Source: an optimization exercise on an open RTL-to-GDS flow (aim: small area, a short achievable clock period and few clock cycles). Production flows keep margins and buffers that such runs may drop.
RTL that was checked went through simulation tests only; none was proved equivalent to the original.
Some runs may be left out. An edit can pass the tests and still lose a function that they never use.
Only the layout flow was run in runs 2, 5, 6, 9 and 10; the RTL was not checked for function there.

==> flow/design.v <==
module bitcoin_hash(	input logic clk, reset_n, start,
								input logic [15:0] message_addr, output_addr,
								output logic done, mem_we,
								output logic [15:0] mem_addr,
								output logic [31:0] mem_write_data,
								input logic [31:0] mem_read_data);
enum logic [3:0] {IDLE, STEP1, STEP2, STEP3,STEP1b, STEP2b, STEP3b, STEP2c, STEP3c, COMPUTE1, COMPUTE2, COMPUTE3, PRE, WRITE} state;
localparam logic [2047:0] K_ALL = {
   32'H428a2f98,32'H71374491,32'Hb5c0fbcf,32'He9b5dba5,32'H3956c25b,32'H59f111f1,32'H923f82a4,32'Hab1c5ed5,
   32'Hd807aa98,32'H12835b01,32'H243185be,32'H550c7dc3,32'H72be5d74,32'H80deb1fe,32'H9bdc06a7,32'Hc19bf174,
   32'He49b69c1,32'Hefbe4786,32'H0fc19dc6,32'H240ca1cc,32'H2de92c6f,32'H4a7484aa,32'H5cb0a9dc,32'H76f988da,
   32'H983e5152,32'Ha831c66d,32'Hb00327c8,32'Hbf597fc7,32'Hc6e00bf3,32'Hd5a79147,32'H06ca6351,32'H14292967,
   32'H27b70a85,32'H2e1b2138,32'H4d2c6dfc,32'H53380d13,32'H650a7354,32'H766a0abb,32'H81c2c92e,32'H92722c85,
   32'Ha2bfe8a1,32'Ha81a664b,32'Hc24b8b70,32'Hc76c51a3,32'Hd192e819,32'Hd6990624,32'Hf40e3585,32'H106aa070,
   32'H19a4c116,32'H1e376c08,32'H2748774c,32'H34b0bcb5,32'H391c0cb3,32'H4ed8aa4a,32'H5b9cca4f,32'H682e6ff3,
   32'H748f82ee,32'H78a5636f,32'H84c87814,32'H8cc70208,32'H90befffa,32'Ha4506ceb,32'Hbef9a3f7,32'Hc67178f2
};
function logic [31:0] k(input logic [6:0] i);
   k = K_ALL[(63-i[5:0])*32 +: 32];
endfunction
logic [6:0]t;
logic [31:0] a,b,c,d,e,f,g,h; 
logic [31:0] H0, H1, H2, H3, H4, H5, H6, H7;
logic [31:0] B0,B1,B2,B3,B4,B5,B6,B7;
logic [31:0] A[8]; 
logic [31:0] w[16];
logic [31:0] rc;  
logic [3:0] nc;
logic [31:0] temp; 
function logic [31:0] rightrotate(input logic [31:0] x,
                                  input logic [7:0] r);
begin
    rightrotate = (x >> r) | (x << (32-r));
end
endfunction
function logic [255:0] sha256_op(input logic [31:0] a, b, c, d, e, f, g, temp);
    logic [31:0] S1, S0, cH, maj, t1, t2;  
begin
    S1 = rightrotate(e, 6) ^ rightrotate(e, 11) ^ rightrotate(e, 25);
    cH = (e & f) ^ ((~e) & g);
    t1 =  S1 + cH + temp;
    S0 = rightrotate(a, 2) ^ rightrotate(a, 13) ^ rightrotate(a, 22);
    maj = (a & b) ^ (a & c) ^ (b & c);
    t2 = S0 + maj;
    sha256_op = {t1 + t2, a, b, c, d + t1, e, f, g};
end
endfunction
function logic [31:0] wtnew(input logic [31:0] w0, w1, w9, w14);
 logic [31:0] s0, s1;
 s0 = rightrotate(w1,7)^rightrotate(w1,18)^(w1>>3);
 s1 = rightrotate(w14,17)^rightrotate(w14,19)^(w14>>10);
 wtnew = w0 + s0 + w9 + s1;
endfunction
always_ff @(posedge clk, negedge reset_n) 
	begin
    if (!reset_n) begin
    	state <= IDLE;	
		done<=0;
		mem_we<=0;
    end else 
    case (state)
    	IDLE: begin  
        	if (start) begin 
            mem_we <= 0;
				done <= 0;
				mem_addr <= message_addr; 
				rc<=1;
				nc<= 0;
				{H0, H1, H2, H3, H4, H5, H6, H7} <= {32'h6a09e667, 32'hbb67ae85, 32'h3c6ef372, 32'ha54ff53a, 32'h510e527f, 32'h9b05688c, 32'h1f83d9ab, 32'h5be0cd19};
				state <= STEP1;
			end
		end	
		STEP1: begin 
         mem_addr <= message_addr+rc; 
			rc<=rc+1;
			state <= STEP2;	  
		end	
		STEP2: begin  
			t <= 0;
			w[15]<=mem_read_data;  
			mem_addr <= message_addr+rc; 
			rc<=rc+1;
			state <= STEP3;
			{a,b,c,d,e,f,g,h} <= {H0, H1, H2, H3, H4, H5, H6, H7};							
		end		
		STEP3: begin  
         temp <= w[15]+k(t)+h; 
			for(int n=0; n<15;n ++) w[n] <= w[n+1]; 
			w[15]<=mem_read_data;  
			mem_addr <= message_addr+ rc; 
			rc<=rc+1;
			t<=t+1;
			state <= COMPUTE1;
		end
		COMPUTE1: begin
			if(t<65)begin
				for(int n=0; n<15;n ++) w[n] <= w[n+1];
				if(t<15) begin
					w[15] <=mem_read_data;
					mem_addr <= message_addr+rc; 
					rc<=rc+1;
				end else begin
					w[15] <=wtnew(w[0], w[1], w[9], w[14]);
					mem_addr <= message_addr+16; 
					rc<=17;
				end
				{a, b, c, d, e, f, g, h} <= sha256_op(a, b, c, d, e, f, g, temp);  
				t<=t+1;
				temp<= w[15]+k(t)+g;
				state<=COMPUTE1;
			end else begin  
				{B0,B1,B2,B3,B4,B5,B6,B7}<={H0 + a,H1 +b,H2 +c,H3 + d,H4 + e,H5 + f,H6 + g,H7 +h};
				state<=STEP1b;
			end	
		end
		STEP1b:begin
		{H0,H1,H2,H3,H4,H5,H6,H7}<={B0,B1,B2,B3,B4,B5,B6,B7};
		mem_addr <= message_addr+rc; 
		rc<=rc+1;
		state <= STEP2b;
		end
		STEP2b: begin  
			w[15]<=mem_read_data;  
			mem_addr <= message_addr+rc; 
			rc<=rc+1;
			for (int n = 0; n < 15; n++) w[n] <= w[n+1];			
			t <= 0;
			{a,b,c,d,e,f,g,h}<={H0,H1,H2,H3,H4,H5,H6,H7};
			state <= STEP3b;			
		end		
		STEP3b: begin  
         	temp <= w[15]+k(t)+h; 
			for(int n=0; n<15;n ++) w[n] <= w[n+1]; 
			w[15]<=mem_read_data;  
			mem_addr <= message_addr+ rc; 
			rc<=rc+1;
			state<=COMPUTE2;
			t<=t+1;
		end
		COMPUTE2:begin 
			if(t<65)begin  
				{a, b, c, d, e, f, g, h} <= sha256_op(a, b, c, d, e, f, g, temp);  
				temp<= w[15]+k(t)+g;				
				for(int n=0; n<15;n ++) w[n] <= w[n+1];
				if(t<2) begin w[15] <=mem_read_data;
				mem_addr <= message_addr+rc;
				rc<=rc+1;
				end else if(t==2) w[15] <= nc;
				else if(t==3) w[15] <=32'h80000000;
				else if(t<14) w[15] <= 32'h00000000;
				else if(t==14) w[15]<=32'h00000280;					
				else w[15]<=wtnew(w[0], w[1], w[9], w[14]);
				t<=t+1;
				state<=COMPUTE2;
			end else begin  
				{A[0], A[1], A[2], A[3], A[4], A[5], A[6], A[7]} <= {H0 + a, H1 + b, H2 + c, H3 + d, H4 + e, H5 + f, H6 + g, H7 + h};					
            	{H0, H1, H2, H3, H4, H5, H6, H7} <= {32'h6a09e667, 32'hbb67ae85, 32'h3c6ef372, 32'ha54ff53a, 32'h510e527f, 32'h9b05688c, 32'h1f83d9ab, 32'h5be0cd19};
				t<=0;
				state<=STEP2c;
			 end  
		end 
		STEP2c: begin  
			w[15]<=A[t];  
			{a,b,c,d,e,f,g,h}<={H0,H1,H2,H3,H4,H5,H6,H7};
			state <= STEP3c;			
		end		
		STEP3c: begin  
         	temp <= w[15]+k(t)+h; 
			for(int n=0; n<15;n ++) w[n] <= w[n+1]; 
			w[15]<=A[t+1];
			t<=t+1;
			state<=COMPUTE3;
		end
		COMPUTE3:begin
			if(t<65)begin 
				{a, b, c, d, e, f, g, h} <= sha256_op(a, b, c, d, e, f, g, temp);  
				temp<= w[15]+k(t)+g; 
				for(int n=0; n<15;n ++) w[n] <= w[n+1];
				if(t<7) w[15]<=A[t+1];
				else if(t==7) w[15] <=32'h80000000;
				else if(t>7 && t<14) w[15] <= 32'h00000000;
				else if(t==14) w[15]<=32'h00000100;
				else w[15]<=wtnew(w[0], w[1], w[9], w[14]);
				t<=t+1;
				state<=COMPUTE3;
			end else begin  
            mem_we<=1;
				mem_addr<=output_addr+nc;
				mem_write_data <= H0+a;
				rc<=16;
				state <= WRITE;					
			end  
		end  
		WRITE: begin
			if (nc< 15) begin
				state <= STEP1b; 
				nc<=nc+1;
				mem_we <= 0;
				mem_addr <= message_addr + rc;
				rc<=rc+1;
			end else begin  
				state <= IDLE;
				done <= 1;
				mem_we <= 0;
			end
		end
	endcase
 end
endmodule
==> flow/run.sh <==
#!/bin/bash
# synth_recipe.tcl (not shown) runs the flow's synth.tcl, then flattens the netlist and writes it again
# the make line also repeats each setting of config.mk as NAME=value (left out here)
make -C /OpenROAD-flow-scripts/flow DESIGN_CONFIG=/design/flow/config.mk WORK_HOME=/design/flow/orfs CLKGATE_MAP_FILE= SYNTH_SCRIPT=/design/flow/synth_recipe.tcl finish
==> flow/config.mk <==
export PLATFORM = sky130hd
export DESIGN_NAME = bitcoin_hash
export DESIGN_NICKNAME = bitcoin_hash
export VERILOG_FILES = /design/flow/design.v
export SDC_FILE = /design/flow/constraint.sdc
export NUM_CORES = 8
export LEC_CHECK = 0
export CAP_MARGIN = 20
export CORE_MARGIN = 2
export CORE_UTILIZATION = 40
export SLEW_MARGIN = 20
==> flow/constraint.sdc <==
create_clock -name core_clock -period 8.5 [get_ports {clk}]
set_input_delay 1.7000 -clock core_clock [delete_from_list [all_inputs] [get_ports {clk}]]
set_output_delay 1.7000 -clock core_clock [all_outputs]
set_load 0.01 [all_outputs]
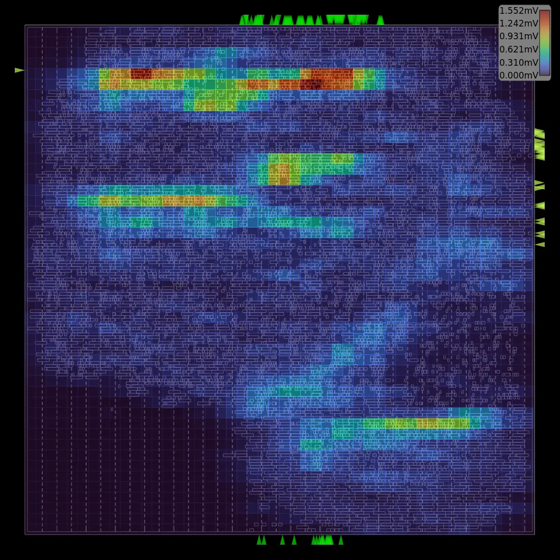
Figure 1: run 1, supply voltage drop heat map.

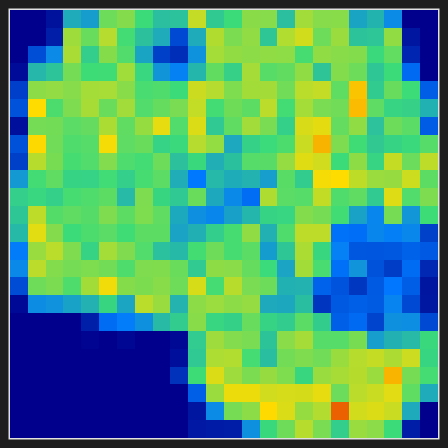
Figure 2: run 1, local utilization.
24 x 24 tiles, from dark blue (low) to red (high), 0 to 100% covered.
mean over tiles	43%
tiles over 75% full	1.4%
emptiest ninth of the die	south-west

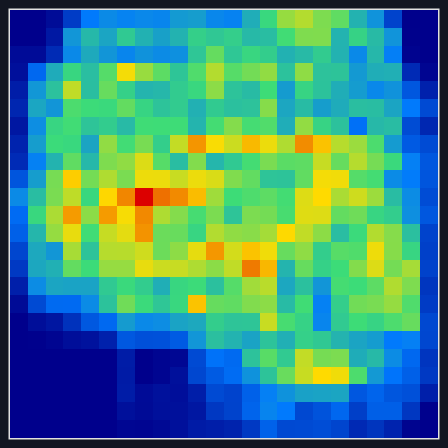
Figure 3: run 1, routed metal per tile.
24 x 24 tiles, from dark blue (low) to red (high), scaled to the fullest tile. Values are wire area over tile area, all layers added.
tiles over half the peak	34%
densest ninth of the die	centre
mean over tiles	0.24
emptiest ninth of the die	south-west
nearly empty tiles	9.7%
fullest tile	0.63

==> notes.md, run 1 <==
The maximum buffer depth of the clock tree is 3. The number of I/O port buffers is 116. The number of iterations in the first detailed-routing pass came out at 10. Of all flip-flops after synthesis, the portion carrying an async set or reset was 0.364%. Yosys attributes the largest share of cell area to sky130_fd_sc_hd__edfxtp_1, sky130_fd_sc_hd__ha_1, sky130_fd_sc_hd__xnor2_1.

The number of global-route vias before repair came out at 62.7k. The count of multi-input gates is 5448. The number of sinks handled by clock tree synthesis is 1649.

The number of buffers added to fix hold violations after cts came out at 0. The register area came out at 0.0495 sq mm.

Setup repair after global routing left no endpoint under its margin. The max-cap violation count is 0. The fraction of area in multi-input gates is 37.9%. The final net count is 8659. The number of flops mapped to enable cells by yosys came out at 1643. The worst register-to-register path begins at e[12]. The number of filler cells placed in the layout came out at 21.0k. The floorplan has 175 rows. The clock period minus final worst setup slack came out at 7.74 ns. The flow ran to the end and the layout has no timing, DRC or antenna violations. In the final design, more cell area goes to flip-flops and latches than to any other class. Among cell families on the critical path, the largest total delay comes from compound AO/OA/AOI/OAI gates. Global routing used 28.2% of the available tracks across all layers. The worst setup path is captured at a register.

The fraction of layout instances using a drive strength above 1 came out at 7.83%. The number of max-slew violations in the final report was 0. The post-route fraction of the period consumed by the critical path is 91.0%. The compound-cell area share of the yosys netlist is 13.0%. The worst path required time came out at 8.95 ns.

The fraction of area in registers is 48.3%. The critical path is of the register to register type. In this run the worst setup path begins at e[12]. The global routing met3 resource utilization is 6.28%. The number of buffers inserted by post-CTS setup repair is 0. The initial core utilization is 40.1%. The worst-margin pin slew is 1.26 ns. The register with the highest flop count is w. Along the worst hold path, the cell count comes to 0. Setup violations remaining at the end of the flow were counted as 0. The critical register-to-register path endpoint is e[30]. The final worst-path setup slack is 0.761 ns. The layout sequential cell count came out at 1649. The cell count along the critical path came out at 26. The slowest stage of the critical path is the sky130_fd_sc_hd__o21ai_0 cell.

The number of flip-flops in the largest register came out at 512.
Testbench counts for the RTL of run 1, summed over its fixed seeds: cycles 71,840.
Figure 4. Layout detail (run 1).
Window x 346 to 376, y 346 to 376 um. Cells in grey, sequential cells in the stronger grey; small squares are vias.
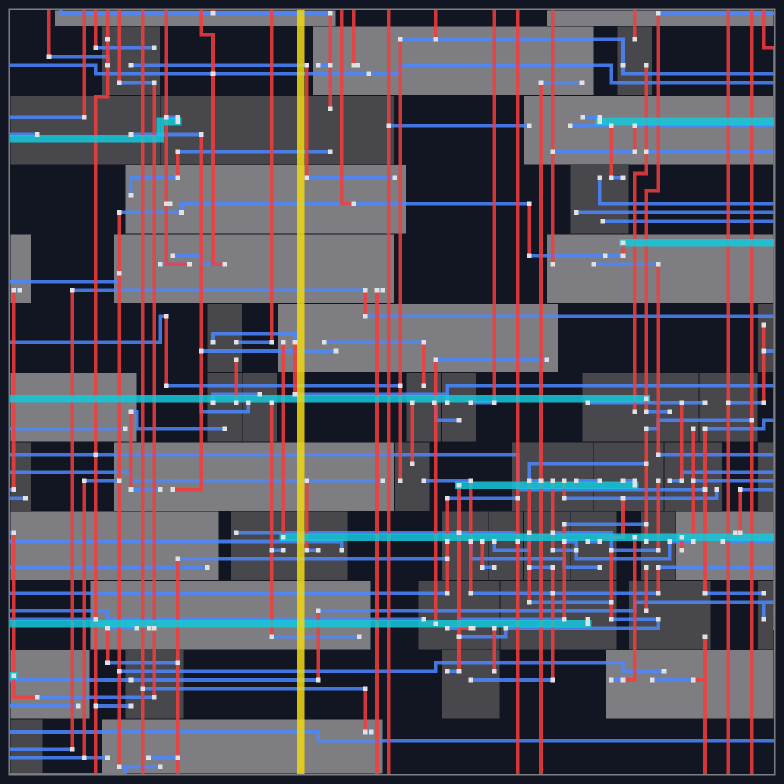

==> run 2: a larger rewrite; changed files in full <==
==> flow/design.v <==
module bitcoin_hash(input logic clk, reset_n, start,
                    input logic [15:0] message_addr, output_addr,
                    output logic done, mem_we,
                    output logic [15:0] mem_addr,
                    output logic [31:0] mem_write_data,
                    input logic [31:0] mem_read_data);
localparam logic [2047:0] K_ALL = {
   32'h428a2f98,32'h71374491,32'hb5c0fbcf,32'he9b5dba5,32'h3956c25b,32'h59f111f1,32'h923f82a4,32'hab1c5ed5,
   32'hd807aa98,32'h12835b01,32'h243185be,32'h550c7dc3,32'h72be5d74,32'h80deb1fe,32'h9bdc06a7,32'hc19bf174,
   32'he49b69c1,32'hefbe4786,32'h0fc19dc6,32'h240ca1cc,32'h2de92c6f,32'h4a7484aa,32'h5cb0a9dc,32'h76f988da,
   32'h983e5152,32'ha831c66d,32'hb00327c8,32'hbf597fc7,32'hc6e00bf3,32'hd5a79147,32'h06ca6351,32'h14292967,
   32'h27b70a85,32'h2e1b2138,32'h4d2c6dfc,32'h53380d13,32'h650a7354,32'h766a0abb,32'h81c2c92e,32'h92722c85,
   32'ha2bfe8a1,32'ha81a664b,32'hc24b8b70,32'hc76c51a3,32'hd192e819,32'hd6990624,32'hf40e3585,32'h106aa070,
   32'h19a4c116,32'h1e376c08,32'h2748774c,32'h34b0bcb5,32'h391c0cb3,32'h4ed8aa4a,32'h5b9cca4f,32'h682e6ff3,
   32'h748f82ee,32'h78a5636f,32'h84c87814,32'h8cc70208,32'h90befffa,32'ha4506ceb,32'hbef9a3f7,32'hc67178f2
};
localparam logic [255:0] IV = {32'h6a09e667, 32'hbb67ae85, 32'h3c6ef372, 32'ha54ff53a,
                               32'h510e527f, 32'h9b05688c, 32'h1f83d9ab, 32'h5be0cd19};
function automatic logic [31:0] kc(input logic [5:0] i);
   kc = K_ALL[(63-i)*32 +: 32];
endfunction
function automatic logic [31:0] iv(input logic [2:0] i);
   iv = IV[(7-i)*32 +: 32];
endfunction
function automatic logic [31:0] rotr(input logic [31:0] x, input int r);
   rotr = (x >> r) | (x << (32-r));
endfunction
localparam logic [1:0] B_LOAD = 2'd0, B_ONE = 2'd1, B_TWO = 2'd2, B_THREE = 2'd3;
logic        busy;
logic [1:0]  blk;
logic [6:0]  cyc;
logic [3:0]  nonce;
logic [31:0] a, b, c, d, e, f, g, h, hk;
logic [31:0] w [16];
logic [31:0] ra [4];    
logic [31:0] re [4];    
logic [31:0] s0, s1, ch, mj, t1, a_rnd, e_rnd;
always_comb begin
   s1    = rotr(e, 6) ^ rotr(e, 11) ^ rotr(e, 25);
   ch    = (e & f) ^ (~e & g);
   s0    = rotr(a, 2) ^ rotr(a, 13) ^ rotr(a, 22);
   mj    = (a & b) ^ (a & c) ^ (b & c);
   t1    = hk + s1 + ch;
   a_rnd = t1 + s0 + mj;
   e_rnd = d + t1;
end
logic [31:0] wexp;
always_comb
   wexp = (rotr(w[14], 17) ^ rotr(w[14], 19) ^ (w[14] >> 10)) + w[9]
        + (rotr(w[1], 7) ^ rotr(w[1], 18) ^ (w[1] >> 3)) + w[0];
logic [31:0] kv;
always_comb begin
   if (cyc == 7'd67)
      kv = kc(6'd0);
   else if (cyc == 7'd62 && blk == B_THREE)
      kv = kc(6'd63) + iv(3'd0);            
   else
      kv = kc(cyc[5:0] + 6'd1);
end
logic [1:0] nblk;
always_comb
   case (blk)
      B_LOAD:  nblk = B_ONE;
      B_ONE:   nblk = B_TWO;
      B_TWO:   nblk = B_THREE;
      default: nblk = B_TWO;
   endcase
logic [31:0] wtop;
always_comb begin
   wtop = wexp;
   if (cyc >= 7'd52) begin
      if (nblk == B_ONE)
         wtop = mem_read_data;
      else if (nblk == B_TWO) begin
         if (cyc <= 7'd54)       wtop = mem_read_data;
         else if (cyc == 7'd55)  wtop = {28'd0, nonce};
         else if (cyc == 7'd56)  wtop = 32'h80000000;
         else if (cyc == 7'd67)  wtop = 32'h00000280;
         else                    wtop = 32'd0;
      end else begin
         if (cyc == 7'd60)       wtop = 32'h80000000;
         else if (cyc == 7'd67)  wtop = 32'h00000100;
         else                    wtop = 32'd0;
      end
   end
end
logic [1:0]  fj;
logic [31:0] ffa, ffe;
always_comb begin
   fj  = 2'd3 - (cyc[1:0] - 2'd1);     
   ffa = a + ((blk == B_ONE) ? iv({1'b0, fj}) : ra[3]);
   ffe = e + ((blk == B_ONE) ? iv({1'b1, fj}) : re[3]);
end
wire ff_win = (cyc >= 7'd61) && (cyc <= 7'd64);
wire inj    = (cyc >= 7'd64);
always_ff @(posedge clk) begin
   b <= a; c <= b; d <= c;
   f <= e; g <= f; h <= g;
   if (inj) begin
      if (nblk == B_TWO) begin
         a <= ra[0];
         e <= re[0];
      end else begin
         a <= iv({1'b0, 2'd3 - cyc[1:0]});    
         e <= iv({1'b1, 2'd3 - cyc[1:0]});    
      end
   end else begin
      a <= a_rnd;
      e <= e_rnd;
   end
   hk <= g + kv + w[1];
   ra[0] <= ra[1]; ra[1] <= ra[2]; ra[3] <= ra[0];
   re[0] <= re[1]; re[1] <= re[2]; re[3] <= re[0];
   if (blk == B_ONE && ff_win) begin
      ra[2] <= ffa;
      re[2] <= ffe;
   end else begin
      ra[2] <= ra[3];
      re[2] <= re[3];
   end
   for (int i = 0; i < 15; i++) w[i] <= w[i+1];
   w[15] <= wtop;
   if (blk == B_TWO && ff_win) begin
      case (cyc[1:0])
         2'd1: begin w[9] <= ffa; w[13] <= ffe; end    
         2'd2: begin w[7] <= ffa; w[11] <= ffe; end    
         2'd3: begin w[5] <= ffa; w[9]  <= ffe; end    
         2'd0: begin w[3] <= ffa; w[7]  <= ffe; end    
      endcase
   end
end
assign mem_write_data = a;
always_ff @(posedge clk, negedge reset_n) begin
   if (!reset_n) begin
      busy   <= 1'b0;
      done   <= 1'b0;
      mem_we <= 1'b0;
   end else begin
      mem_we <= 1'b0;
      if (!busy) begin
         if (start) begin
            busy <= 1'b1;
            done <= 1'b0;
         end
      end else if (blk == B_THREE && cyc == 7'd63) begin
         mem_we <= 1'b1;
      end else if (blk == B_THREE && cyc == 7'd64 && nonce == 4'd0) begin
         busy <= 1'b0;
         done <= 1'b1;
      end
   end
end
always_ff @(posedge clk) begin
   if (!busy) begin
      blk      <= B_LOAD;
      cyc      <= 7'd51;
      nonce    <= 4'd0;
      mem_addr <= message_addr;
   end else begin
      if (cyc == 7'd67) begin
         cyc <= 7'd0;
         blk <= nblk;
         if (blk == B_TWO) nonce <= nonce + 4'd1;
      end else
         cyc <= cyc + 7'd1;
      if (blk == B_LOAD)
         mem_addr <= mem_addr + 16'd1;
      else if (cyc == 7'd50)
         mem_addr <= message_addr + 16'd16;
      else if (cyc == 7'd51 || cyc == 7'd52)
         mem_addr <= mem_addr + 16'd1;
      else if (cyc == 7'd63)
         mem_addr <= output_addr + {12'd0, nonce - 4'd1};
   end
end
endmodule
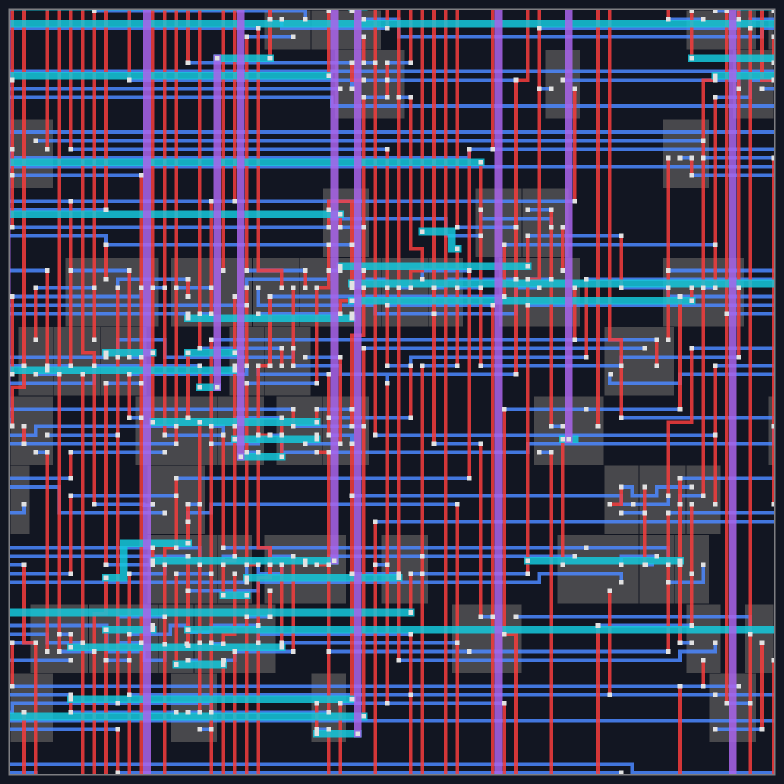
Figure 5: run 2, layout detail.
Window x 249 to 279, y 249 to 279 um. Cells in grey, sequential cells in the stronger grey; small squares are vias.
colour	layer
red	met2
purple	met4
blue	met1
cyan	met3
most frequent	o21ai_0 (10), nor2_1 (8), a21oi_1 (8)
sequential cells in the window	0
cells with their middle in the window	54

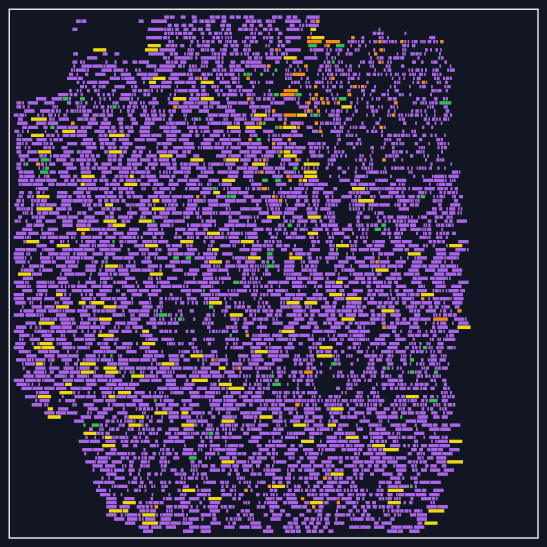
Figure 6: run 2, sizing map.
Scale: 1.5 px per um.
colour	size	cells	share
green	drive 2	69	1.3%
yellow	drive 6 and up	152	2.9%
orange	drive 3 to 4	84	1.6%
purple	drive 1 or less	4888	94%

==> run 2 against run 1 <==
  * Still clean
  * Cell count fell by 39%
  * Global-route usage down 1.6 points
  * Cell area fell by 46%
  * Register-to-register slack better by 0.77 ns
  * Critical path depth decreased by 4
  * Non-clock buffer count fell by 77
  * Critical path type unchanged
==> notes.md, run 2 <==
Among cell families on the critical path, the largest total delay comes from adder cells. The max-cap violation count is 0 (unchanged). The number of DRC markers in iteration 0 came out at 3590. The worst-margin pin slew is 1.17 ns (-0.0841 ns).

The full die area came out at 0.124 sq mm. In the routed layout, each cell is associated on average with a via count of 5.54. The number of cells on the worst hold path came out at 0 (unchanged).

The count of multi-input gates was 3480 (-36%). The number of iterations in the first detailed-routing pass is 6 (-4). Ranked by total cell area, the synthesized netlist is headed by sky130_fd_sc_hd__dfxtp_1, sky130_fd_sc_hd__fa_1, sky130_fd_sc_hd__xnor2_1. The number of flops mapped to enable cells by yosys came out at 16 (-99%).

The layout sequential cell count came to 1056 (-36%). The fraction of layout instances using a drive strength above 1 came out at 5.87% (-2.0 points). Static timing analysis puts the maximum clock frequency at 144 MHz. The simple-gate share of the synthesized area came out at 10.8%.

The post-route fraction of the period consumed by the critical path is 82.0% (-9.1 points). The worst setup path is launched from a register. The element type at the critical path end is a register. The adder and majority cell fraction of the synthesized area is 13.4%. The cell count along the critical path is 22 (-15%).

The detail route stage leaves a number of antenna-violating nets equal to 0. The fraction of area in multi-input gates is 45.8% (+7.9 points). The register area came out at 0.0213 sq mm (-57%). The total overflow left after global routing is 0. Ranked by flip-flop count, first place goes to w. The final setup violation count came out at 0 (unchanged). The initial core utilization is 40.3% (+0.21 points). The worst path required time came to 9.10 ns (+0.15 ns). The routed design uses 9820 um of met3 wire. The number of buffers inserted by post-CTS setup repair came out at 0 (unchanged).

The number of max-slew violations in the final report was 0 (unchanged). From left edge to right edge, the die measures 352 um. Hold timing on the final database bottoms out at a slack of 0.303 ns. The placed wire-length estimate came out at 129000 um.

Counting tap cells, the placed design contains a total of 6608 instances. Timing analysis after detailed placement gives a worst setup slack of 1.66 ns. The number of top-level pins is 117.

The setup skew after layout is 0.0650 ns. The area-dominant cell class after layout is multi-input combinational cells. By area, the combinational part of the netlist is dominated by compound AO/OA/AOI/OAI gates. The plain and repair buffers instantiated in the layout total 178. The async set or reset register ratio after synthesis came out at 0.284% (-0.080 points). The final worst-path setup slack is 1.53 ns (+0.771 ns). After detailed routing, the wire length on met1 is 74600 um.

The number of cell rows was 127 (-27%). The number of I/O port buffers is 116 (unchanged). The met2 layer usage reported by global route came out at 42.5%.

The final net count is 5570 (-36%). The number of global-route vias before repair is 36.2k (-42%). The path class of the tightest hold or removal check is register to register.

The number of antenna diodes came out at 1. The first element of the critical path is cyc[1]. The met2 layer wire length in the routed design is 75700 um. Once layout is complete, the utilization of the core stands at 46.0%.

The count of clock buffers in the final design came out at 142. The slowest stage cell on the critical path is sky130_fd_sc_hd__ha_1.

The signal on the critical path passes through clkinv_1, ha_1, buf_4, ha_1, nand2_1, a31oi_1, a21oi_1, o21ai_0, nor2_1, fa_1, inv_1, ha_1, a21o_1, a21o_1, a21oi_1, o21ai_1, a21o_1, a41o_1, a211oi_2, nor3_1, or4b_1, and3_1. Leaving out fill and tap cells, the most frequent cell in the layout is sky130_fd_sc_hd__dfxtp_1. The share of the yosys chip area belonging to registers came out at 44.1%. The maximum buffer depth of the clock tree is 3 (unchanged). The overall fraction of global-route tracks in use came out at 26.6% (-1.6 points). The area of all placed cells without fillers is 0.0551 sq mm. The run finished with no timing, DRC or antenna violations.

The last element of the critical path is hk[30]. The setup slack of the most critical reg-to-reg path came out at 1.53 ns. The worst min-delay path startpoint is ra[1][7]. The number of sinks handled by clock tree synthesis came out at 1056 (-36%). Measured along the y axis, the die boundary spans 352 um. The warning count from the yosys run is 4. The fraction of area in registers is 38.7% (-9.6 points). The global routing met3 resource utilization came out at 3.16% (-3.1 points).

The number of filler cells placed in the layout is 11.5k (-45%). The cell count after synthesis came out at 5040. The sum of negative setup slack is 0 ns. The number of flip-flops in the largest register came out at 512 (unchanged). The critical register-to-register path endpoint is hk[30]. The multi-input combinational cells in the finished layout cover a total of 0.0252 sq mm. The worst flop-to-flop path startpoint is cyc[1].

The critical setup path kind is register to register. The clock period minus final worst setup slack came out at 6.97 ns (-0.771 ns). The worst path arrival time is 7.57 ns.

The number of buffers added to fix hold violations after cts is 0 (unchanged). The compound-cell area share of the yosys netlist was 17.9% (+4.9 points). Setup repair after global routing left no endpoint under its margin. The source-to-sink clock delay at the later pin of the worst-skew pair came out at 0.72 ns.

The final-layout non-clock buffer area share came out at 3.00%.
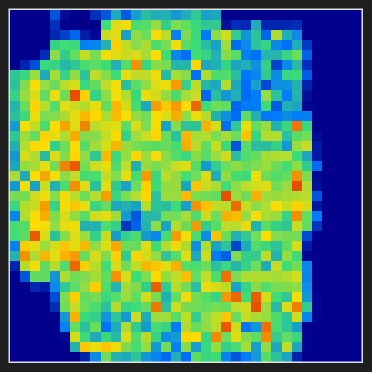
Figure 7: run 2, local utilization.
Scale: 1 px per um. 35 x 35 tiles, from dark blue (low) to red (high), 0 to 100% covered.
fullest tile	92%
mean over tiles	43%
nearly empty tiles	20%
tiles over 75% full	8.0%
emptiest ninth of the die	north-east

Figure 8. Routed metal per tile (run 2).
Scale: 1 px per um. 35 x 35 tiles, from dark blue (low) to red (high), scaled to the fullest tile. Values are wire area over tile area, all layers added.
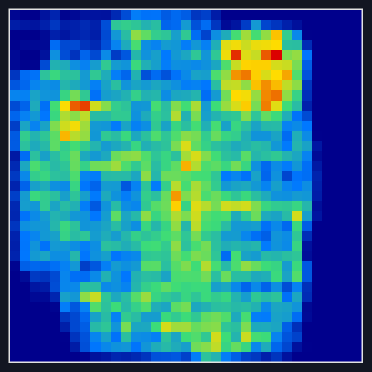

## Run 3: files that changed since run 2, shown whole
==> flow/design.v <==
module bitcoin_hash(input logic clk, reset_n, start,
                    input logic [15:0] message_addr, output_addr,
                    output logic done, mem_we,
                    output logic [15:0] mem_addr,
                    output logic [31:0] mem_write_data,
                    input logic [31:0] mem_read_data);
localparam logic [2047:0] K_ALL = {
   32'h428a2f98,32'h71374491,32'hb5c0fbcf,32'he9b5dba5,32'h3956c25b,32'h59f111f1,32'h923f82a4,32'hab1c5ed5,
   32'hd807aa98,32'h12835b01,32'h243185be,32'h550c7dc3,32'h72be5d74,32'h80deb1fe,32'h9bdc06a7,32'hc19bf174,
   32'he49b69c1,32'hefbe4786,32'h0fc19dc6,32'h240ca1cc,32'h2de92c6f,32'h4a7484aa,32'h5cb0a9dc,32'h76f988da,
   32'h983e5152,32'ha831c66d,32'hb00327c8,32'hbf597fc7,32'hc6e00bf3,32'hd5a79147,32'h06ca6351,32'h14292967,
   32'h27b70a85,32'h2e1b2138,32'h4d2c6dfc,32'h53380d13,32'h650a7354,32'h766a0abb,32'h81c2c92e,32'h92722c85,
   32'ha2bfe8a1,32'ha81a664b,32'hc24b8b70,32'hc76c51a3,32'hd192e819,32'hd6990624,32'hf40e3585,32'h106aa070,
   32'h19a4c116,32'h1e376c08,32'h2748774c,32'h34b0bcb5,32'h391c0cb3,32'h4ed8aa4a,32'h5b9cca4f,32'h682e6ff3,
   32'h748f82ee,32'h78a5636f,32'h84c87814,32'h8cc70208,32'h90befffa,32'ha4506ceb,32'hbef9a3f7,32'hc67178f2
};
localparam logic [255:0] IV = {32'h6a09e667, 32'hbb67ae85, 32'h3c6ef372, 32'ha54ff53a,
                               32'h510e527f, 32'h9b05688c, 32'h1f83d9ab, 32'h5be0cd19};
function automatic logic [31:0] kc(input logic [5:0] i);
   kc = K_ALL[(63-i)*32 +: 32];
endfunction
function automatic logic [31:0] iv(input logic [2:0] i);
   iv = IV[(7-i)*32 +: 32];
endfunction
function automatic logic [31:0] rotr(input logic [31:0] x, input int r);
   rotr = (x >> r) | (x << (32-r));
endfunction
localparam logic [1:0] B_LOAD = 2'd0, B_ONE = 2'd1, B_TWO = 2'd2, B_THREE = 2'd3;
logic        busy;
logic [1:0]  blk;
logic [6:0]  cyc;
logic [3:0]  nonce;
logic        c_inj, c_injring, c_ffiv, c_ffr, c_topexp, c_topmem;
logic        c_wn, c_w8, c_w280, c_w100;
logic [3:0]  c_ffw;
logic [1:0]  c_fj, c_ivi;       
logic [31:0] a, b, c, d, e, f, g, h, hk;
logic [31:0] w [16];
logic [31:0] ra [4];    
logic [31:0] re [4];    
function automatic logic [63:0] csa(input logic [31:0] x, y, z);
   csa = {x ^ y ^ z, ((x & y) | (x & z) | (y & z)) << 1};
endfunction
function automatic logic [31:0] add_bk(input logic [31:0] x, y);
   logic [31:0] gg, pp;
   gg = x & y;
   pp = x ^ y;
   for (int dd = 1; dd < 32; dd = dd * 2)
      for (int i = 2*dd - 1; i < 32; i += 2*dd) begin
         gg[i] = gg[i] | (pp[i] & gg[i-dd]);
         pp[i] = pp[i] & pp[i-dd];
      end
   for (int dd = 8; dd >= 1; dd = dd / 2)
      for (int i = 3*dd - 1; i < 32; i += 2*dd) begin
         gg[i] = gg[i] | (pp[i] & gg[i-dd]);
         pp[i] = pp[i] & pp[i-dd];
      end
   add_bk = (x ^ y) ^ {gg[30:0], 1'b0};
endfunction
logic [31:0] s0, s1, ch, mj, a_rnd, e_rnd;
logic [31:0] p1, q1, p2, q2, p3, q3, p4, q4;
always_comb begin
   s1    = rotr(e, 6) ^ rotr(e, 11) ^ rotr(e, 25);
   ch    = (e & f) ^ (~e & g);
   s0    = rotr(a, 2) ^ rotr(a, 13) ^ rotr(a, 22);
   mj    = (a & b) ^ (a & c) ^ (b & c);
   {p1, q1} = csa(hk, s1, ch);
   {p2, q2} = csa(p1, q1, s0);
   {p3, q3} = csa(p2, q2, mj);
   a_rnd = p3 + q3;
   {p4, q4} = csa(p1, q1, d);
   e_rnd = p4 + q4;
end
logic [31:0] wexp, x1, y1, x2, y2;
always_comb begin
   {x1, y1} = csa(rotr(w[14], 17) ^ rotr(w[14], 19) ^ (w[14] >> 10), w[9],
                  rotr(w[1], 7) ^ rotr(w[1], 18) ^ (w[1] >> 3));
   {x2, y2} = csa(x1, y1, w[0]);
   wexp = add_bk(x2, y2);
end
logic [31:0] kv, kreg;
always_comb begin
   if (cyc == 7'd66)
      kv = kc(6'd0);
   else if (cyc == 7'd67)
      kv = kc(6'd1);
   else if (cyc == 7'd61 && blk == B_THREE)
      kv = kc(6'd63) + iv(3'd0);            
   else
      kv = kc(cyc[5:0] + 6'd2);
end
logic [31:0] hx, hy;
always_comb {hx, hy} = csa(g, kreg, w[1]);
function automatic logic [1:0] next_blk(input logic [1:0] bk);
   case (bk)
      B_LOAD:  next_blk = B_ONE;
      B_ONE:   next_blk = B_TWO;
      B_TWO:   next_blk = B_THREE;
      default: next_blk = B_TWO;
   endcase
endfunction
logic [6:0] cyc_n;
logic [1:0] blk_n, nb_n;
logic [3:0] nonce_n;
always_comb begin
   if (!busy) begin
      cyc_n   = 7'd51;
      blk_n   = B_LOAD;
      nonce_n = 4'd0;
   end else if (cyc == 7'd67) begin
      cyc_n   = 7'd0;
      blk_n   = next_blk(blk);
      nonce_n = (blk == B_TWO) ? nonce + 4'd1 : nonce;
   end else begin
      cyc_n   = cyc + 7'd1;
      blk_n   = blk;
      nonce_n = nonce;
   end
   nb_n = next_blk(blk_n);
end
always_ff @(posedge clk) begin
   cyc   <= cyc_n;
   blk   <= blk_n;
   nonce <= nonce_n;
   c_inj     <= (cyc_n >= 7'd64);
   c_injring <= (nb_n == B_TWO);
   c_ffiv    <= (blk_n == B_ONE);
   c_fj      <= 2'd1 - cyc_n[1:0];
   c_ivi     <= 2'd3 - cyc_n[1:0];
   c_ffr     <= (blk_n == B_ONE) && (cyc_n >= 7'd62) && (cyc_n <= 7'd65);
   for (int i = 0; i < 4; i++)
      c_ffw[i] <= (blk_n == B_TWO) && (cyc_n == 7'd62 + i);
   c_topexp  <= (cyc_n < 7'd52);
   c_topmem  <= (cyc_n >= 7'd52) && (nb_n == B_ONE || (nb_n == B_TWO && cyc_n <= 7'd54));
   c_wn      <= (nb_n == B_TWO) && (cyc_n == 7'd55);
   c_w8      <= ((nb_n == B_TWO) && (cyc_n == 7'd56)) || ((nb_n == B_THREE) && (cyc_n == 7'd60));
   c_w280    <= (nb_n == B_TWO) && (cyc_n == 7'd67);
   c_w100    <= (nb_n == B_THREE) && (cyc_n == 7'd67);
end
logic [31:0] wtop;
always_comb begin
   if (c_topexp)
      wtop = wexp;
   else if (c_topmem)
      wtop = mem_read_data;
   else
      wtop = {c_w8, 21'd0, c_w280, c_w100, c_w280, 3'd0, nonce & {4{c_wn}}};
end
logic [31:0] ffa, ffe;
always_comb begin
   ffa = add_bk(b, c_ffiv ? iv({1'b0, c_fj}) : ra[2]);
   ffe = add_bk(f, c_ffiv ? iv({1'b1, c_fj}) : re[2]);
end
always_ff @(posedge clk) begin
   b <= a; c <= b; d <= c;
   f <= e; g <= f; h <= g;
   if (c_inj) begin
      if (c_injring) begin
         a <= ra[0];
         e <= re[0];
      end else begin
         a <= iv({1'b0, c_ivi});    
         e <= iv({1'b1, c_ivi});    
      end
   end else begin
      a <= a_rnd;
      e <= e_rnd;
   end
   hk <= add_bk(hx, hy);
   kreg <= kv;
   ra[0] <= ra[1]; ra[2] <= ra[3]; ra[3] <= ra[0];
   re[0] <= re[1]; re[2] <= re[3]; re[3] <= re[0];
   if (c_ffr) begin
      ra[1] <= ffa;
      re[1] <= ffe;
   end else begin
      ra[1] <= ra[2];
      re[1] <= re[2];
   end
   for (int i = 0; i < 15; i++) w[i] <= w[i+1];
   w[15] <= wtop;
   if (c_ffw[0]) begin w[8] <= ffa; w[12] <= ffe; end    
   if (c_ffw[1]) begin w[6] <= ffa; w[10] <= ffe; end    
   if (c_ffw[2]) begin w[4] <= ffa; w[8]  <= ffe; end    
   if (c_ffw[3]) begin w[2] <= ffa; w[6]  <= ffe; end    
end
assign mem_write_data = a;
always_ff @(posedge clk, negedge reset_n) begin
   if (!reset_n) begin
      busy   <= 1'b0;
      done   <= 1'b0;
      mem_we <= 1'b0;
   end else begin
      mem_we <= 1'b0;
      if (!busy) begin
         if (start) begin
            busy <= 1'b1;
            done <= 1'b0;
         end
      end else if (blk == B_THREE && cyc == 7'd63) begin
         mem_we <= 1'b1;
      end else if (blk == B_THREE && cyc == 7'd64 && nonce == 4'd0) begin
         busy <= 1'b0;
         done <= 1'b1;
      end
   end
end
always_ff @(posedge clk) begin
   if (!busy)
      mem_addr <= message_addr;
   else if (blk == B_LOAD)
      mem_addr <= mem_addr + 16'd1;
   else if (cyc == 7'd50)
      mem_addr <= message_addr + 16'd16;
   else if (cyc == 7'd51 || cyc == 7'd52)
      mem_addr <= mem_addr + 16'd1;
   else if (cyc == 7'd63)
      mem_addr <= output_addr + {12'd0, nonce - 4'd1};
end
endmodule
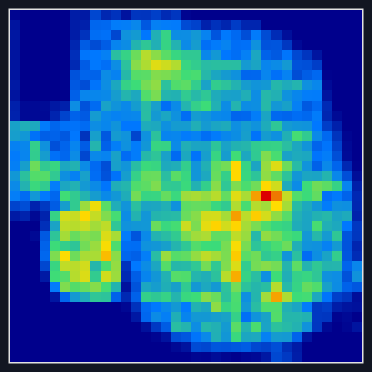
Figure 9: run 3, routed metal per tile.
Scale: 1 px per um. 35 x 35 tiles, from dark blue (low) to red (high), scaled to the fullest tile. Values are wire area over tile area, all layers added.
mean over tiles	0.20
nearly empty tiles	22%
densest ninth of the die	centre
fullest tile	0.72
tiles over half the peak	17%

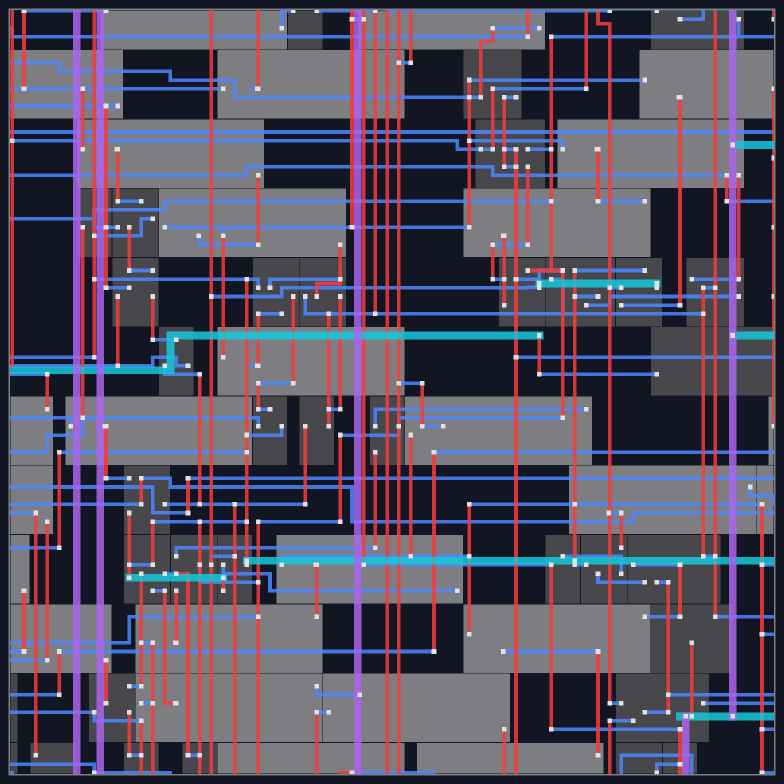
Figure 10: run 3, layout detail.
Window x 249 to 279, y 249 to 279 um. Cells in grey, sequential cells in the stronger grey; small squares are vias.
colour	layer
purple	met4
blue	met1
red	met2
cyan	met3
sequential cells in the window	19
netlist names of flops here include	`w` (19)
most frequent	dfxtp_1 (19), o21ai_0 (7), nand2_1 (5)
cells with their middle in the window	47

==> run 3 against run 2 <==
  * Die area rose by 0.29%
  * Fmax grew 16%
  * First-iteration DRC count down 6.1%
  * Routed wire length fell by 6.5%
  * Clock skew increased by 0.0034 ns
  * Setup slack better by 0.95 ns
  * Cell count down 6.2%
  * Highest routed layer unchanged
==> notes.md, run 3 <==
The library cell used most frequently in the layout, excluding fill and tap cells, is sky130_fd_sc_hd__dfxtp_1. The register area came out at 0.0223 sq mm (+4.4%). The warning count from the yosys run is 4 (unchanged). The setup skew after layout is 0.0685 ns (+0.00344 ns).

The compound-cell area share of the yosys netlist is 12.4% (-5.5 points). The full die area is 0.124 sq mm (+0.29%). The fraction of area in registers came out at 40.2% (+1.4 points). The number of DRC markers in iteration 0 was 3371 (-6.1%).

The cell total after placement came to 6173 (-6.6%). The maximum buffer depth of the clock tree came out at 3 (unchanged). The maximum clock frequency came out at 166 MHz (+16%).

The sum of negative setup slack came out at 0 ns (unchanged). The post-route fraction of the period consumed by the critical path is 70.8% (-11 points). The critical path ends at w[8][31].

The setup slack of the most critical reg-to-reg path came out at 2.48 ns (+0.95 ns). The cell count after synthesis is 4592 (-8.9%). The number of cell rows is 127 (unchanged). The overall fraction of global-route tracks in use is 24.7% (-1.9 points).

The setup path with the least slack is of type register to register. The path class of the tightest hold or removal check is register to register.

The number of flip-flops in the largest register came to 512 (unchanged). The placed wire-length estimate came out at 120000 um (-6.4%). Setup repair after global routing left no endpoint under its margin. The met1 routed wirelength after detailed routing came out at 69400 um (-6.9%). The final net count came out at 5246 (-5.8%). The routed wire length on met3 came out at 10400 um (+5.6%). The number of iterations in the first detailed-routing pass is 9 (+3). The simple-gate share of the synthesized area came out at 7.93% (-2.9 points). The number of buffers other than clock buffers in the final layout is 160 (-10%). The number of global-route vias before repair is 33.0k (-8.8%). The residual overflow from global routing is 0 (unchanged). The count of clock buffers in the final design is 150 (+5.6%).

The flow ran to the end and the layout has no timing, DRC or antenna violations. The share of the yosys chip area belonging to registers is 45.9% (+1.8 points).

The number of filler cells placed in the layout came out at 11.2k (-2.1%). The via density per instance is 5.31 (-4.2%). The area-dominant cell class after layout is multi-input combinational cells. The slowest stage of the critical path is the sky130_fd_sc_hd__a311oi_1 cell. The die height is 352 um (+0.15%). In this run the critical register-to-register path is launched from c_ivi[0].

The max-cap violation count is 0 (unchanged). The width of the die came out at 352 um (+0.15%). Sorting the synthesized cells by area gives the leading types as sky130_fd_sc_hd__dfxtp_1, sky130_fd_sc_hd__fa_1, sky130_fd_sc_hd__ha_1. The number of nets still failing antenna checks after routing came out at 0 (unchanged).

The number of buffers inserted by post-CTS setup repair was 0 (unchanged). The final-layout non-clock buffer area share was 2.69% (-0.31 points). The fraction of layout instances using a drive strength above 1 is 8.21% (+2.3 points). The number of max-slew violations in the final report is 0 (unchanged). The number of I/O port buffers came to 116 (unchanged). The layout sequential cell count came out at 1102 (+4.4%).

The signal on the critical path passes through inv_1, ha_1, nand2b_1, nor2_1, nor2_1, ha_1, a21oi_1, nor2_1, a211oi_1, o311ai_1, a311oi_1, o21ai_1, a41oi_1, a211o_1, fa_1, xnor2_1, xnor2_1, mux2i_1, o21ai_0. The number of flops mapped to enable cells by yosys came to 16 (unchanged). The tightest hold margin came out at 0.285 ns (-0.0176 ns). In this design, the largest share of critical-path delay is due to compound AO/OA/AOI/OAI gates. After synthesis, the largest family of logic cells by area is adder cells.

The number of top-level pins is 117 (unchanged). In this run the critical register-to-register path is captured at w[8][31].
Testbench counts for the RTL of run 3, summed over its fixed seeds: cycles 72,288.
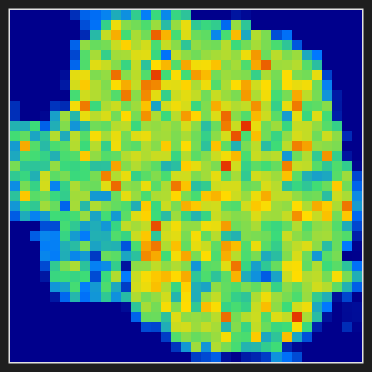
Figure 11: run 3, local utilization.
Scale: 1 px per um. 35 x 35 tiles, from dark blue (low) to red (high), 0 to 100% covered.
area of the placeable core: 0.120 sq mm
final core area utilization: 46.2%
initial core utilization: 40.3%

Figure 12. Supply voltage drop heat map (run 3).
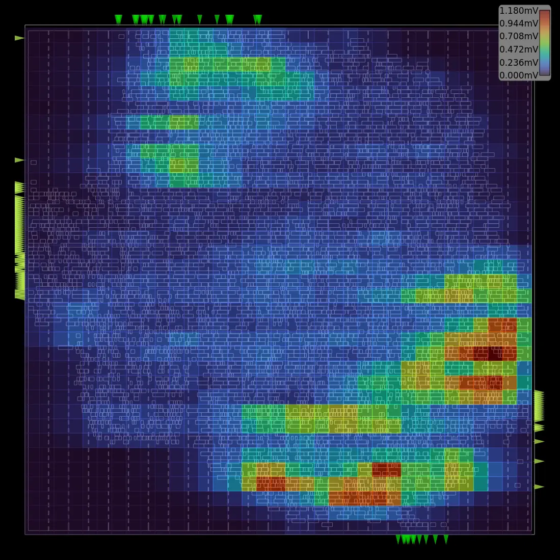

--- run 4 (diff from run 3) ---
--- a/flow/config.mk
+++ b/flow/config.mk
@@ -10,2 +10,3 @@
 export CORE_UTILIZATION = 40
+export SETUP_SLACK_MARGIN = 3.5
 export SLEW_MARGIN = 20
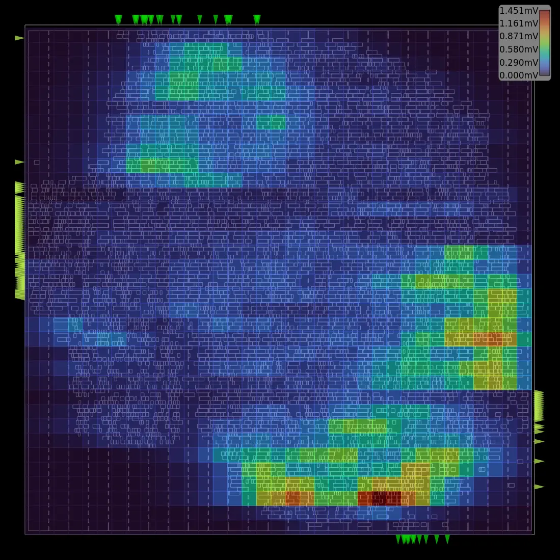
Figure 13: run 4, supply voltage drop heat map.

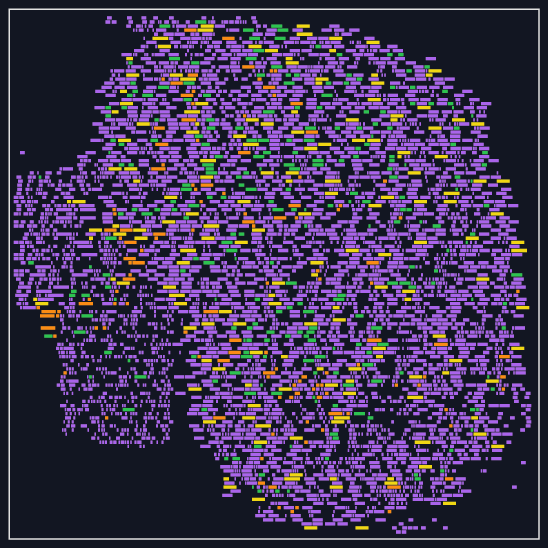
Figure 14: run 4, sizing map.
Scale: 1.5 px per um.
colour	size	cells	share
yellow	drive 6 and up	167	3.5%
orange	drive 3 to 4	126	2.6%
green	drive 2	248	5.2%
purple	drive 1 or less	4254	89%

==> run 4 against run 3 <==
  * Hold slack gained 0.025 ns
  * Via count shrank 0.12%
  * Critical path type unchanged
  * Still clean on timing, DRC and antenna
  * Flip-flop and latch count is the same
  * Fmax grew 18%
  * Critical path depth grew 3
  * First-iteration DRC count shrank 2.1%
  * Count of clock-buffer cells in the layout grew 8
  * Non-clock buffer count grew 24
  * Utilization grew 0.65 points
==> notes.md, run 4 <==
The number of levels in the clock H-tree came out at 3. The number of global-route vias before repair came out at 32.9k (-0.24%). The via density per instance was 5.28 (-0.47%). The total routed wirelength is 157000 um. The congestion estimate from routability-driven global placement came to 0.965. The clock period minus final worst setup slack came out at 5.12 ns. In this run the critical register-to-register path is launched from w[1][9].

The number of iterations in the first detailed-routing pass came out at 6 (-3). In this run the worst setup path terminates at w[15][31]. The number of max-slew violations in the final report is 0 (unchanged). The number of DRC markers in iteration 0 came out at 3299 (-2.1%).

The number of nets still failing antenna checks after routing came out at 0 (unchanged). The register area came out at 0.0224 sq mm (+0.61%). The cell total after placement was 6174 (+0.016%). The kind of cell with the highest combined delay along the critical path is adder cells. The setup slack of the most critical reg-to-reg path came out at 3.38 ns (+0.90 ns). Yosys attributes the largest share of cell area to sky130_fd_sc_hd__dfxtp_1, sky130_fd_sc_hd__fa_1, sky130_fd_sc_hd__ha_1. Walking the worst path, the cells encountered are buf_4, xnor2_2, xnor2_2, fa_1, fa_1, ha_1, a21o_1, or3_1, o2111ai_2, o31ai_4, a211oi_4, o311ai_2, a21o_1, a21o_1, a31o_1, fa_2, xnor2_2, xnor2_1, xnor2_1, xnor2_1, nand2_1, o21ai_1.

The sum of negative setup slack is 0 ns (unchanged). The number of cell rows is 127 (unchanged). The maximum buffer depth of the clock tree is 3 (unchanged). The number of nets in the synthesized netlist is 5161. Setup repair after global routing could not meet its margin everywhere.

Among all stages on the critical path, the largest delay is contributed by sky130_fd_sc_hd__fa_1. In this run the critical register-to-register path is captured at w[15][31]. The setup skew after layout came out at 0.0403 ns (-0.0281 ns). The placeable core region is 0.120 sq mm (unchanged). The residual overflow from global routing is 0 (unchanged). Tracing the worst setup path back leads to its startpoint at w[1][9]. The cell count after synthesis came out at 4592 (unchanged).

The number of flops mapped to enable cells by yosys came to 16 (unchanged). The fraction of area in multi-input gates came out at 44.2%.

The tightest hold margin is 0.310 ns (+0.0247 ns). The flow ran to the end and the layout has no timing, DRC or antenna violations. The number of I/O port buffers is 116 (unchanged). The number of flip-flops in the largest register was 512 (unchanged). Of all the cell area in the finished design, the clock network holds 7.26%.

The number of buffers inserted by post-CTS setup repair is 15 (+15). The final net count came out at 5270 (+0.46%). The library cell used most frequently in the layout, excluding fill and tap cells, is sky130_fd_sc_hd__dfxtp_1. The simple-gate share of the synthesized area came to 7.93% (unchanged). The layout sequential cell count is 1102 (unchanged). The final-layout non-clock buffer area share came out at 2.97% (+0.28 points). The compound-cell area share of the yosys netlist is 12.4% (unchanged).

Ranked by total area, the top cell class in this layout is multi-input combinational cells. The routed wire length on met3 came to 10700 um (+3.4%). The number of filler cells placed in the layout was 11.2k (-0.098%).

The share of the yosys chip area belonging to registers is 45.9% (unchanged). The max-cap violation count is 0 (unchanged). The width of the die came to 352 um (unchanged). The post-route fraction of the period consumed by the critical path is 60.2% (-11 points). The count of clock buffers in the final design is 158 (+5.3%). The total number of vias came out at 33.8k. The fraction of layout instances using a drive strength above 1 is 11.3% (+3.1 points). The maximum clock frequency came to 195 MHz (+18%). The warning count from the yosys run is 4 (unchanged). The die height came out at 352 um (unchanged). The initial core utilization came to 40.3% (unchanged). The critical path is of the register to register type. The standard cell area after detailed placement came out at 0.0514 sq mm. The fraction of area in registers was 39.8% (-0.32 points). The largest family of logic cells by synthesized area is adder cells. Dividing the detail-routed wire length by the instance count gives 24.6 um. The final standard cell utilization of the core came out at 46.8% (+0.65 points). The number of top-level pins came out at 117 (unchanged). The overall fraction of global-route tracks in use was 24.9% (+0.14 points). The placed wire-length estimate came to 121000 um (+0.10%).

The full die area is 0.124 sq mm (unchanged).
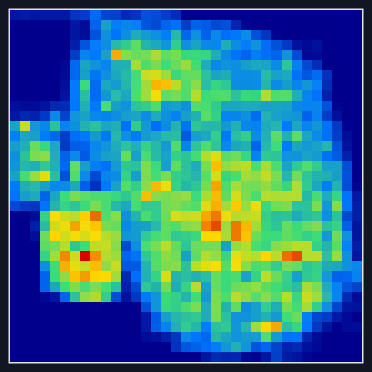
Figure 15: run 4, routed metal per tile.
Scale: 1 px per um. 35 x 35 tiles, from dark blue (low) to red (high), scaled to the fullest tile. Values are wire area over tile area, all layers added.
fullest tile	0.64
mean over tiles	0.21
densest ninth of the die	centre
tiles over half the peak	26%
nearly empty tiles	20%

Figure 16. Layout detail (run 4).
Window x 249 to 279, y 249 to 279 um. Cells in grey, sequential cells in the stronger grey; small squares are vias.
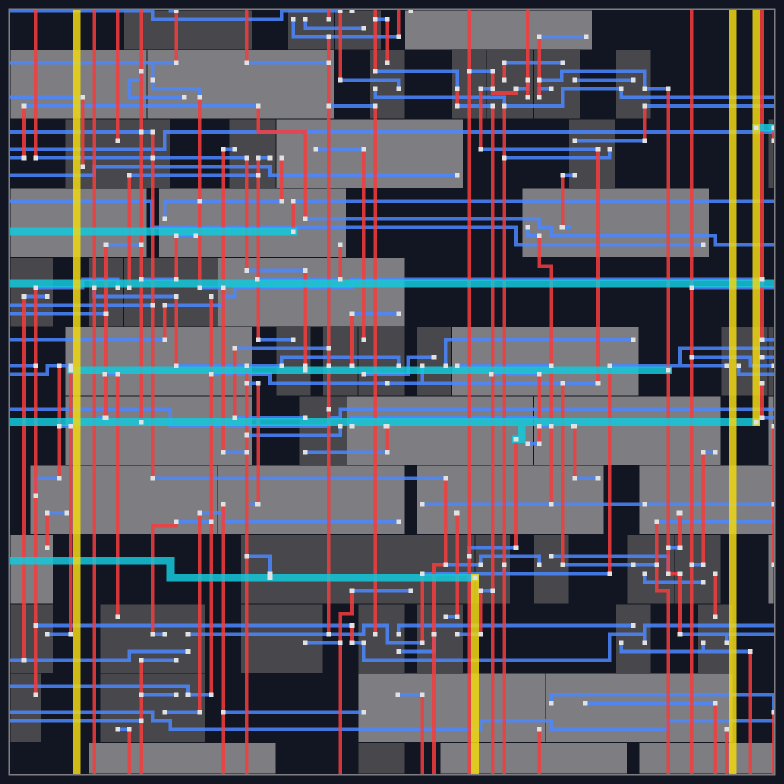

--- run 5 (diff from run 4) ---
--- a/flow/design.v
+++ b/flow/design.v
@@ -78,3 +78,3 @@
    {x2, y2} = csa(x1, y1, w[0]);
-   wexp = add_bk(x2, y2);
+   wexp = x2 + y2;
 end
--- a/flow/config.mk
+++ b/flow/config.mk
@@ -9,4 +9,5 @@
 export CORE_MARGIN = 2
-export CORE_UTILIZATION = 40
-export SETUP_SLACK_MARGIN = 3.5
+export CORE_UTILIZATION = 60
+export PLACE_DENSITY = 0.75
+export SETUP_SLACK_MARGIN = 4.0
 export SLEW_MARGIN = 20
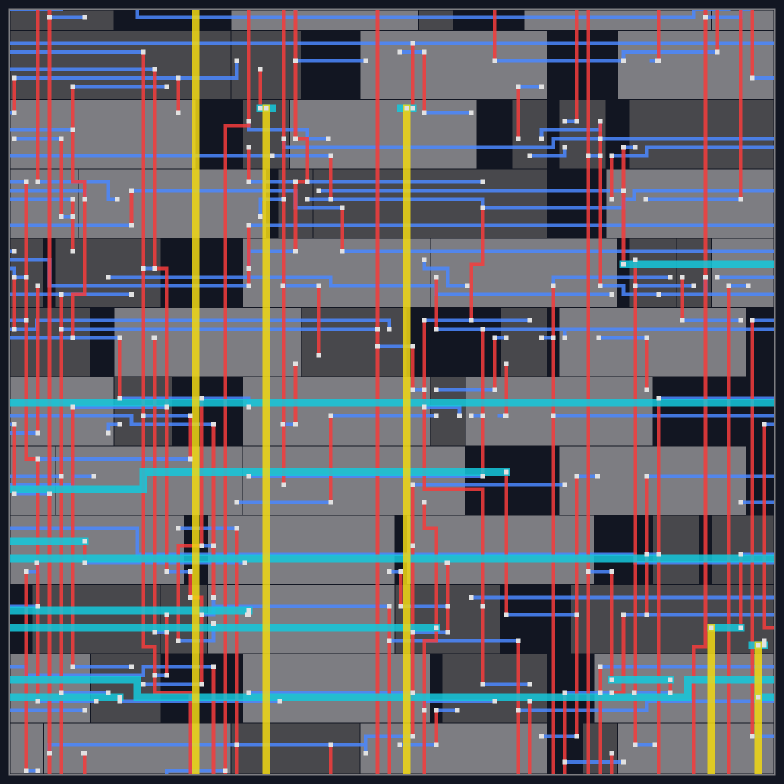
Figure 17: run 5, layout detail.
Window x 202 to 232, y 202 to 232 um. Cells in grey, sequential cells in the stronger grey; small squares are vias.
colour	layer
yellow	met4
cyan	met3
red	met2
blue	met1
sequential cells in the window	25
netlist names of flops here include	`w` (23), `re` (2)
cells with their middle in the window	49
most frequent	dfxtp_1 (23), a21oi_1 (5)

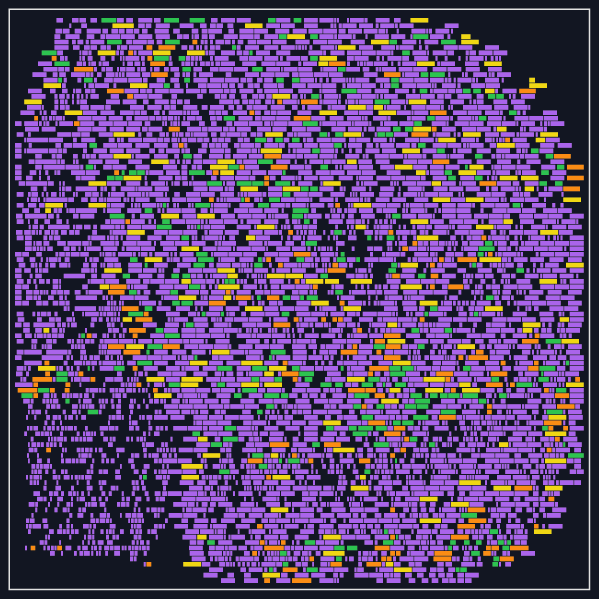
Figure 18: run 5, sizing map.
Scale: 2 px per um.
colour	size	cells	share
green	drive 2	280	5.7%
yellow	drive 6 and up	162	3.3%
orange	drive 3 to 4	191	3.9%
purple	drive 1 or less	4295	87%

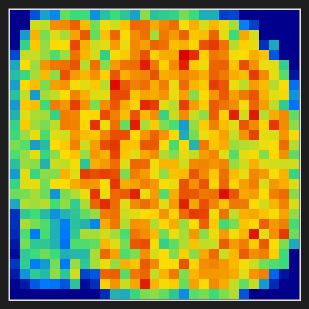
Figure 19: run 5, local utilization.
Scale: 1 px per um. 29 x 29 tiles, from dark blue (low) to red (high), 0 to 100% covered.
nearly empty tiles	5.4%
fullest tile	100%
mean over tiles	66%
tiles over 75% full	47%
emptiest ninth of the die	south-west

==> run 5 against run 4 <==
  * Global-route usage rose by 11 points
  * Clock skew fell by 0.0019 ns
  * Flip-flop and latch count unchanged
  * Cell count is 6.5% lower
  * Die area decreased by 32%
  * Routed wire length down 3.9%
  * Synthesized area increased by 0.82%
  * Sequential share of layout area about the same
  * Critical endpoint is now a[31]
  * Largest cell class unchanged
  * Highest routed layer unchanged
==> notes.md, run 5 <==
The flow ran to the end and the layout has no timing, DRC or antenna violations. The met1 routed wirelength after detailed routing came out at 61100 um. The signal on the critical path passes through xnor2_4, xnor2_2, fa_1, inv_2, fa_1, fa_1, inv_1, ha_2, inv_2, fa_2, nor2b_2, o31a_1, o2111ai_4, a31oi_4, o41ai_4, o21ai_1, a21oi_1, xnor2_1, mux2_2. The via density per instance came to 5.98 (+13%). The post-CTS resize count is 153. The count of clock buffers in the final design came out at 143 (-9.5%). The layout sequential cell count came out at 1102 (unchanged).

The maximum clock frequency is 211 MHz (+7.7%). The standard cell area after detailed placement came out at 0.0509 sq mm (-0.85%). The full die area came out at 0.0837 sq mm (-32%). The number of buffers inserted by post-CTS setup repair was 27 (+12). The repair_antennas step left the layout with diodes totalling 1. The total routed wirelength was 151000 um (-3.9%).

The max-cap violation count is 0 (unchanged). The number of global-route vias before repair is 34.9k (+6.1%). The share of the yosys chip area belonging to registers is 45.5% (-0.37 points). The die height is 289 um (-18%).

The placeable core region came out at 0.0805 sq mm (-33%). The slowest stage cell on the critical path is sky130_fd_sc_hd__fa_1. Global routing used 47.4% of the available met1 tracks. The register area was 0.0224 sq mm (+0.22%). The cell count along the critical path is 19. By area, multi-input combinational cells come first. Tracing the worst setup path back leads to its startpoint at e[12].

The compound-cell area share of the yosys netlist came out at 13.6% (+1.2 points). The number of I/O port buffers is 116 (unchanged). The residual overflow from global routing came to 0 (unchanged). The width of the die came out at 289 um (-18%). The maximum buffer depth of the clock tree is 3 (unchanged). The number of filler cells placed in the layout is 5821 (-48%). The setup skew after layout came to 0.0384 ns (-0.00193 ns). The placed wire-length estimate is 112000 um (-6.9%).

The fraction of area in registers came out at 39.8% (about the same). The tightest hold margin came out at 0.316 ns (+0.00579 ns). The post-synthesis average cell area came out at 10.4 sq um.

The number of DRC markers in iteration 0 is 3559 (+7.9%). The endpoint identified for the worst register-to-register timing path is a[31]. The final worst-path setup slack came out at 3.75 ns. The total nets after synthesis is 5265 (+2.0%). The post-route fraction of the period consumed by the critical path came out at 55.9% (-4.3 points).

The number of max-slew violations in the final report came out at 0 (unchanged). The final net count is 5386 (+2.2%). The final setup violation count is 0. The number of flops mapped to enable cells by yosys was 16 (unchanged). The number of levels in the clock H-tree is 3 (unchanged).

The number of top-level pins came out at 117 (unchanged). The family of cells with the greatest summed delay on the critical path is adder cells. The final standard cell utilization of the core came out at 70.0% (+23 points). In the layout the commonest cells are sky130_fd_sc_hd__dfxtp_1, sky130_fd_sc_hd__inv_1, sky130_fd_sc_hd__a21oi_1. The detailed-route wire length per cell came to 25.3 um (+2.9%). The setup path with the least slack is of type register to register. The clock period minus final worst setup slack is 4.75 ns (-0.366 ns). The number of iterations in the first detailed-routing pass came out at 6 (unchanged).

The routed wire length on met3 is 13600 um (+27%). The overall fraction of global-route tracks in use was 35.9% (+11 points). Setup repair after global routing could not meet its margin everywhere. The fraction of area in multi-input gates came out at 45.2% (+0.93 points). The sum of negative setup slack is 0 ns (unchanged).

The startpoint identified for the worst register-to-register timing path is e[12]. The total number of vias came out at 35.8k (+5.9%). The simple-gate share of the synthesized area is 7.98% (+0.053 points). The cell total after placement came out at 5728 (-7.2%). The leading cell type in the layout, fill and taps excluded is sky130_fd_sc_hd__dfxtp_1. The warning count from the yosys run came out at 4 (unchanged). The number of cell rows is 104 (-18%). The most critical setup path has its endpoint at a[31].

The largest family of logic cells by synthesized area is adder cells. The number of flip-flops in the largest register came out at 512 (unchanged). The number of nets still failing antenna checks after routing is 0 (unchanged).

The relative area of clock buffers and inverters in the final design is 6.89% (-0.37 points). The setup slack of the most critical reg-to-reg path came to 3.75 ns (+0.37 ns). The cell count after synthesis came out at 4717 (+2.7%).
Figure 20. Routed metal per tile (run 5).
Scale: 1 px per um. 29 x 29 tiles, from dark blue (low) to red (high), scaled to the fullest tile. Values are wire area over tile area, all layers added.
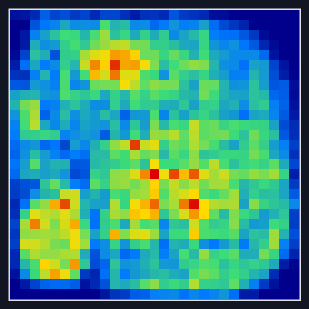

## Run 6: files that changed since run 5, shown whole
==> flow/design.v <==
module bitcoin_hash(input logic clk, reset_n, start,
                    input logic [15:0] message_addr, output_addr,
                    output logic done, mem_we,
                    output logic [15:0] mem_addr,
                    output logic [31:0] mem_write_data,
                    input logic [31:0] mem_read_data);
localparam logic [2047:0] K_ALL = {
   32'h428a2f98,32'h71374491,32'hb5c0fbcf,32'he9b5dba5,32'h3956c25b,32'h59f111f1,32'h923f82a4,32'hab1c5ed5,
   32'hd807aa98,32'h12835b01,32'h243185be,32'h550c7dc3,32'h72be5d74,32'h80deb1fe,32'h9bdc06a7,32'hc19bf174,
   32'he49b69c1,32'hefbe4786,32'h0fc19dc6,32'h240ca1cc,32'h2de92c6f,32'h4a7484aa,32'h5cb0a9dc,32'h76f988da,
   32'h983e5152,32'ha831c66d,32'hb00327c8,32'hbf597fc7,32'hc6e00bf3,32'hd5a79147,32'h06ca6351,32'h14292967,
   32'h27b70a85,32'h2e1b2138,32'h4d2c6dfc,32'h53380d13,32'h650a7354,32'h766a0abb,32'h81c2c92e,32'h92722c85,
   32'ha2bfe8a1,32'ha81a664b,32'hc24b8b70,32'hc76c51a3,32'hd192e819,32'hd6990624,32'hf40e3585,32'h106aa070,
   32'h19a4c116,32'h1e376c08,32'h2748774c,32'h34b0bcb5,32'h391c0cb3,32'h4ed8aa4a,32'h5b9cca4f,32'h682e6ff3,
   32'h748f82ee,32'h78a5636f,32'h84c87814,32'h8cc70208,32'h90befffa,32'ha4506ceb,32'hbef9a3f7,32'hc67178f2
};
localparam logic [255:0] IV = {32'h6a09e667, 32'hbb67ae85, 32'h3c6ef372, 32'ha54ff53a,
                               32'h510e527f, 32'h9b05688c, 32'h1f83d9ab, 32'h5be0cd19};
function automatic logic [31:0] kc(input logic [5:0] i);
   kc = K_ALL[(63-i)*32 +: 32];
endfunction
function automatic logic [31:0] iv(input logic [2:0] i);
   iv = IV[(7-i)*32 +: 32];
endfunction
function automatic logic [31:0] rotr(input logic [31:0] x, input int r);
   rotr = (x >> r) | (x << (32-r));
endfunction
function automatic logic [63:0] csa(input logic [31:0] x, y, z);
   logic [31:0] u;
   u = x ^ y;
   csa = {u ^ z, ((u & z) | (~u & x)) << 1};
endfunction
function automatic logic [63:0] c42(input logic [31:0] x1, x2, x3, x4);
   logic [31:0] u, uv, co, ci, sm, cy;
   u  = x1 ^ x2;
   uv = u ^ x3 ^ x4;
   co = (u & x3) | (~u & x1);
   ci = {co[30:0], 1'b0};
   sm = uv ^ ci;
   cy = (uv & ci) | (~uv & x4);
   c42 = {sm, cy << 1};
endfunction
function automatic logic [31:0] add_ks(input logic [31:0] x, y);
   logic [31:0] gg, pp, g2, p2;
   gg = x & y;
   pp = x ^ y;
   for (int dd = 1; dd < 32; dd = dd * 2) begin
      g2 = gg; p2 = pp;
      for (int i = dd; i < 32; i++) begin
         g2[i] = gg[i] | (pp[i] & gg[i-dd]);
         p2[i] = pp[i] & pp[i-dd];
      end
      gg = g2; pp = p2;
   end
   add_ks = (x ^ y) ^ {gg[30:0], 1'b0};
endfunction
function automatic logic [31:0] add_bk(input logic [31:0] x, y);
   logic [31:0] gg, pp;
   gg = x & y;
   pp = x ^ y;
   for (int dd = 1; dd < 32; dd = dd * 2)
      for (int i = 2*dd - 1; i < 32; i += 2*dd) begin
         gg[i] = gg[i] | (pp[i] & gg[i-dd]);
         pp[i] = pp[i] & pp[i-dd];
      end
   for (int dd = 8; dd >= 1; dd = dd / 2)
      for (int i = 3*dd - 1; i < 32; i += 2*dd) begin
         gg[i] = gg[i] | (pp[i] & gg[i-dd]);
         pp[i] = pp[i] & pp[i-dd];
      end
   add_bk = (x ^ y) ^ {gg[30:0], 1'b0};
endfunction
localparam logic [1:0] B_LOAD = 2'd0, B_ONE = 2'd1, B_TWO = 2'd2, B_THREE = 2'd3;
function automatic logic [1:0] next_blk(input logic [1:0] bk);
   case (bk)
      B_LOAD:  next_blk = B_ONE;
      B_ONE:   next_blk = B_TWO;
      B_TWO:   next_blk = B_THREE;
      default: next_blk = B_TWO;
   endcase
endfunction
logic        busy;
logic [1:0]  blk;
logic [6:0]  cyc;
logic [3:0]  nonce;
logic [5:0]  kidx;        
logic        c_inj, c_injring, c_injhk, c_ffiv, c_ffr, c_err, c_topexp, c_topmem;
logic        c_wn, c_w8, c_w280, c_w100, c_kring, c_kiv, c_kfold;
logic [3:0]  c_ffw;       
logic [3:0]  c_hkw;       
logic [1:0]  c_fj, c_ivi;
logic [31:0] a, b, c, d, e, f, g, hk, kreg;
logic [31:0] w [16];
logic [31:0] ra [4];      
logic [31:0] re [4];      
logic [31:0] s0, s1, ch, mj, a_rnd, e_rnd;
logic [31:0] p1, q1, p3, q3, p4, q4;
always_comb begin
   s1    = rotr(e, 6) ^ rotr(e, 11) ^ rotr(e, 25);
   ch    = (e & f) ^ (~e & g);
   s0    = rotr(a, 2) ^ rotr(a, 13) ^ rotr(a, 22);
   mj    = (a & b) ^ (a & c) ^ (b & c);
   {p1, q1} = csa(hk, s1, ch);
   {p3, q3} = c42(s0, mj, p1, q1);
   a_rnd = add_ks(p3, q3);
   {p4, q4} = csa(p1, q1, d);
   e_rnd = add_ks(p4, q4);
end
logic [31:0] wexp, x2, y2;
always_comb begin
   {x2, y2} = c42(w[9], w[0], rotr(w[14], 17) ^ rotr(w[14], 19) ^ (w[14] >> 10),
                  rotr(w[1], 7) ^ rotr(w[1], 18) ^ (w[1] >> 3));
   wexp = x2 + y2;
end
logic [31:0] hx, hy, hk_n;
always_comb begin
   {hx, hy} = csa(g, kreg, w[1]);
   hk_n = add_bk(hx, hy);
end
logic [31:0] kv;
always_comb begin
   if (c_kiv)
      kv = iv({1'b1, c_fj});                
   else if (c_kring)
      kv = re[2];                           
   else if (c_kfold)
      kv = kc(6'd63) + iv(3'd0);            
   else
      kv = kc(kidx);
end
logic [6:0] cyc_n;
logic [1:0] blk_n, nb_n;
logic [3:0] nonce_n;
logic [5:0] kidx_n;
always_comb begin
   if (!busy) begin
      cyc_n   = 7'd51;
      blk_n   = B_LOAD;
      nonce_n = 4'd0;
   end else if (cyc == 7'd67) begin
      cyc_n   = 7'd0;
      blk_n   = next_blk(blk);
      nonce_n = (blk == B_TWO) ? nonce + 4'd1 : nonce;
   end else begin
      cyc_n   = cyc + 7'd1;
      blk_n   = blk;
      nonce_n = nonce;
   end
   nb_n = next_blk(blk_n);
   if (cyc_n == 7'd66)
      kidx_n = 6'd0;
   else if (cyc_n >= 7'd62 && cyc_n <= 7'd65)
      kidx_n = kidx;
   else
      kidx_n = kidx + 6'd1;
end
always_ff @(posedge clk) begin
   cyc   <= cyc_n;
   blk   <= blk_n;
   nonce <= nonce_n;
   kidx  <= kidx_n;
   c_inj     <= (cyc_n >= 7'd64);
   c_injring <= (nb_n == B_TWO);
   c_injhk   <= (blk_n == B_ONE);
   c_ffiv    <= (blk_n == B_ONE);
   c_fj      <= 2'd1 - cyc_n[1:0];
   c_ivi     <= 2'd3 - cyc_n[1:0];
   c_ffr     <= (blk_n == B_ONE) && (cyc_n >= 7'd62) && (cyc_n <= 7'd65);
   c_err     <= (blk_n == B_ONE) && (cyc_n >= 7'd64);
   c_kiv     <= (blk_n == B_ONE) && (cyc_n >= 7'd62) && (cyc_n <= 7'd65);
   c_kring   <= (blk_n == B_TWO) && (cyc_n >= 7'd62) && (cyc_n <= 7'd65);
   c_kfold   <= (blk_n == B_THREE) && (cyc_n == 7'd61);
   for (int i = 0; i < 4; i++) begin
      c_ffw[i] <= (blk_n == B_TWO) && (cyc_n == 7'd62 + i);
      c_hkw[i] <= (blk_n == B_TWO) && (cyc_n == 7'd64 + i);
   end
   c_topexp  <= (cyc_n < 7'd48);
   c_topmem  <= (cyc_n >= 7'd52) && (nb_n == B_ONE || (nb_n == B_TWO && cyc_n <= 7'd54));
   c_wn      <= (nb_n == B_TWO) && (cyc_n == 7'd55);
   c_w8      <= ((nb_n == B_TWO) && (cyc_n == 7'd56)) || ((nb_n == B_THREE) && (cyc_n == 7'd60));
   c_w280    <= (nb_n == B_TWO) && (cyc_n == 7'd67);
   c_w100    <= (nb_n == B_THREE) && (cyc_n == 7'd67);
end
logic [31:0] wtop;
always_comb begin
   if (c_topexp)
      wtop = wexp;
   else if (c_topmem)
      wtop = mem_read_data;
   else
      wtop = {c_w8, 21'd0, c_w280, c_w100, c_w280, 3'd0, nonce & {4{c_wn}}};
end
logic [31:0] ffa;
always_comb ffa = b + (c_ffiv ? iv({1'b0, c_fj}) : ra[2]);
always_ff @(posedge clk) begin
   b <= a; c <= b; d <= c;
   f <= e; g <= f;
   if (c_inj) begin
      if (c_injring) begin
         a <= ra[0];
         e <= c_injhk ? hk : re[0];
      end else begin
         a <= iv({1'b0, c_ivi});    
         e <= iv({1'b1, c_ivi});    
      end
   end else begin
      a <= a_rnd;
      e <= e_rnd;
   end
   hk   <= hk_n;
   kreg <= kv;
   ra[0] <= ra[1]; ra[2] <= ra[3]; ra[3] <= ra[0];
   ra[1] <= c_ffr ? ffa : ra[2];
   re[0] <= re[1]; re[1] <= re[2]; re[2] <= re[3];
   re[3] <= c_err ? hk : re[0];
   for (int i = 0; i < 15; i++) w[i] <= w[i+1];
   w[15] <= wtop;
   if (c_ffw[0]) w[8] <= ffa;     
   if (c_ffw[1]) w[6] <= ffa;     
   if (c_ffw[2]) w[4] <= ffa;     
   if (c_ffw[3]) w[2] <= ffa;     
   if (c_hkw[0]) w[10] <= hk;     
   if (c_hkw[1]) w[8]  <= hk;     
   if (c_hkw[2]) w[6]  <= hk;     
   if (c_hkw[3]) w[4]  <= hk;     
end
assign mem_write_data = a;
always_ff @(posedge clk, negedge reset_n) begin
   if (!reset_n) begin
      busy   <= 1'b0;
      done   <= 1'b0;
      mem_we <= 1'b0;
   end else begin
      mem_we <= 1'b0;
      if (!busy) begin
         if (start) begin
            busy <= 1'b1;
            done <= 1'b0;
         end
      end else if (blk == B_THREE && cyc == 7'd63) begin
         mem_we <= 1'b1;
      end else if (blk == B_THREE && cyc == 7'd64 && nonce == 4'd0) begin
         busy <= 1'b0;
         done <= 1'b1;
      end
   end
end
always_ff @(posedge clk) begin
   if (!busy)
      mem_addr <= message_addr;
   else if (blk == B_LOAD)
      mem_addr <= mem_addr + 16'd1;
   else if (cyc == 7'd50)
      mem_addr <= message_addr + 16'd16;
   else if (cyc == 7'd51 || cyc == 7'd52)
      mem_addr <= mem_addr + 16'd1;
   else if (cyc == 7'd63)
      mem_addr <= output_addr + {12'd0, nonce - 4'd1};
end
endmodule
==> flow/config.mk <==
export PLATFORM = sky130hd
export DESIGN_NAME = bitcoin_hash
export DESIGN_NICKNAME = bitcoin_hash
export VERILOG_FILES = /design/flow/design.v
export SDC_FILE = /design/flow/constraint.sdc
export NUM_CORES = 8
export LEC_CHECK = 0
export ABC_AREA = 1
export CAP_MARGIN = 20
export CORE_MARGIN = 2
export CORE_UTILIZATION = 60
export PLACE_DENSITY = 0.75
export SETUP_SLACK_MARGIN = 4.0
export SLEW_MARGIN = 20
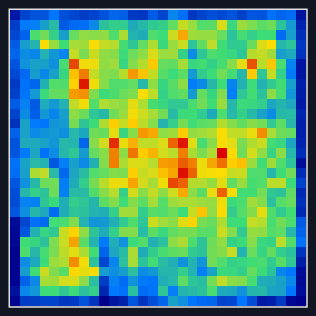
Figure 21: run 6, routed metal per tile.
Scale: 1 px per um. 30 x 30 tiles, from dark blue (low) to red (high), scaled to the fullest tile. Values are wire area over tile area, all layers added.
via count of the routed design: 47.2k
per-cell routed wire length: 24.7 um

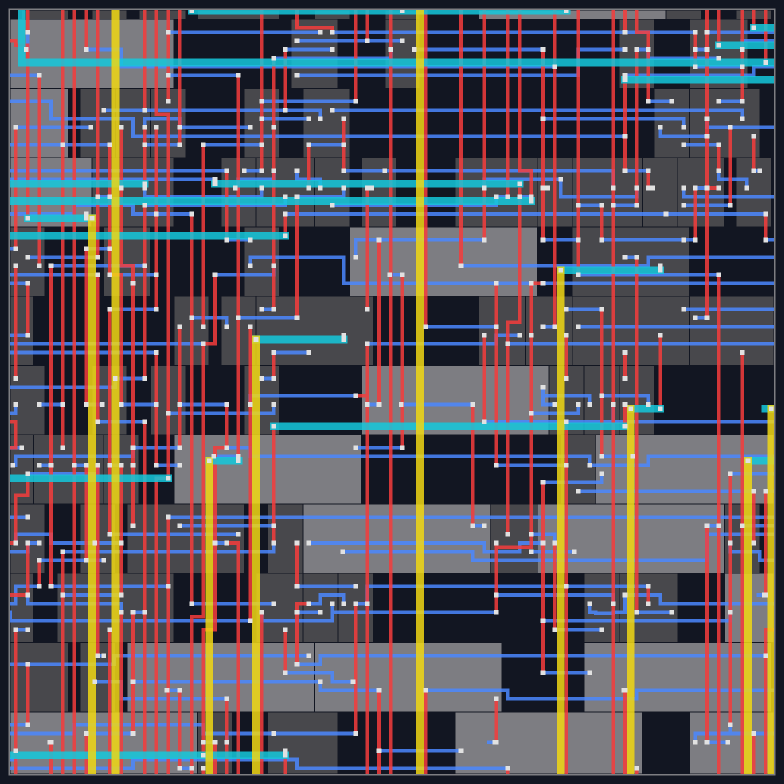
Figure 22: run 6, layout detail.
Window x 207 to 237, y 207 to 237 um. Cells in grey, sequential cells in the stronger grey; small squares are vias.
colour	layer
blue	met1
yellow	met4
cyan	met3
red	met2
most frequent	nand2_1 (17), dfxtp_1 (12), inv_1 (10)
cells with their middle in the window	71
netlist names of flops here include	`ra` (12)
sequential cells in the window	12

==> run 6 against run 5 <==
  * Still clean
  * First-iteration DRC count increased by 63%
  * Critical path depth is 3 lower
  * Non-clock buffer count shrank 52
  * Synthesized cell count increased by 39%
  * Critical endpoint is now e[27]
==> notes.md, run 6 <==
The run finished with no timing, DRC or antenna violations. The worst min-delay path category is register to register. The share of the yosys chip area belonging to registers is 43.8% (-1.7 points). The final setup violation count is 0 (unchanged). The first global-routing pass estimated 279000 um of wire.

The number of levels in the clock H-tree came out at 3 (unchanged). The post-route fraction of the period consumed by the critical path is 52.7% (-3.2 points). The number of global-route vias before repair came to 43.7k (+25%). The number of buffers other than clock buffers in the final layout is 154. The number of library cell types mapped by synthesis came out at 77. The final net count came out at 6926 (+29%). The number of I/O port buffers came out at 116 (unchanged). The post-synthesis average cell area came out at 7.80 sq um (-25%).

The xor and xnor area share after synthesis came out at 8.08%. The signal on the critical path passes through xnor2_1, xor2_1, inv_1, nand2_1, a21boi_0, nand2_1, nand2_1, xor2_1, ha_1, a21oi_1, o21ai_0, a21oi_1, o211ai_1, or2_2, nand3_1, o211ai_1. The compound-cell area share of the yosys netlist came out at 14.6% (+0.97 points). Grouping stages by cell kind, the critical path spends the most delay in compound AO/OA/AOI/OAI gates. The post-CTS resize count is 3 (-98%).

The last element of the critical path is e[27]. The mapped netlist covers 0.0513 sq mm. The met1 routed wirelength after detailed routing came to 74500 um (+22%). The cell total after placement came to 7673 (+34%).

The total nets after synthesis is 6860 (+30%). The via density per instance came to 5.99 (+0.11%). The final cell count without fillers came out at 7876. The number of max-slew violations in the final report came to 0 (unchanged). The met1 usage in global routing came out at 55.8% (+8.4 points). Clock-pin slew was measured on the worst setup and hold paths at 0.07 ns. The maximum clock frequency was 223 MHz (+6.1%).

The number of flops mapped to enable cells by yosys is 16 (unchanged). The layout sequential cell count came out at 1113 (+1.0%). The number of iterations in the first detailed-routing pass is 9 (+3).

The width of the die came to 296 um (+2.4%). Setup repair after global routing could not meet its margin everywhere. The setup slack of the most critical reg-to-reg path came out at 4.02 ns (+0.27 ns). The leading cell type in the layout, fill and taps excluded is sky130_fd_sc_hd__nand2_1. The warning count from the yosys run is 4 (unchanged). By area, multi-input combinational cells come first. In the routed design, unresolved DRC markers number 0. The fraction of area in registers is 39.2% (-0.55 points).

The register area came to 0.0225 sq mm (+0.15%). The die height is 296 um (+2.4%). The critical register-to-register path endpoint is e[27]. The final worst-path setup slack is 4.02 ns (+0.273 ns). The number of buffers inserted by post-CTS setup repair came out at 0 (-100%). The residual overflow from global routing is 0 (unchanged). The overall fraction of global-route tracks in use is 43.4% (+7.6 points).

The count of clock buffers in the final design is 143 (unchanged). The sum of negative setup slack is 0 ns (unchanged). The full die area is 0.0878 sq mm (+4.9%).

The clock period minus final worst setup slack was 4.48 ns (-0.273 ns). The final standard cell utilization of the core is 67.5% (-2.5 points). The simple-gate share of the synthesized area came out at 20.5% (+13 points). The setup path with the least slack is of type register to register.

The slowest stage cell on the critical path is sky130_fd_sc_hd__a21boi_0. The number of flip-flops in the largest register came out at 512 (unchanged). The fraction of area in multi-input gates was 44.5% (-0.65 points). The tightest hold margin is 0.309 ns (-0.00609 ns). The number of antenna diodes was 8 (+7). The number of top-level pins is 117 (unchanged).

The cell count along the critical path is 16 (-3). The routed wire length on met3 is 22500 um (+65%). The placeable core region is 0.0849 sq mm (+5.4%). The number of filler cells placed in the layout is 7070 (+21%).

The total routed wirelength came out at 195000 um (+29%). By area, the combinational part of the netlist is dominated by simple AND/OR/NAND/NOR gates. The cell count after synthesis is 6573 (+39%). The number of cell rows is 107 (+2.9%).

The number of nets still failing antenna checks after routing is 0 (unchanged). Leaving out fill and tap cells, the most frequent cells in the layout are sky130_fd_sc_hd__nand2_1, sky130_fd_sc_hd__dfxtp_1, sky130_fd_sc_hd__inv_1. The worst flop-to-flop path startpoint is e[23].

The standard cell area after detailed placement came out at 0.0533 sq mm (+4.7%). The first element of the critical path is e[23].

The setup skew after layout came out at 0.0316 ns (-0.00681 ns). The number of DRC markers in iteration 0 came out at 5801 (+63%). The maximum buffer depth of the clock tree is 3 (unchanged). The relative area of clock buffers and inverters in the final design came to 6.64% (-0.25 points). The max-cap violation count is 0 (unchanged).
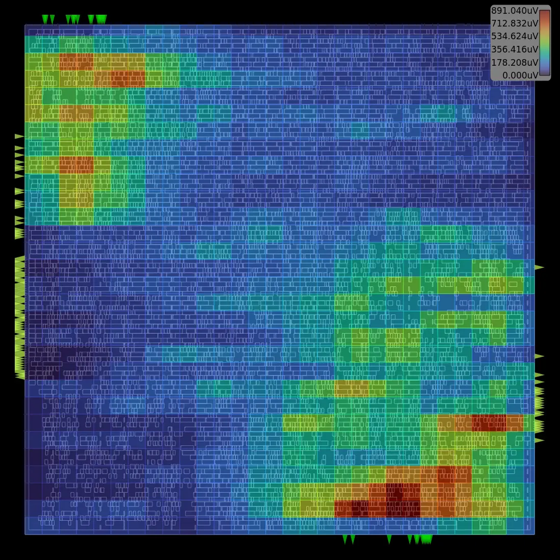
Figure 23: run 6, supply voltage drop heat map.

Figure 24. Local utilization (run 6).
Scale: 1 px per um. 30 x 30 tiles, from dark blue (low) to red (high), 0 to 100% covered.
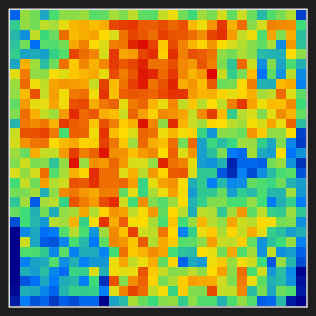

--- run 7 (diff from run 6) ---
--- a/flow/design.v
+++ b/flow/design.v
@@ -193,3 +193,3 @@
 logic [31:0] ffa;
-always_comb ffa = b + (c_ffiv ? iv({1'b0, c_fj}) : ra[2]);
+always_comb ffa = add_bk(b, c_ffiv ? iv({1'b0, c_fj}) : ra[2]);
 always_ff @(posedge clk) begin
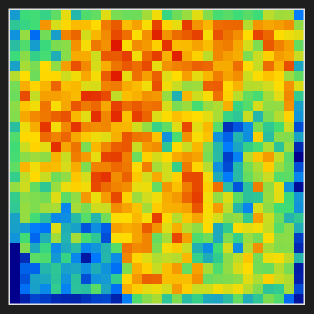
Figure 25: run 7, local utilization.
Scale: 1 px per um. 29 x 29 tiles, from dark blue (low) to red (high), 0 to 100% covered.
final core area utilization: 67.8%
initial core utilization: 60.4%

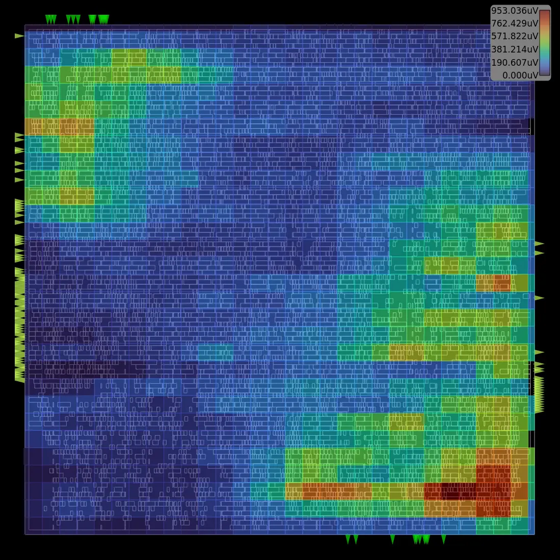
Figure 26: run 7, supply voltage drop heat map.

==> run 7 against run 6 <==
  * Critical path depth fell by 2
  * Routed wire length is 5.5% lower
  * Sequential share of layout area rose by 0.54 points
  * Largest cell class unchanged
  * Setup slack improved by 0.030 ns
  * Critical endpoint is now a[24]
  * Count of clock-buffer cells in the layout rose by 3
  * Register-to-register slack gained 0.03 ns
  * Die area shrank 1.8%
  * Cell count shrank 4.2%
  * First-iteration DRC count shrank 16%
  * Utilization grew 0.36 points
  * Highest routed layer unchanged
  * Hold slack worse by 0.018 ns
==> notes.md, run 7 <==
The maximum buffer depth of the clock tree is 3 (unchanged). The compound-cell area share of the yosys netlist is 14.7% (+0.16 points). The number of top-level pins came to 117 (unchanged).

The post-route fraction of the period consumed by the critical path is 52.3% (-0.35 points). The count of clock buffers in the final design is 146 (+2.1%). The number of DRC markers in iteration 0 is 4899 (-16%). The first-pass GRT wire length is 268000 um (-4.1%). The leading cell type in the layout, fill and taps excluded is sky130_fd_sc_hd__nand2_1. The number of max-slew violations in the final report came out at 0 (unchanged). In this run the critical register-to-register path is captured at a[24]. The total nets after synthesis is 6582 (-4.1%). The register area came out at 0.0225 sq mm (about the same). The total number of vias was 44.7k (-5.2%).

The warning count from the yosys run is 4 (unchanged). The kind of cell with the highest combined delay along the critical path is compound AO/OA/AOI/OAI gates. The first element of the critical path is a[25]. The fraction of area in registers is 39.8% (+0.54 points). The final setup violation count is 0 (unchanged). The standard cell area after detailed placement is 0.0525 sq mm (-1.6%). The number of levels in the clock H-tree came to 3 (unchanged). The residual overflow from global routing came out at 0 (unchanged). The area-dominant cell class after layout is multi-input combinational cells. The width of the die is 294 um (-0.92%). The path class of the tightest hold or removal check is register to register. The number of buffers inserted by post-CTS setup repair was 0 (unchanged).

The relative area of clock buffers and inverters in the final design is 6.72% (+0.080 points). The number of antenna diodes is 2 (-6). The max-cap violation count came out at 0 (unchanged).

The final net count is 6677 (-3.6%). The slowest stage cell on the critical path is sky130_fd_sc_hd__dfxtp_1. The number of I/O port buffers is 116 (unchanged). The cell total after placement is 7341 (-4.3%). The fraction of area in multi-input gates is 43.8% (-0.68 points). The number of iterations in the first detailed-routing pass came out at 8 (-1). The number of nets still failing antenna checks after routing is 0 (unchanged). The final cell count without fillers came out at 7544 (-4.2%).

The clock period minus final worst setup slack is 4.45 ns (-0.0301 ns). The cell count along the critical path is 14 (-2). The combined area of all synthesized cells is 0.0503 sq mm (-1.9%). The largest family of logic cells by synthesized area is simple AND/OR/NAND/NOR gates. The number of flops mapped to enable cells by yosys is 16 (unchanged). In this run the critical register-to-register path is launched from a[25]. The full die area came to 0.0862 sq mm (-1.8%). The last element of the critical path is a[24]. The met1 routed wirelength after detailed routing is 71700 um (-3.7%).

The total routed wirelength was 184000 um (-5.5%). The post-CTS clock slew at the launch and capture registers of the worst setup and hold paths is 0.07 ns (about the same). The placeable core region is 0.0833 sq mm (-1.9%).

The run finished with no timing, DRC or antenna violations. The residual DRC count came to 0 (unchanged). Traced cell by cell, the critical path runs through xnor2_1, xor2_1, xor2_1, xor2_2, or2_1, nand3_1, nand2_1, ha_1, a21oi_1, o21ai_0, a21oi_1, nand3_1, o21ai_0, nand2_1.

The detailed-route wire length per cell came out at 24.4 um (-1.3%). The setup skew after layout came out at 0.0740 ns (+0.0424 ns). The post-CTS resize count came out at 7 (+4). The top cell types in the final layout, fill and taps aside, are sky130_fd_sc_hd__nand2_1, sky130_fd_sc_hd__dfxtp_1, sky130_fd_sc_hd__inv_1.

The number of filler cells placed in the layout came out at 6796 (-3.9%). The overall fraction of global-route tracks in use is 42.0% (-1.5 points). The layout sequential cell count is 1113 (unchanged).
Testbench counts for the RTL of run 7, summed over its fixed seeds: cycles 72,288.
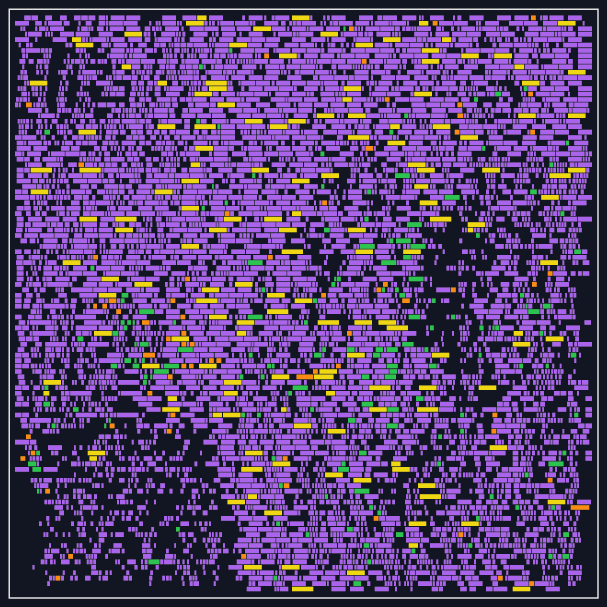
Figure 27: run 7, sizing map.
Scale: 2 px per um.
colour	size	cells	share
yellow	drive 6 and up	153	2.4%
purple	drive 1 or less	6079	94%
green	drive 2	162	2.5%
orange	drive 3 to 4	68	1.1%

Figure 28. Routed metal per tile (run 7).
Scale: 1 px per um. 29 x 29 tiles, from dark blue (low) to red (high), scaled to the fullest tile. Values are wire area over tile area, all layers added.
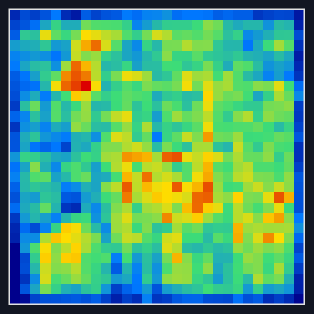

--- run 8 (diff from run 7) ---
--- a/flow/config.mk
+++ b/flow/config.mk
@@ -10,5 +10,7 @@
 export CORE_MARGIN = 2
-export CORE_UTILIZATION = 60
-export PLACE_DENSITY = 0.75
-export SETUP_SLACK_MARGIN = 4.0
+export CORE_UTILIZATION = 50
+export CTS_CLUSTER_DIAMETER = 100
+export CTS_CLUSTER_SIZE = 30
+export PLACE_DENSITY = 0.65
+export SETUP_SLACK_MARGIN = 5.0
 export SLEW_MARGIN = 20
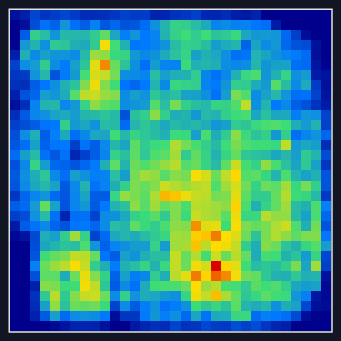
Figure 29: run 8, routed metal per tile.
Scale: 1 px per um. 32 x 32 tiles, from dark blue (low) to red (high), scaled to the fullest tile. Values are wire area over tile area, all layers added.
final WL: 190000 um
gr usage total: 35.0%
via count of the routed design: 44.5k
per-cell routed wire length: 24.2 um

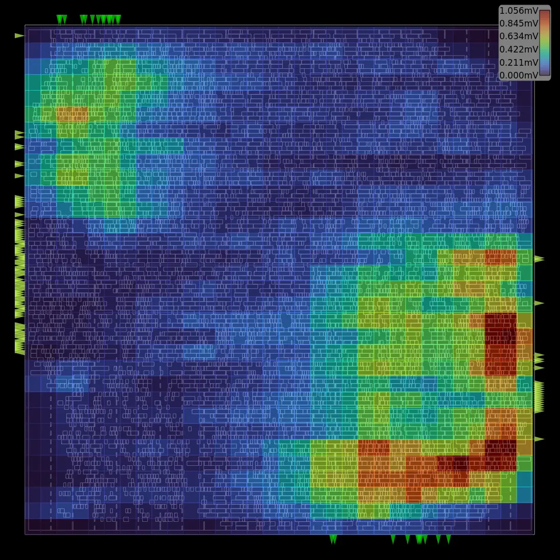
Figure 30: run 8, supply voltage drop heat map.

==> run 8 against run 7 <==
  * Still clean on timing, DRC and antenna
  * Utilization fell by 7.2 points
  * Setup slack improved by 0.63 ns
  * Cell count rose by 4.0%
  * Via count fell by 0.61%
  * Critical path depth rose by 12
  * Clock skew fell by 0.040 ns
  * Cell area rose by 7.3%
==> notes.md, run 8 <==
The met2 layer wire length in the routed design came out at 82300 um. The number of well-tap cells placed is 1298. The fraction of layout instances using a drive strength above 1 is 19.3%. The cell count along the critical path is 26 (+12). The number of antenna diodes is 3 (+1).

The library cell used most frequently in the layout, excluding fill and tap cells, is sky130_fd_sc_hd__nand2_1. The post-CTS resize count was 501 (+494).

The fraction of area in registers is 37.6% (-2.2 points). The met1 routed wirelength after detailed routing is 79800 um (+11%). The number of cells on the worst hold path came out at 0. The critical register-to-register path endpoint is w[6][31].

The register area came out at 0.0228 sq mm (+1.3%). The met2 layer usage reported by global route is 54.3%. By count the netlist is led by sky130_fd_sc_hd__nand2_1, sky130_fd_sc_hd__dfxtp_1, sky130_fd_sc_hd__inv_1. Following the worst setup path forward leads to its endpoint at w[6][31]. The area of all placed cells without fillers came out at 0.0606 sq mm.

The top cell types in the final layout, fill and taps aside, are sky130_fd_sc_hd__nand2_1, sky130_fd_sc_hd__dfxtp_1, sky130_fd_sc_hd__inv_1. The number of hold buffers added after CTS was 0. The worst reg-to-reg path cell count is 26.

The number of I/O port buffers is 116 (unchanged). The final cell count without fillers came to 7845 (+4.0%). The residual DRC count was 0 (unchanged).

The number of levels in the clock H-tree is 2 (-1). The number of top-level pins is 117 (unchanged). TritonCTS built the clock tree. The compound-cell area share of the yosys netlist came out at 14.7% (unchanged). The first-pass GRT wire length is 266000 um (-0.66%). The max-cap violation count was 0 (unchanged). The startpoint identified for the worst register-to-register timing path is cyc[1]. The clock period minus final worst setup slack came out at 3.82 ns (-0.629 ns).

The residual overflow from global routing is 0 (unchanged). After synthesis, the largest family of logic cells by area is simple AND/OR/NAND/NOR gates. The width of the die is 321 um (+9.4%). The full die area was 0.103 sq mm (+20%). The maximum buffer depth of the clock tree is 3 (unchanged). The layout sequential cell count came out at 1113 (unchanged). The number of buffers inserted by post-CTS setup repair is 89 (+89). The family of cells with the greatest summed delay on the critical path is adder cells. The number of iterations in the first detailed-routing pass is 7 (-1). The number of flops mapped to enable cells by yosys was 16 (unchanged). The number of buffers and inverters on the critical path came out at 5. The first element of the critical path is cyc[1]. The standard cell area after detailed placement is 0.0529 sq mm (+0.74%).

The register with the most flip-flops in the final layout is w. The final net count is 6826 (+2.2%). The number of filler cells placed in the layout is 8652 (+27%).

The combined area of all synthesized cells came out at 0.0503 sq mm (unchanged). The post-CTS clock slew at the launch and capture registers of the worst setup and hold paths was 0.11 ns (+0.04 ns). The slowest stage of the critical path belongs to the cell sky130_fd_sc_hd__fa_2. The post-route fraction of the period consumed by the critical path came to 44.9% (-7.4 points). The number of flip-flops in the largest register came out at 512. The relative area of clock buffers and inverters in the final design is 2.49% (-4.2 points). Once detailed placement completed, the half-perimeter wirelength came to 142000 um.

The path class of the tightest hold or removal check is register to register. The final setup violation count is 0 (unchanged). The flow ran to the end and the layout has no timing, DRC or antenna violations. The number of DRC markers in iteration 0 is 4896 (-0.061%). The cell total after placement is 7565 (+3.1%).

The number of nets still failing antenna checks after routing is 0 (unchanged). In the final design, more cell area goes to multi-input combinational cells than to any other class. The worst path arrival time came out at 4.38 ns.

The warning count from the yosys run came out at 4 (unchanged). The number of sinks handled by clock tree synthesis is 1113. The number of max-slew violations in the final report came to 0 (unchanged). The total nets after synthesis came out at 6582 (unchanged).

The fraction of area in multi-input gates is 47.5% (+3.7 points).
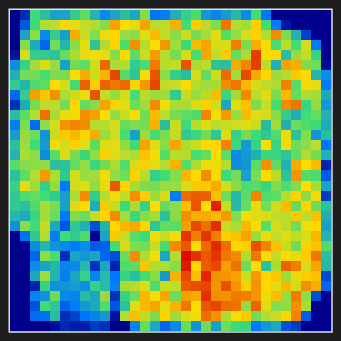
Figure 31: run 8, local utilization.
Scale: 1 px per um. 32 x 32 tiles, from dark blue (low) to red (high), 0 to 100% covered.
initial core utilization: 50.3%
final core area utilization: 60.6%
area of the placeable core: 0.100 sq mm

Figure 32. Sizing map (run 8).
Scale: 2 px per um.
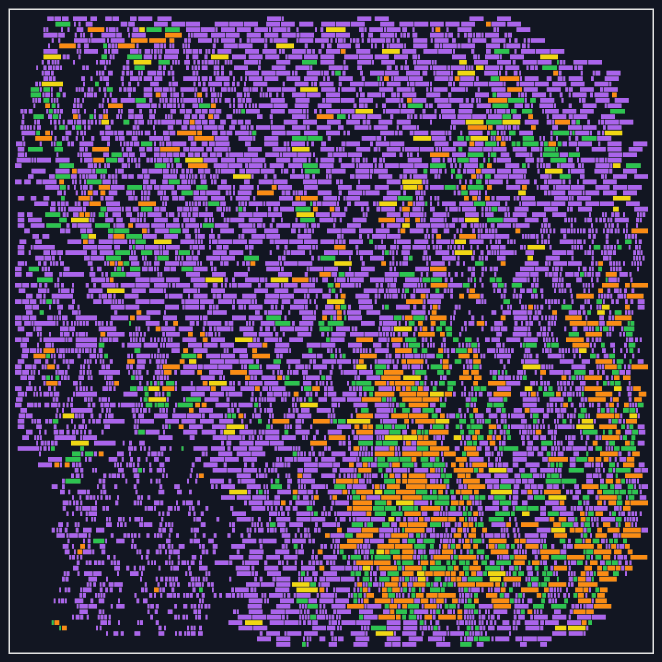

--- run 9 (diff from run 8) ---
--- a/flow/design.v
+++ b/flow/design.v
@@ -193,3 +193,3 @@
 logic [31:0] ffa;
-always_comb ffa = add_bk(b, c_ffiv ? iv({1'b0, c_fj}) : ra[2]);
+always_comb ffa = b + (c_ffiv ? iv({1'b0, c_fj}) : ra[2]);
 always_ff @(posedge clk) begin
--- a/flow/config.mk
+++ b/flow/config.mk
@@ -11,4 +11,4 @@
 export CORE_UTILIZATION = 50
-export CTS_CLUSTER_DIAMETER = 100
-export CTS_CLUSTER_SIZE = 30
+export CTS_CLUSTER_DIAMETER = 80
+export CTS_CLUSTER_SIZE = 20
 export PLACE_DENSITY = 0.65
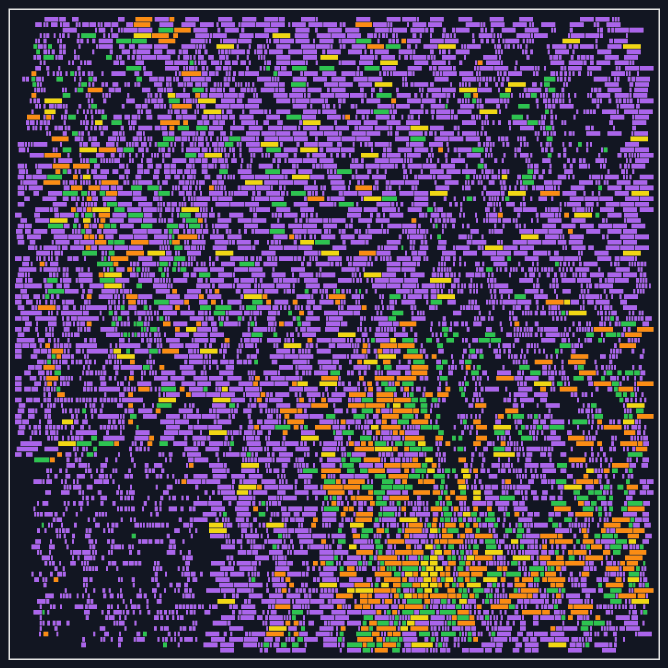
Figure 33: run 9, sizing map.
Scale: 2 px per um.
Synth-to-Final Area Change: 19.7%
Non-Filler Cell Area, Final: 0.0614 sq mm

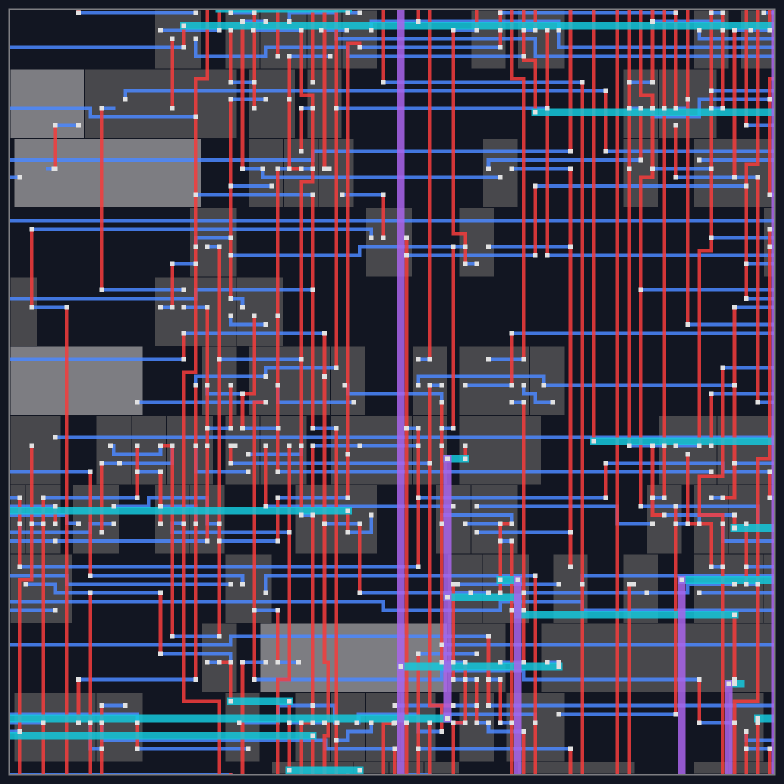
Figure 34: run 9, layout detail.
Window x 228 to 258, y 228 to 258 um. Cells in grey, sequential cells in the stronger grey; small squares are vias.
colour	layer
purple	met4
blue	met1
red	met2
cyan	met3
cells with their middle in the window	74
netlist names of flops here include	`ra` (2), `w` (1)
most frequent	nand2_1 (17), nor2_1 (12), inv_1 (11)
sequential cells in the window	3

==> run 9 against run 8 <==
  * Hold slack got worse by 0.0055 ns
  * Global-route usage increased by 2.1 points
  * Clock skew is 0.012 ns higher
  * Critical endpoint is now a[20]
  * Cell count is 4.6% higher
  * Die area grew 1.9%
  * Still clean
  * Non-clock buffer count fell by 17
  * Fmax shrank 0.49%
  * Flip-flop and latch count is the same
  * Utilization down 0.30 points
  * Register-to-register slack worse by 0.02 ns
  * Via count grew 4.4%
==> notes.md, run 9 <==
The slowest stage of the critical path is the sky130_fd_sc_hd__dfxtp_1 cell. The fraction of layout instances using a drive strength above 1 is 16.7% (-2.7 points). The number of buffers added to fix hold violations after cts is 0 (unchanged). The met2 layer wire length in the routed design came out at 84600 um (+2.9%). The number of buffers inserted by post-CTS setup repair is 100 (+12%). The family of cells with the greatest summed delay on the critical path is simple AND/OR/NAND/NOR gates. The number of iterations in the first detailed-routing pass is 6 (-1). The clock tree from TritonCTS is yes. The final net count came out at 7098 (+4.0%). The cell count along the critical path is 22 (-15%). The residual overflow from global routing came to 0 (unchanged).

The post-route fraction of the period consumed by the critical path is 45.2% (+0.22 points). The width of the die came out at 324 um (+0.93%). The number of cells on the worst hold path came to 0 (unchanged). The number of filler cells placed in the layout came out at 9068 (+4.8%). Ranked by flip-flop count, first place goes to w. The post-CTS clock slew at the launch and capture registers of the worst setup and hold paths came out at 0.08 ns (-0.03 ns). The residual DRC count is 0 (unchanged). The largest family of logic cells by synthesized area is simple AND/OR/NAND/NOR gates. The area-dominant cell class after layout is multi-input combinational cells. The worst path arrival time is 4.39 ns (about the same). The run finished with no timing, DRC or antenna violations. The standard cell area after detailed placement came out at 0.0536 sq mm (+1.4%). The fraction of area in registers is 37.1% (-0.45 points). The number of I/O port buffers was 116 (unchanged).

The met1 routed wirelength after detailed routing came out at 86000 um (+7.8%). The number of nets still failing antenna checks after routing is 0 (unchanged). The total number of vias is 46.5k (+4.4%).

The maximum buffer depth of the clock tree is 3 (unchanged). The post-CTS resize count is 482 (-3.8%). The met2 layer usage reported by global route was 54.9% (+0.67 points). The relative area of clock buffers and inverters in the final design is 3.54% (+1.0 points). The worst reg-to-reg path cell count is 22 (-15%). The last element of the critical path is a[20]. The number of levels in the clock H-tree is 3 (+1).

The first-pass GRT wire length is 283000 um (+6.2%). The full die area is 0.105 sq mm (+1.9%).
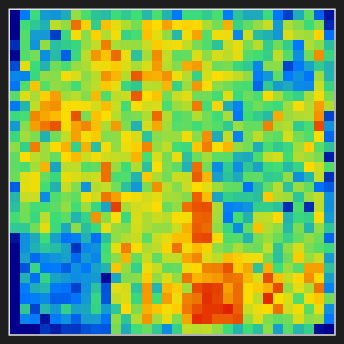
Figure 35: run 9, local utilization.
Scale: 1 px per um. 32 x 32 tiles, from dark blue (low) to red (high), 0 to 100% covered.
initial core utilization: 50.4%
area of the placeable core: 0.102 sq mm
final core area utilization: 60.3%

Figure 36. Routed metal per tile (run 9).
Scale: 1 px per um. 32 x 32 tiles, from dark blue (low) to red (high), scaled to the fullest tile. Values are wire area over tile area, all layers added.
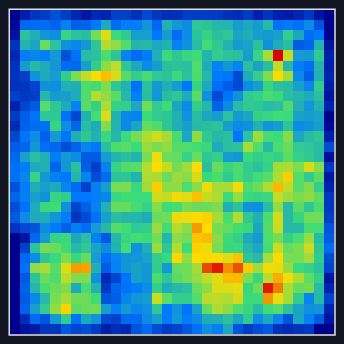

--- run 10 (diff from run 9) ---
--- a/flow/design.v
+++ b/flow/design.v
@@ -95,3 +95,3 @@
 logic [31:0] re [4];      
-logic [31:0] s0, s1, ch, mj, a_rnd, e_rnd;
+logic [31:0] s0, s1, ch, mj, hc, a_rnd, e_rnd;
 logic [31:0] p1, q1, p3, q3, p4, q4;
@@ -102,3 +102,5 @@
    mj    = (a & b) ^ (a & c) ^ (b & c);
-   {p1, q1} = csa(hk, s1, ch);
+   hc    = (e & (hk ^ f)) | (~e & (hk ^ g));    
+   p1    = hc ^ s1;
+   q1    = ((hc & s1) | (~hc & hk)) << 1;         
    {p3, q3} = c42(s0, mj, p1, q1);
@@ -193,3 +195,3 @@
 logic [31:0] ffa;
-always_comb ffa = b + (c_ffiv ? iv({1'b0, c_fj}) : ra[2]);
+always_comb ffa = add_bk(b, c_ffiv ? iv({1'b0, c_fj}) : ra[2]);
 always_ff @(posedge clk) begin
--- a/flow/config.mk
+++ b/flow/config.mk
@@ -8,9 +8,9 @@
 export ABC_AREA = 1
-export CAP_MARGIN = 20
+export CAP_MARGIN = 30
 export CORE_MARGIN = 2
 export CORE_UTILIZATION = 50
-export CTS_CLUSTER_DIAMETER = 80
-export CTS_CLUSTER_SIZE = 20
+export CTS_CLUSTER_DIAMETER = 100
+export CTS_CLUSTER_SIZE = 30
 export PLACE_DENSITY = 0.65
 export SETUP_SLACK_MARGIN = 5.0
-export SLEW_MARGIN = 20
+export SLEW_MARGIN = 30
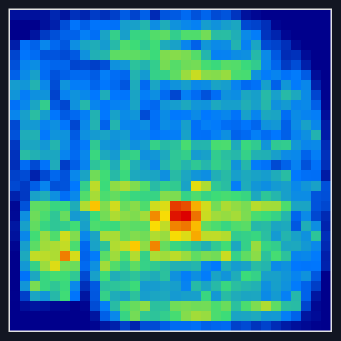
Figure 37: run 10, routed metal per tile.
Scale: 1 px per um. 32 x 32 tiles, from dark blue (low) to red (high), scaled to the fullest tile. Values are wire area over tile area, all layers added.
nearly empty tiles	7.1%
tiles over half the peak	19%
mean over tiles	0.29
fullest tile	0.86

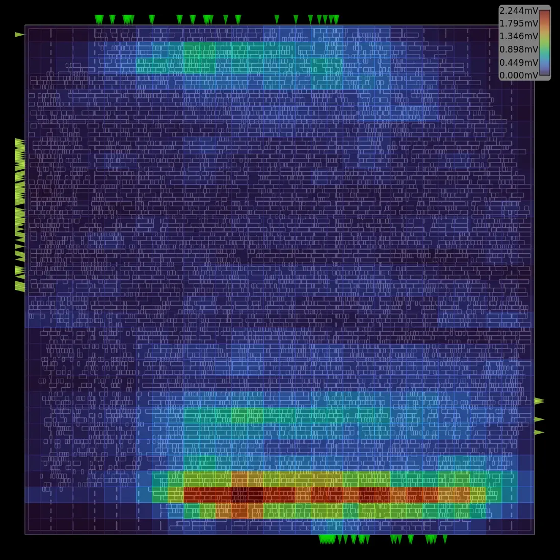
Figure 38: run 10, supply voltage drop heat map.

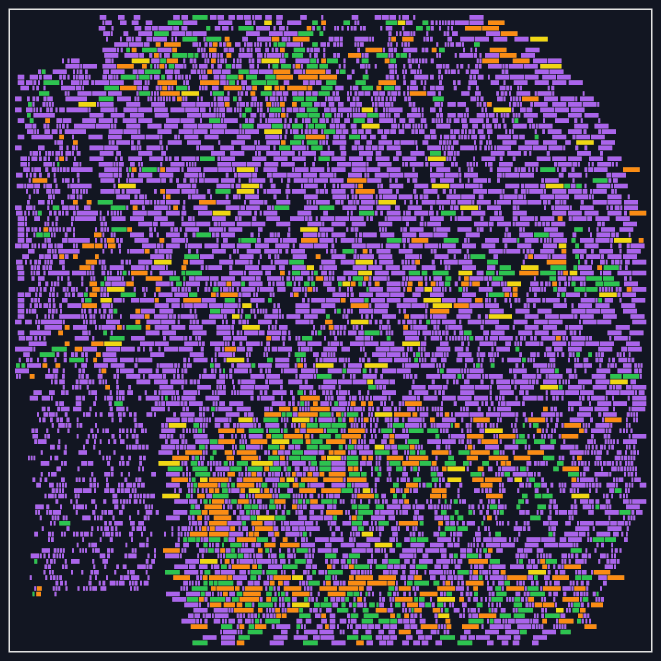
Figure 39: run 10, sizing map.
Scale: 2 px per um.
colour	size	cells	share
orange	drive 3 to 4	428	6.7%
yellow	drive 6 and up	84	1.3%
green	drive 2	562	8.8%
purple	drive 1 or less	5306	83%

==> run 10 against run 9 <==
  * Synthesized cell count down 6.5%
  * Utilization down 0.81 points
  * Clock skew up 0.014 ns
  * Count of clock-buffer cells in the layout down 21
  * First-iteration DRC count down 11%
  * Critical path depth up 2
  * Global-route usage down 4.5 points
  * Non-clock buffer count down 16
  * Cell area down 3.3%
==> notes.md, run 10 <==
Ranked by flip-flop count, first place goes to w. The worst reg-to-reg path cell count is 24 (+9.1%). Setup violations remaining at the end of the flow were counted as 0. For the worst setup path, the data required time is 9.06 ns. The first-pass GRT wire length came out at 250000 um (-12%). The fraction of layout instances using a drive strength above 1 is 16.8% (+0.17 points). The residual overflow from global routing is 0 (unchanged).

The total number of vias came out at 42.8k (-7.9%). The met2 layer wire length in the routed design is 77300 um (-8.6%). The post-CTS resize count came out at 404 (-16%).

The number of cells on the worst hold path is 0 (unchanged). Among all cell classes, the greatest summed area belongs to multi-input combinational cells. The cell count along the critical path came out at 24 (+9.1%). The overall fraction of global-route tracks in use is 32.6%.

The full die area came out at 0.103 sq mm (-2.3%). The initial core utilization is 50.2% (-0.15 points). The last element of the critical path is a[28]. The flow ran to the end and the layout has no timing, DRC or antenna violations.

The standard cell area after detailed placement is 0.0525 sq mm (-2.1%). The number of filler cells placed in the layout was 8694 (-4.1%).

The number of iterations in the first detailed-routing pass is 8 (+2). The width of the die is 321 um (-1.1%). After synthesis, the largest family of logic cells by area is simple AND/OR/NAND/NOR gates.

The critical register-to-register path endpoint is a[28]. The area of all placed cells without fillers came out at 0.0593 sq mm (-3.3%). The post-synthesis average cell area came out at 8.15 sq um.

The relative area of clock buffers and inverters in the final design came to 2.52% (-1.0 points). The placeable core region is 0.0997 sq mm (-2.0%). The post-CTS clock slew at the launch and capture registers of the worst setup and hold paths came out at 0.12 ns (+0.04 ns). The number of buffers added to fix hold violations after cts was 0 (unchanged). Broken down by cell family, the worst path's largest delay share belongs to simple AND/OR/NAND/NOR gates. The number of nets still failing antenna checks after routing came out at 0 (unchanged). The final standard cell utilization of the core came to 59.5% (-0.81 points). TritonCTS built the clock tree. The met2 layer usage reported by global route came to 51.2% (-3.8 points). The number of I/O port buffers is 116 (unchanged). The area growth from synthesis to layout is 18.4%. The fraction of area in registers is 38.4% (+1.3 points). The met1 routed wirelength after detailed routing came out at 72800 um (-15%). The first element of the critical path is e[13]. The cell sitting at the root of the clock tree is a sky130_fd_sc_hd__clkbuf_16. The number of levels in the clock H-tree came out at 2 (-1).

The element type at the critical path start is a register. The largest individual stage delay along the critical path comes from the cell sky130_fd_sc_hd__dfxtp_4. The maximum buffer depth of the clock tree is 3 (unchanged).

The worst path arrival time is 4.26 ns (-0.13 ns). The post-route fraction of the period consumed by the critical path came to 43.5% (-1.7 points).
Figure 40. Local utilization (run 10).
Scale: 1 px per um. 32 x 32 tiles, from dark blue (low) to red (high), 0 to 100% covered.
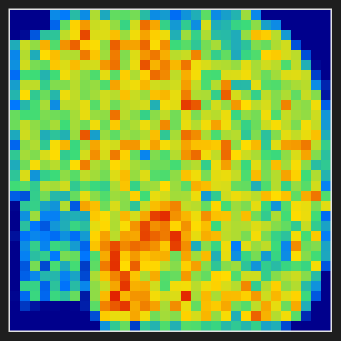

--- run 11: outline of the changes from run 10 ---
flow/design.v: 262 -> 291 lines; modules unchanged: 0
  bitcoin_hash: edited, 262 -> 291 lines
==> flow/flow/run.sh (new file) <==
#!/bin/bash
set -euo pipefail
bash standard.sh SETUP_SLACK_MARGIN=6 finish > flow_make.log 2>&1
==> flow/standard.sh (new file) <==
#!/bin/bash
# synth_recipe.tcl (not shown) runs the flow's synth.tcl, then flattens the netlist and writes it again
# the make line also repeats each setting of config.mk as NAME=value (left out here)
make -C /OpenROAD-flow-scripts/flow DESIGN_CONFIG=/design/flow/config.mk WORK_HOME=/design/flow/orfs CLKGATE_MAP_FILE= SYNTH_SCRIPT=/design/flow/synth_recipe.tcl "${@:-finish}"
--- a/flow/config.mk
+++ b/flow/config.mk
@@ -10,7 +10,6 @@
 export CORE_MARGIN = 2
 export CORE_UTILIZATION = 50
-export CTS_CLUSTER_DIAMETER = 100
-export CTS_CLUSTER_SIZE = 30
+export CTS_CLUSTER_DIAMETER = 80
+export CTS_CLUSTER_SIZE = 20
 export PLACE_DENSITY = 0.65
-export SETUP_SLACK_MARGIN = 5.0
 export SLEW_MARGIN = 30
removed: flow/run.sh
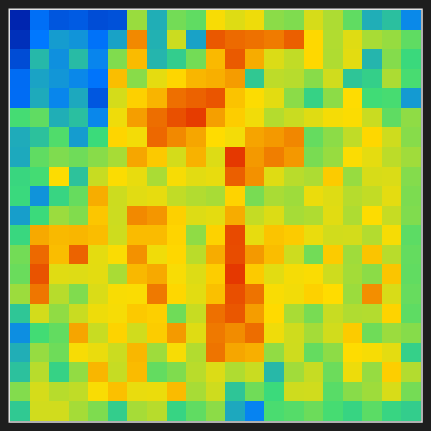
Figure 41: run 11, local utilization.
Scale: 1 px per um. 21 x 21 tiles, from dark blue (low) to red (high), 0 to 100% covered.
mean over tiles	65%
fullest tile	94%
emptiest ninth of the die	north-west

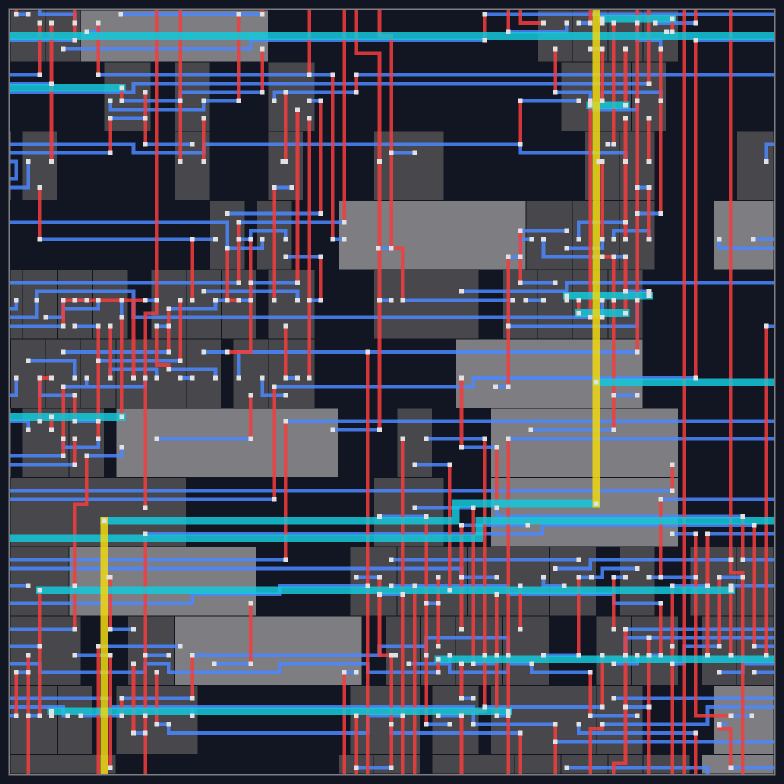
Figure 42: run 11, layout detail.
Window x 293 to 323, y 293 to 323 um. Cells in grey, sequential cells in the stronger grey; small squares are vias.
colour	layer
red	met2
blue	met1
yellow	met4
cyan	met3
most frequent	nand2_1 (29), nand3_1 (8)
cells with their middle in the window	76
netlist names of flops here include	`bw` (3), `bc` (2)
sequential cells in the window	8

==> run 11 against run 10 <==
  * Utilization is 8.5 points higher
  * Sequential share of layout area is 3.2 points lower
  * First-iteration DRC count is 68% higher
  * Cell count is 70% higher
  * Die area is 65% higher
  * Global-route usage is 4.2 points higher
  * Register-to-register slack hardly changed
  * Via count is 71% higher
  * Cell area is 89% higher
  * Synthesized area is 66% higher
  * Critical path type unchanged
  * Critical endpoint is now ba[17]
  * Highest routed layer unchanged
==> notes.md, run 11 <==
The flow ran to the end and the layout has no timing, DRC or antenna violations. The endpoint identified for the worst register-to-register timing path is ba[17]. The share of the synthesized area in the top cell type is 45.9%. The worst hold path begins at w[3][25]. In the final design, more cell area goes to multi-input combinational cells than to any other class. In this run the worst setup path terminates at ba[17]. On the critical path, the stage with the largest delay is an instance of sky130_fd_sc_hd__dfxtp_4. TritonCTS built the clock tree. The number of filler cells placed in the layout is 12.7k (+46%).

The final standard cell utilization of the core came out at 68.0% (+8.5 points). The width of the die came out at 411 um (+28%). The kind of cell with the highest combined delay along the critical path is XOR/XNOR gates. The total number of vias was 73.4k (+71%). The initial core utilization is 50.3% (+0.071 points).

The residual overflow from global routing is 0 (unchanged). The standard cell area after detailed placement came to 0.0885 sq mm (+69%). The area of all placed cells without fillers came out at 0.112 sq mm (+89%). In this run the clock root is driven by a sky130_fd_sc_hd__clkbuf_16. The number of cells on the worst hold path came out at 0 (unchanged). The met2 layer usage reported by global route was 55.9% (+4.7 points). The final setup violation count is 0 (unchanged). The placeable core region came out at 0.165 sq mm (+65%). The met2 layer wire length in the routed design came to 142000 um (+84%). The number of buffers added to fix hold violations after cts is 0 (unchanged). The number of I/O port buffers came out at 116 (unchanged). STA classifies the critical path startpoint as a register. The first-pass GRT wire length was 457000 um (+83%). The number of levels in the clock H-tree is 3 (+1). The number of nets still failing antenna checks after routing is 0 (unchanged). The overall fraction of global-route tracks in use came out at 36.8% (+4.2 points).

The largest family of logic cells by synthesized area is simple AND/OR/NAND/NOR gates. The worst path required time came out at 9.14 ns (+0.08 ns). The relative area of clock buffers and inverters in the final design is 3.30% (+0.78 points). The maximum buffer depth of the clock tree is 3 (unchanged). The worst reg-to-reg path cell count is 21 (-13%). The fraction of layout instances using a drive strength above 1 is 32.9% (+16 points).

From synthesis to final layout, the design area changed by 35.1%. The number of iterations in the first detailed-routing pass is 6 (-2). The fraction of area in registers came out at 35.2% (-3.2 points). The post-CTS clock slew at the launch and capture registers of the worst setup and hold paths is 0.08 ns (-0.04 ns).

The worst path arrival time came out at 4.33 ns (+0.07 ns).
Testbench counts for the RTL of run 11, summed over its fixed seeds: cycles 39,648.
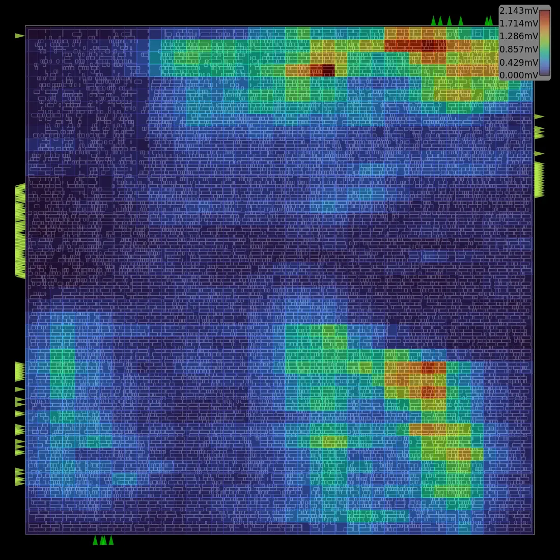
Figure 43: run 11, supply voltage drop heat map.

-- re-timing with driven ports --
The flow's constraints put no driver on any port. The routed layouts listed below were extracted and timed again, unchanged, in two steps. Step 1 sets driving cells, clkbuf_16 on the clock port and buf_2 on the other inputs (assumed; they add their load-dependent delay and slew). Step 2 also shifts input and output timing later by t, the mid clock arrival at the registers, as if the neighbouring blocks saw the same clock. Slacks: ideal / step 1 / step 2; pairs: ideal / step 1.
run	shift t [ns]	setup WS [ns]	hold WS [ns]	clock arrival spread, ns	cell pins on the clock port's net
run 1	0.919	0.761 / 0.761 / 0.761	0.412 / 0.412 / 0.412	0.069 / 0.068	1
run 2	0.760	1.532 / 1.532 / 1.532	0.303 / 0.303 / 0.303	0.066 / 0.065	1
run 3	0.765	2.480 / 2.480 / 2.480	0.285 / 0.285 / 0.285	0.070 / 0.070	1
run 4	0.786	3.383 / 3.383 / 3.383	0.310 / 0.310 / 0.310	0.041 / 0.040	1
run 5	0.736	3.749 / 3.749 / 3.749	0.315 / 0.315 / 0.315	0.039 / 0.039	1
run 6	0.782	4.022 / 4.022 / 4.022	0.309 / 0.309 / 0.309	0.034 / 0.035	1
run 7	0.765	4.052 / 4.052 / 4.052	0.291 / 0.291 / 0.291	0.076 / 0.076	1
run 8	0.760	4.681 / 4.681 / 4.422	0.321 / 0.321 / 0.321	0.035 / 0.035	1
run 9	0.734	4.662 / 4.662 / 4.436	0.315 / 0.315 / 0.315	0.045 / 0.046	1
run 10	0.729	4.806 / 4.806 / 4.469	0.309 / 0.309 / 0.309	0.060 / 0.060	1
run 11	0.910	4.806 / 4.806 / 4.806	0.283 / 0.283 / 0.283	0.091 / 0.091	1
After both steps setup and hold are still met in every run listed. The setup slack of run 10, which loses most, moves by 0.000 ns with the drivers and by -0.337 ns with both steps.
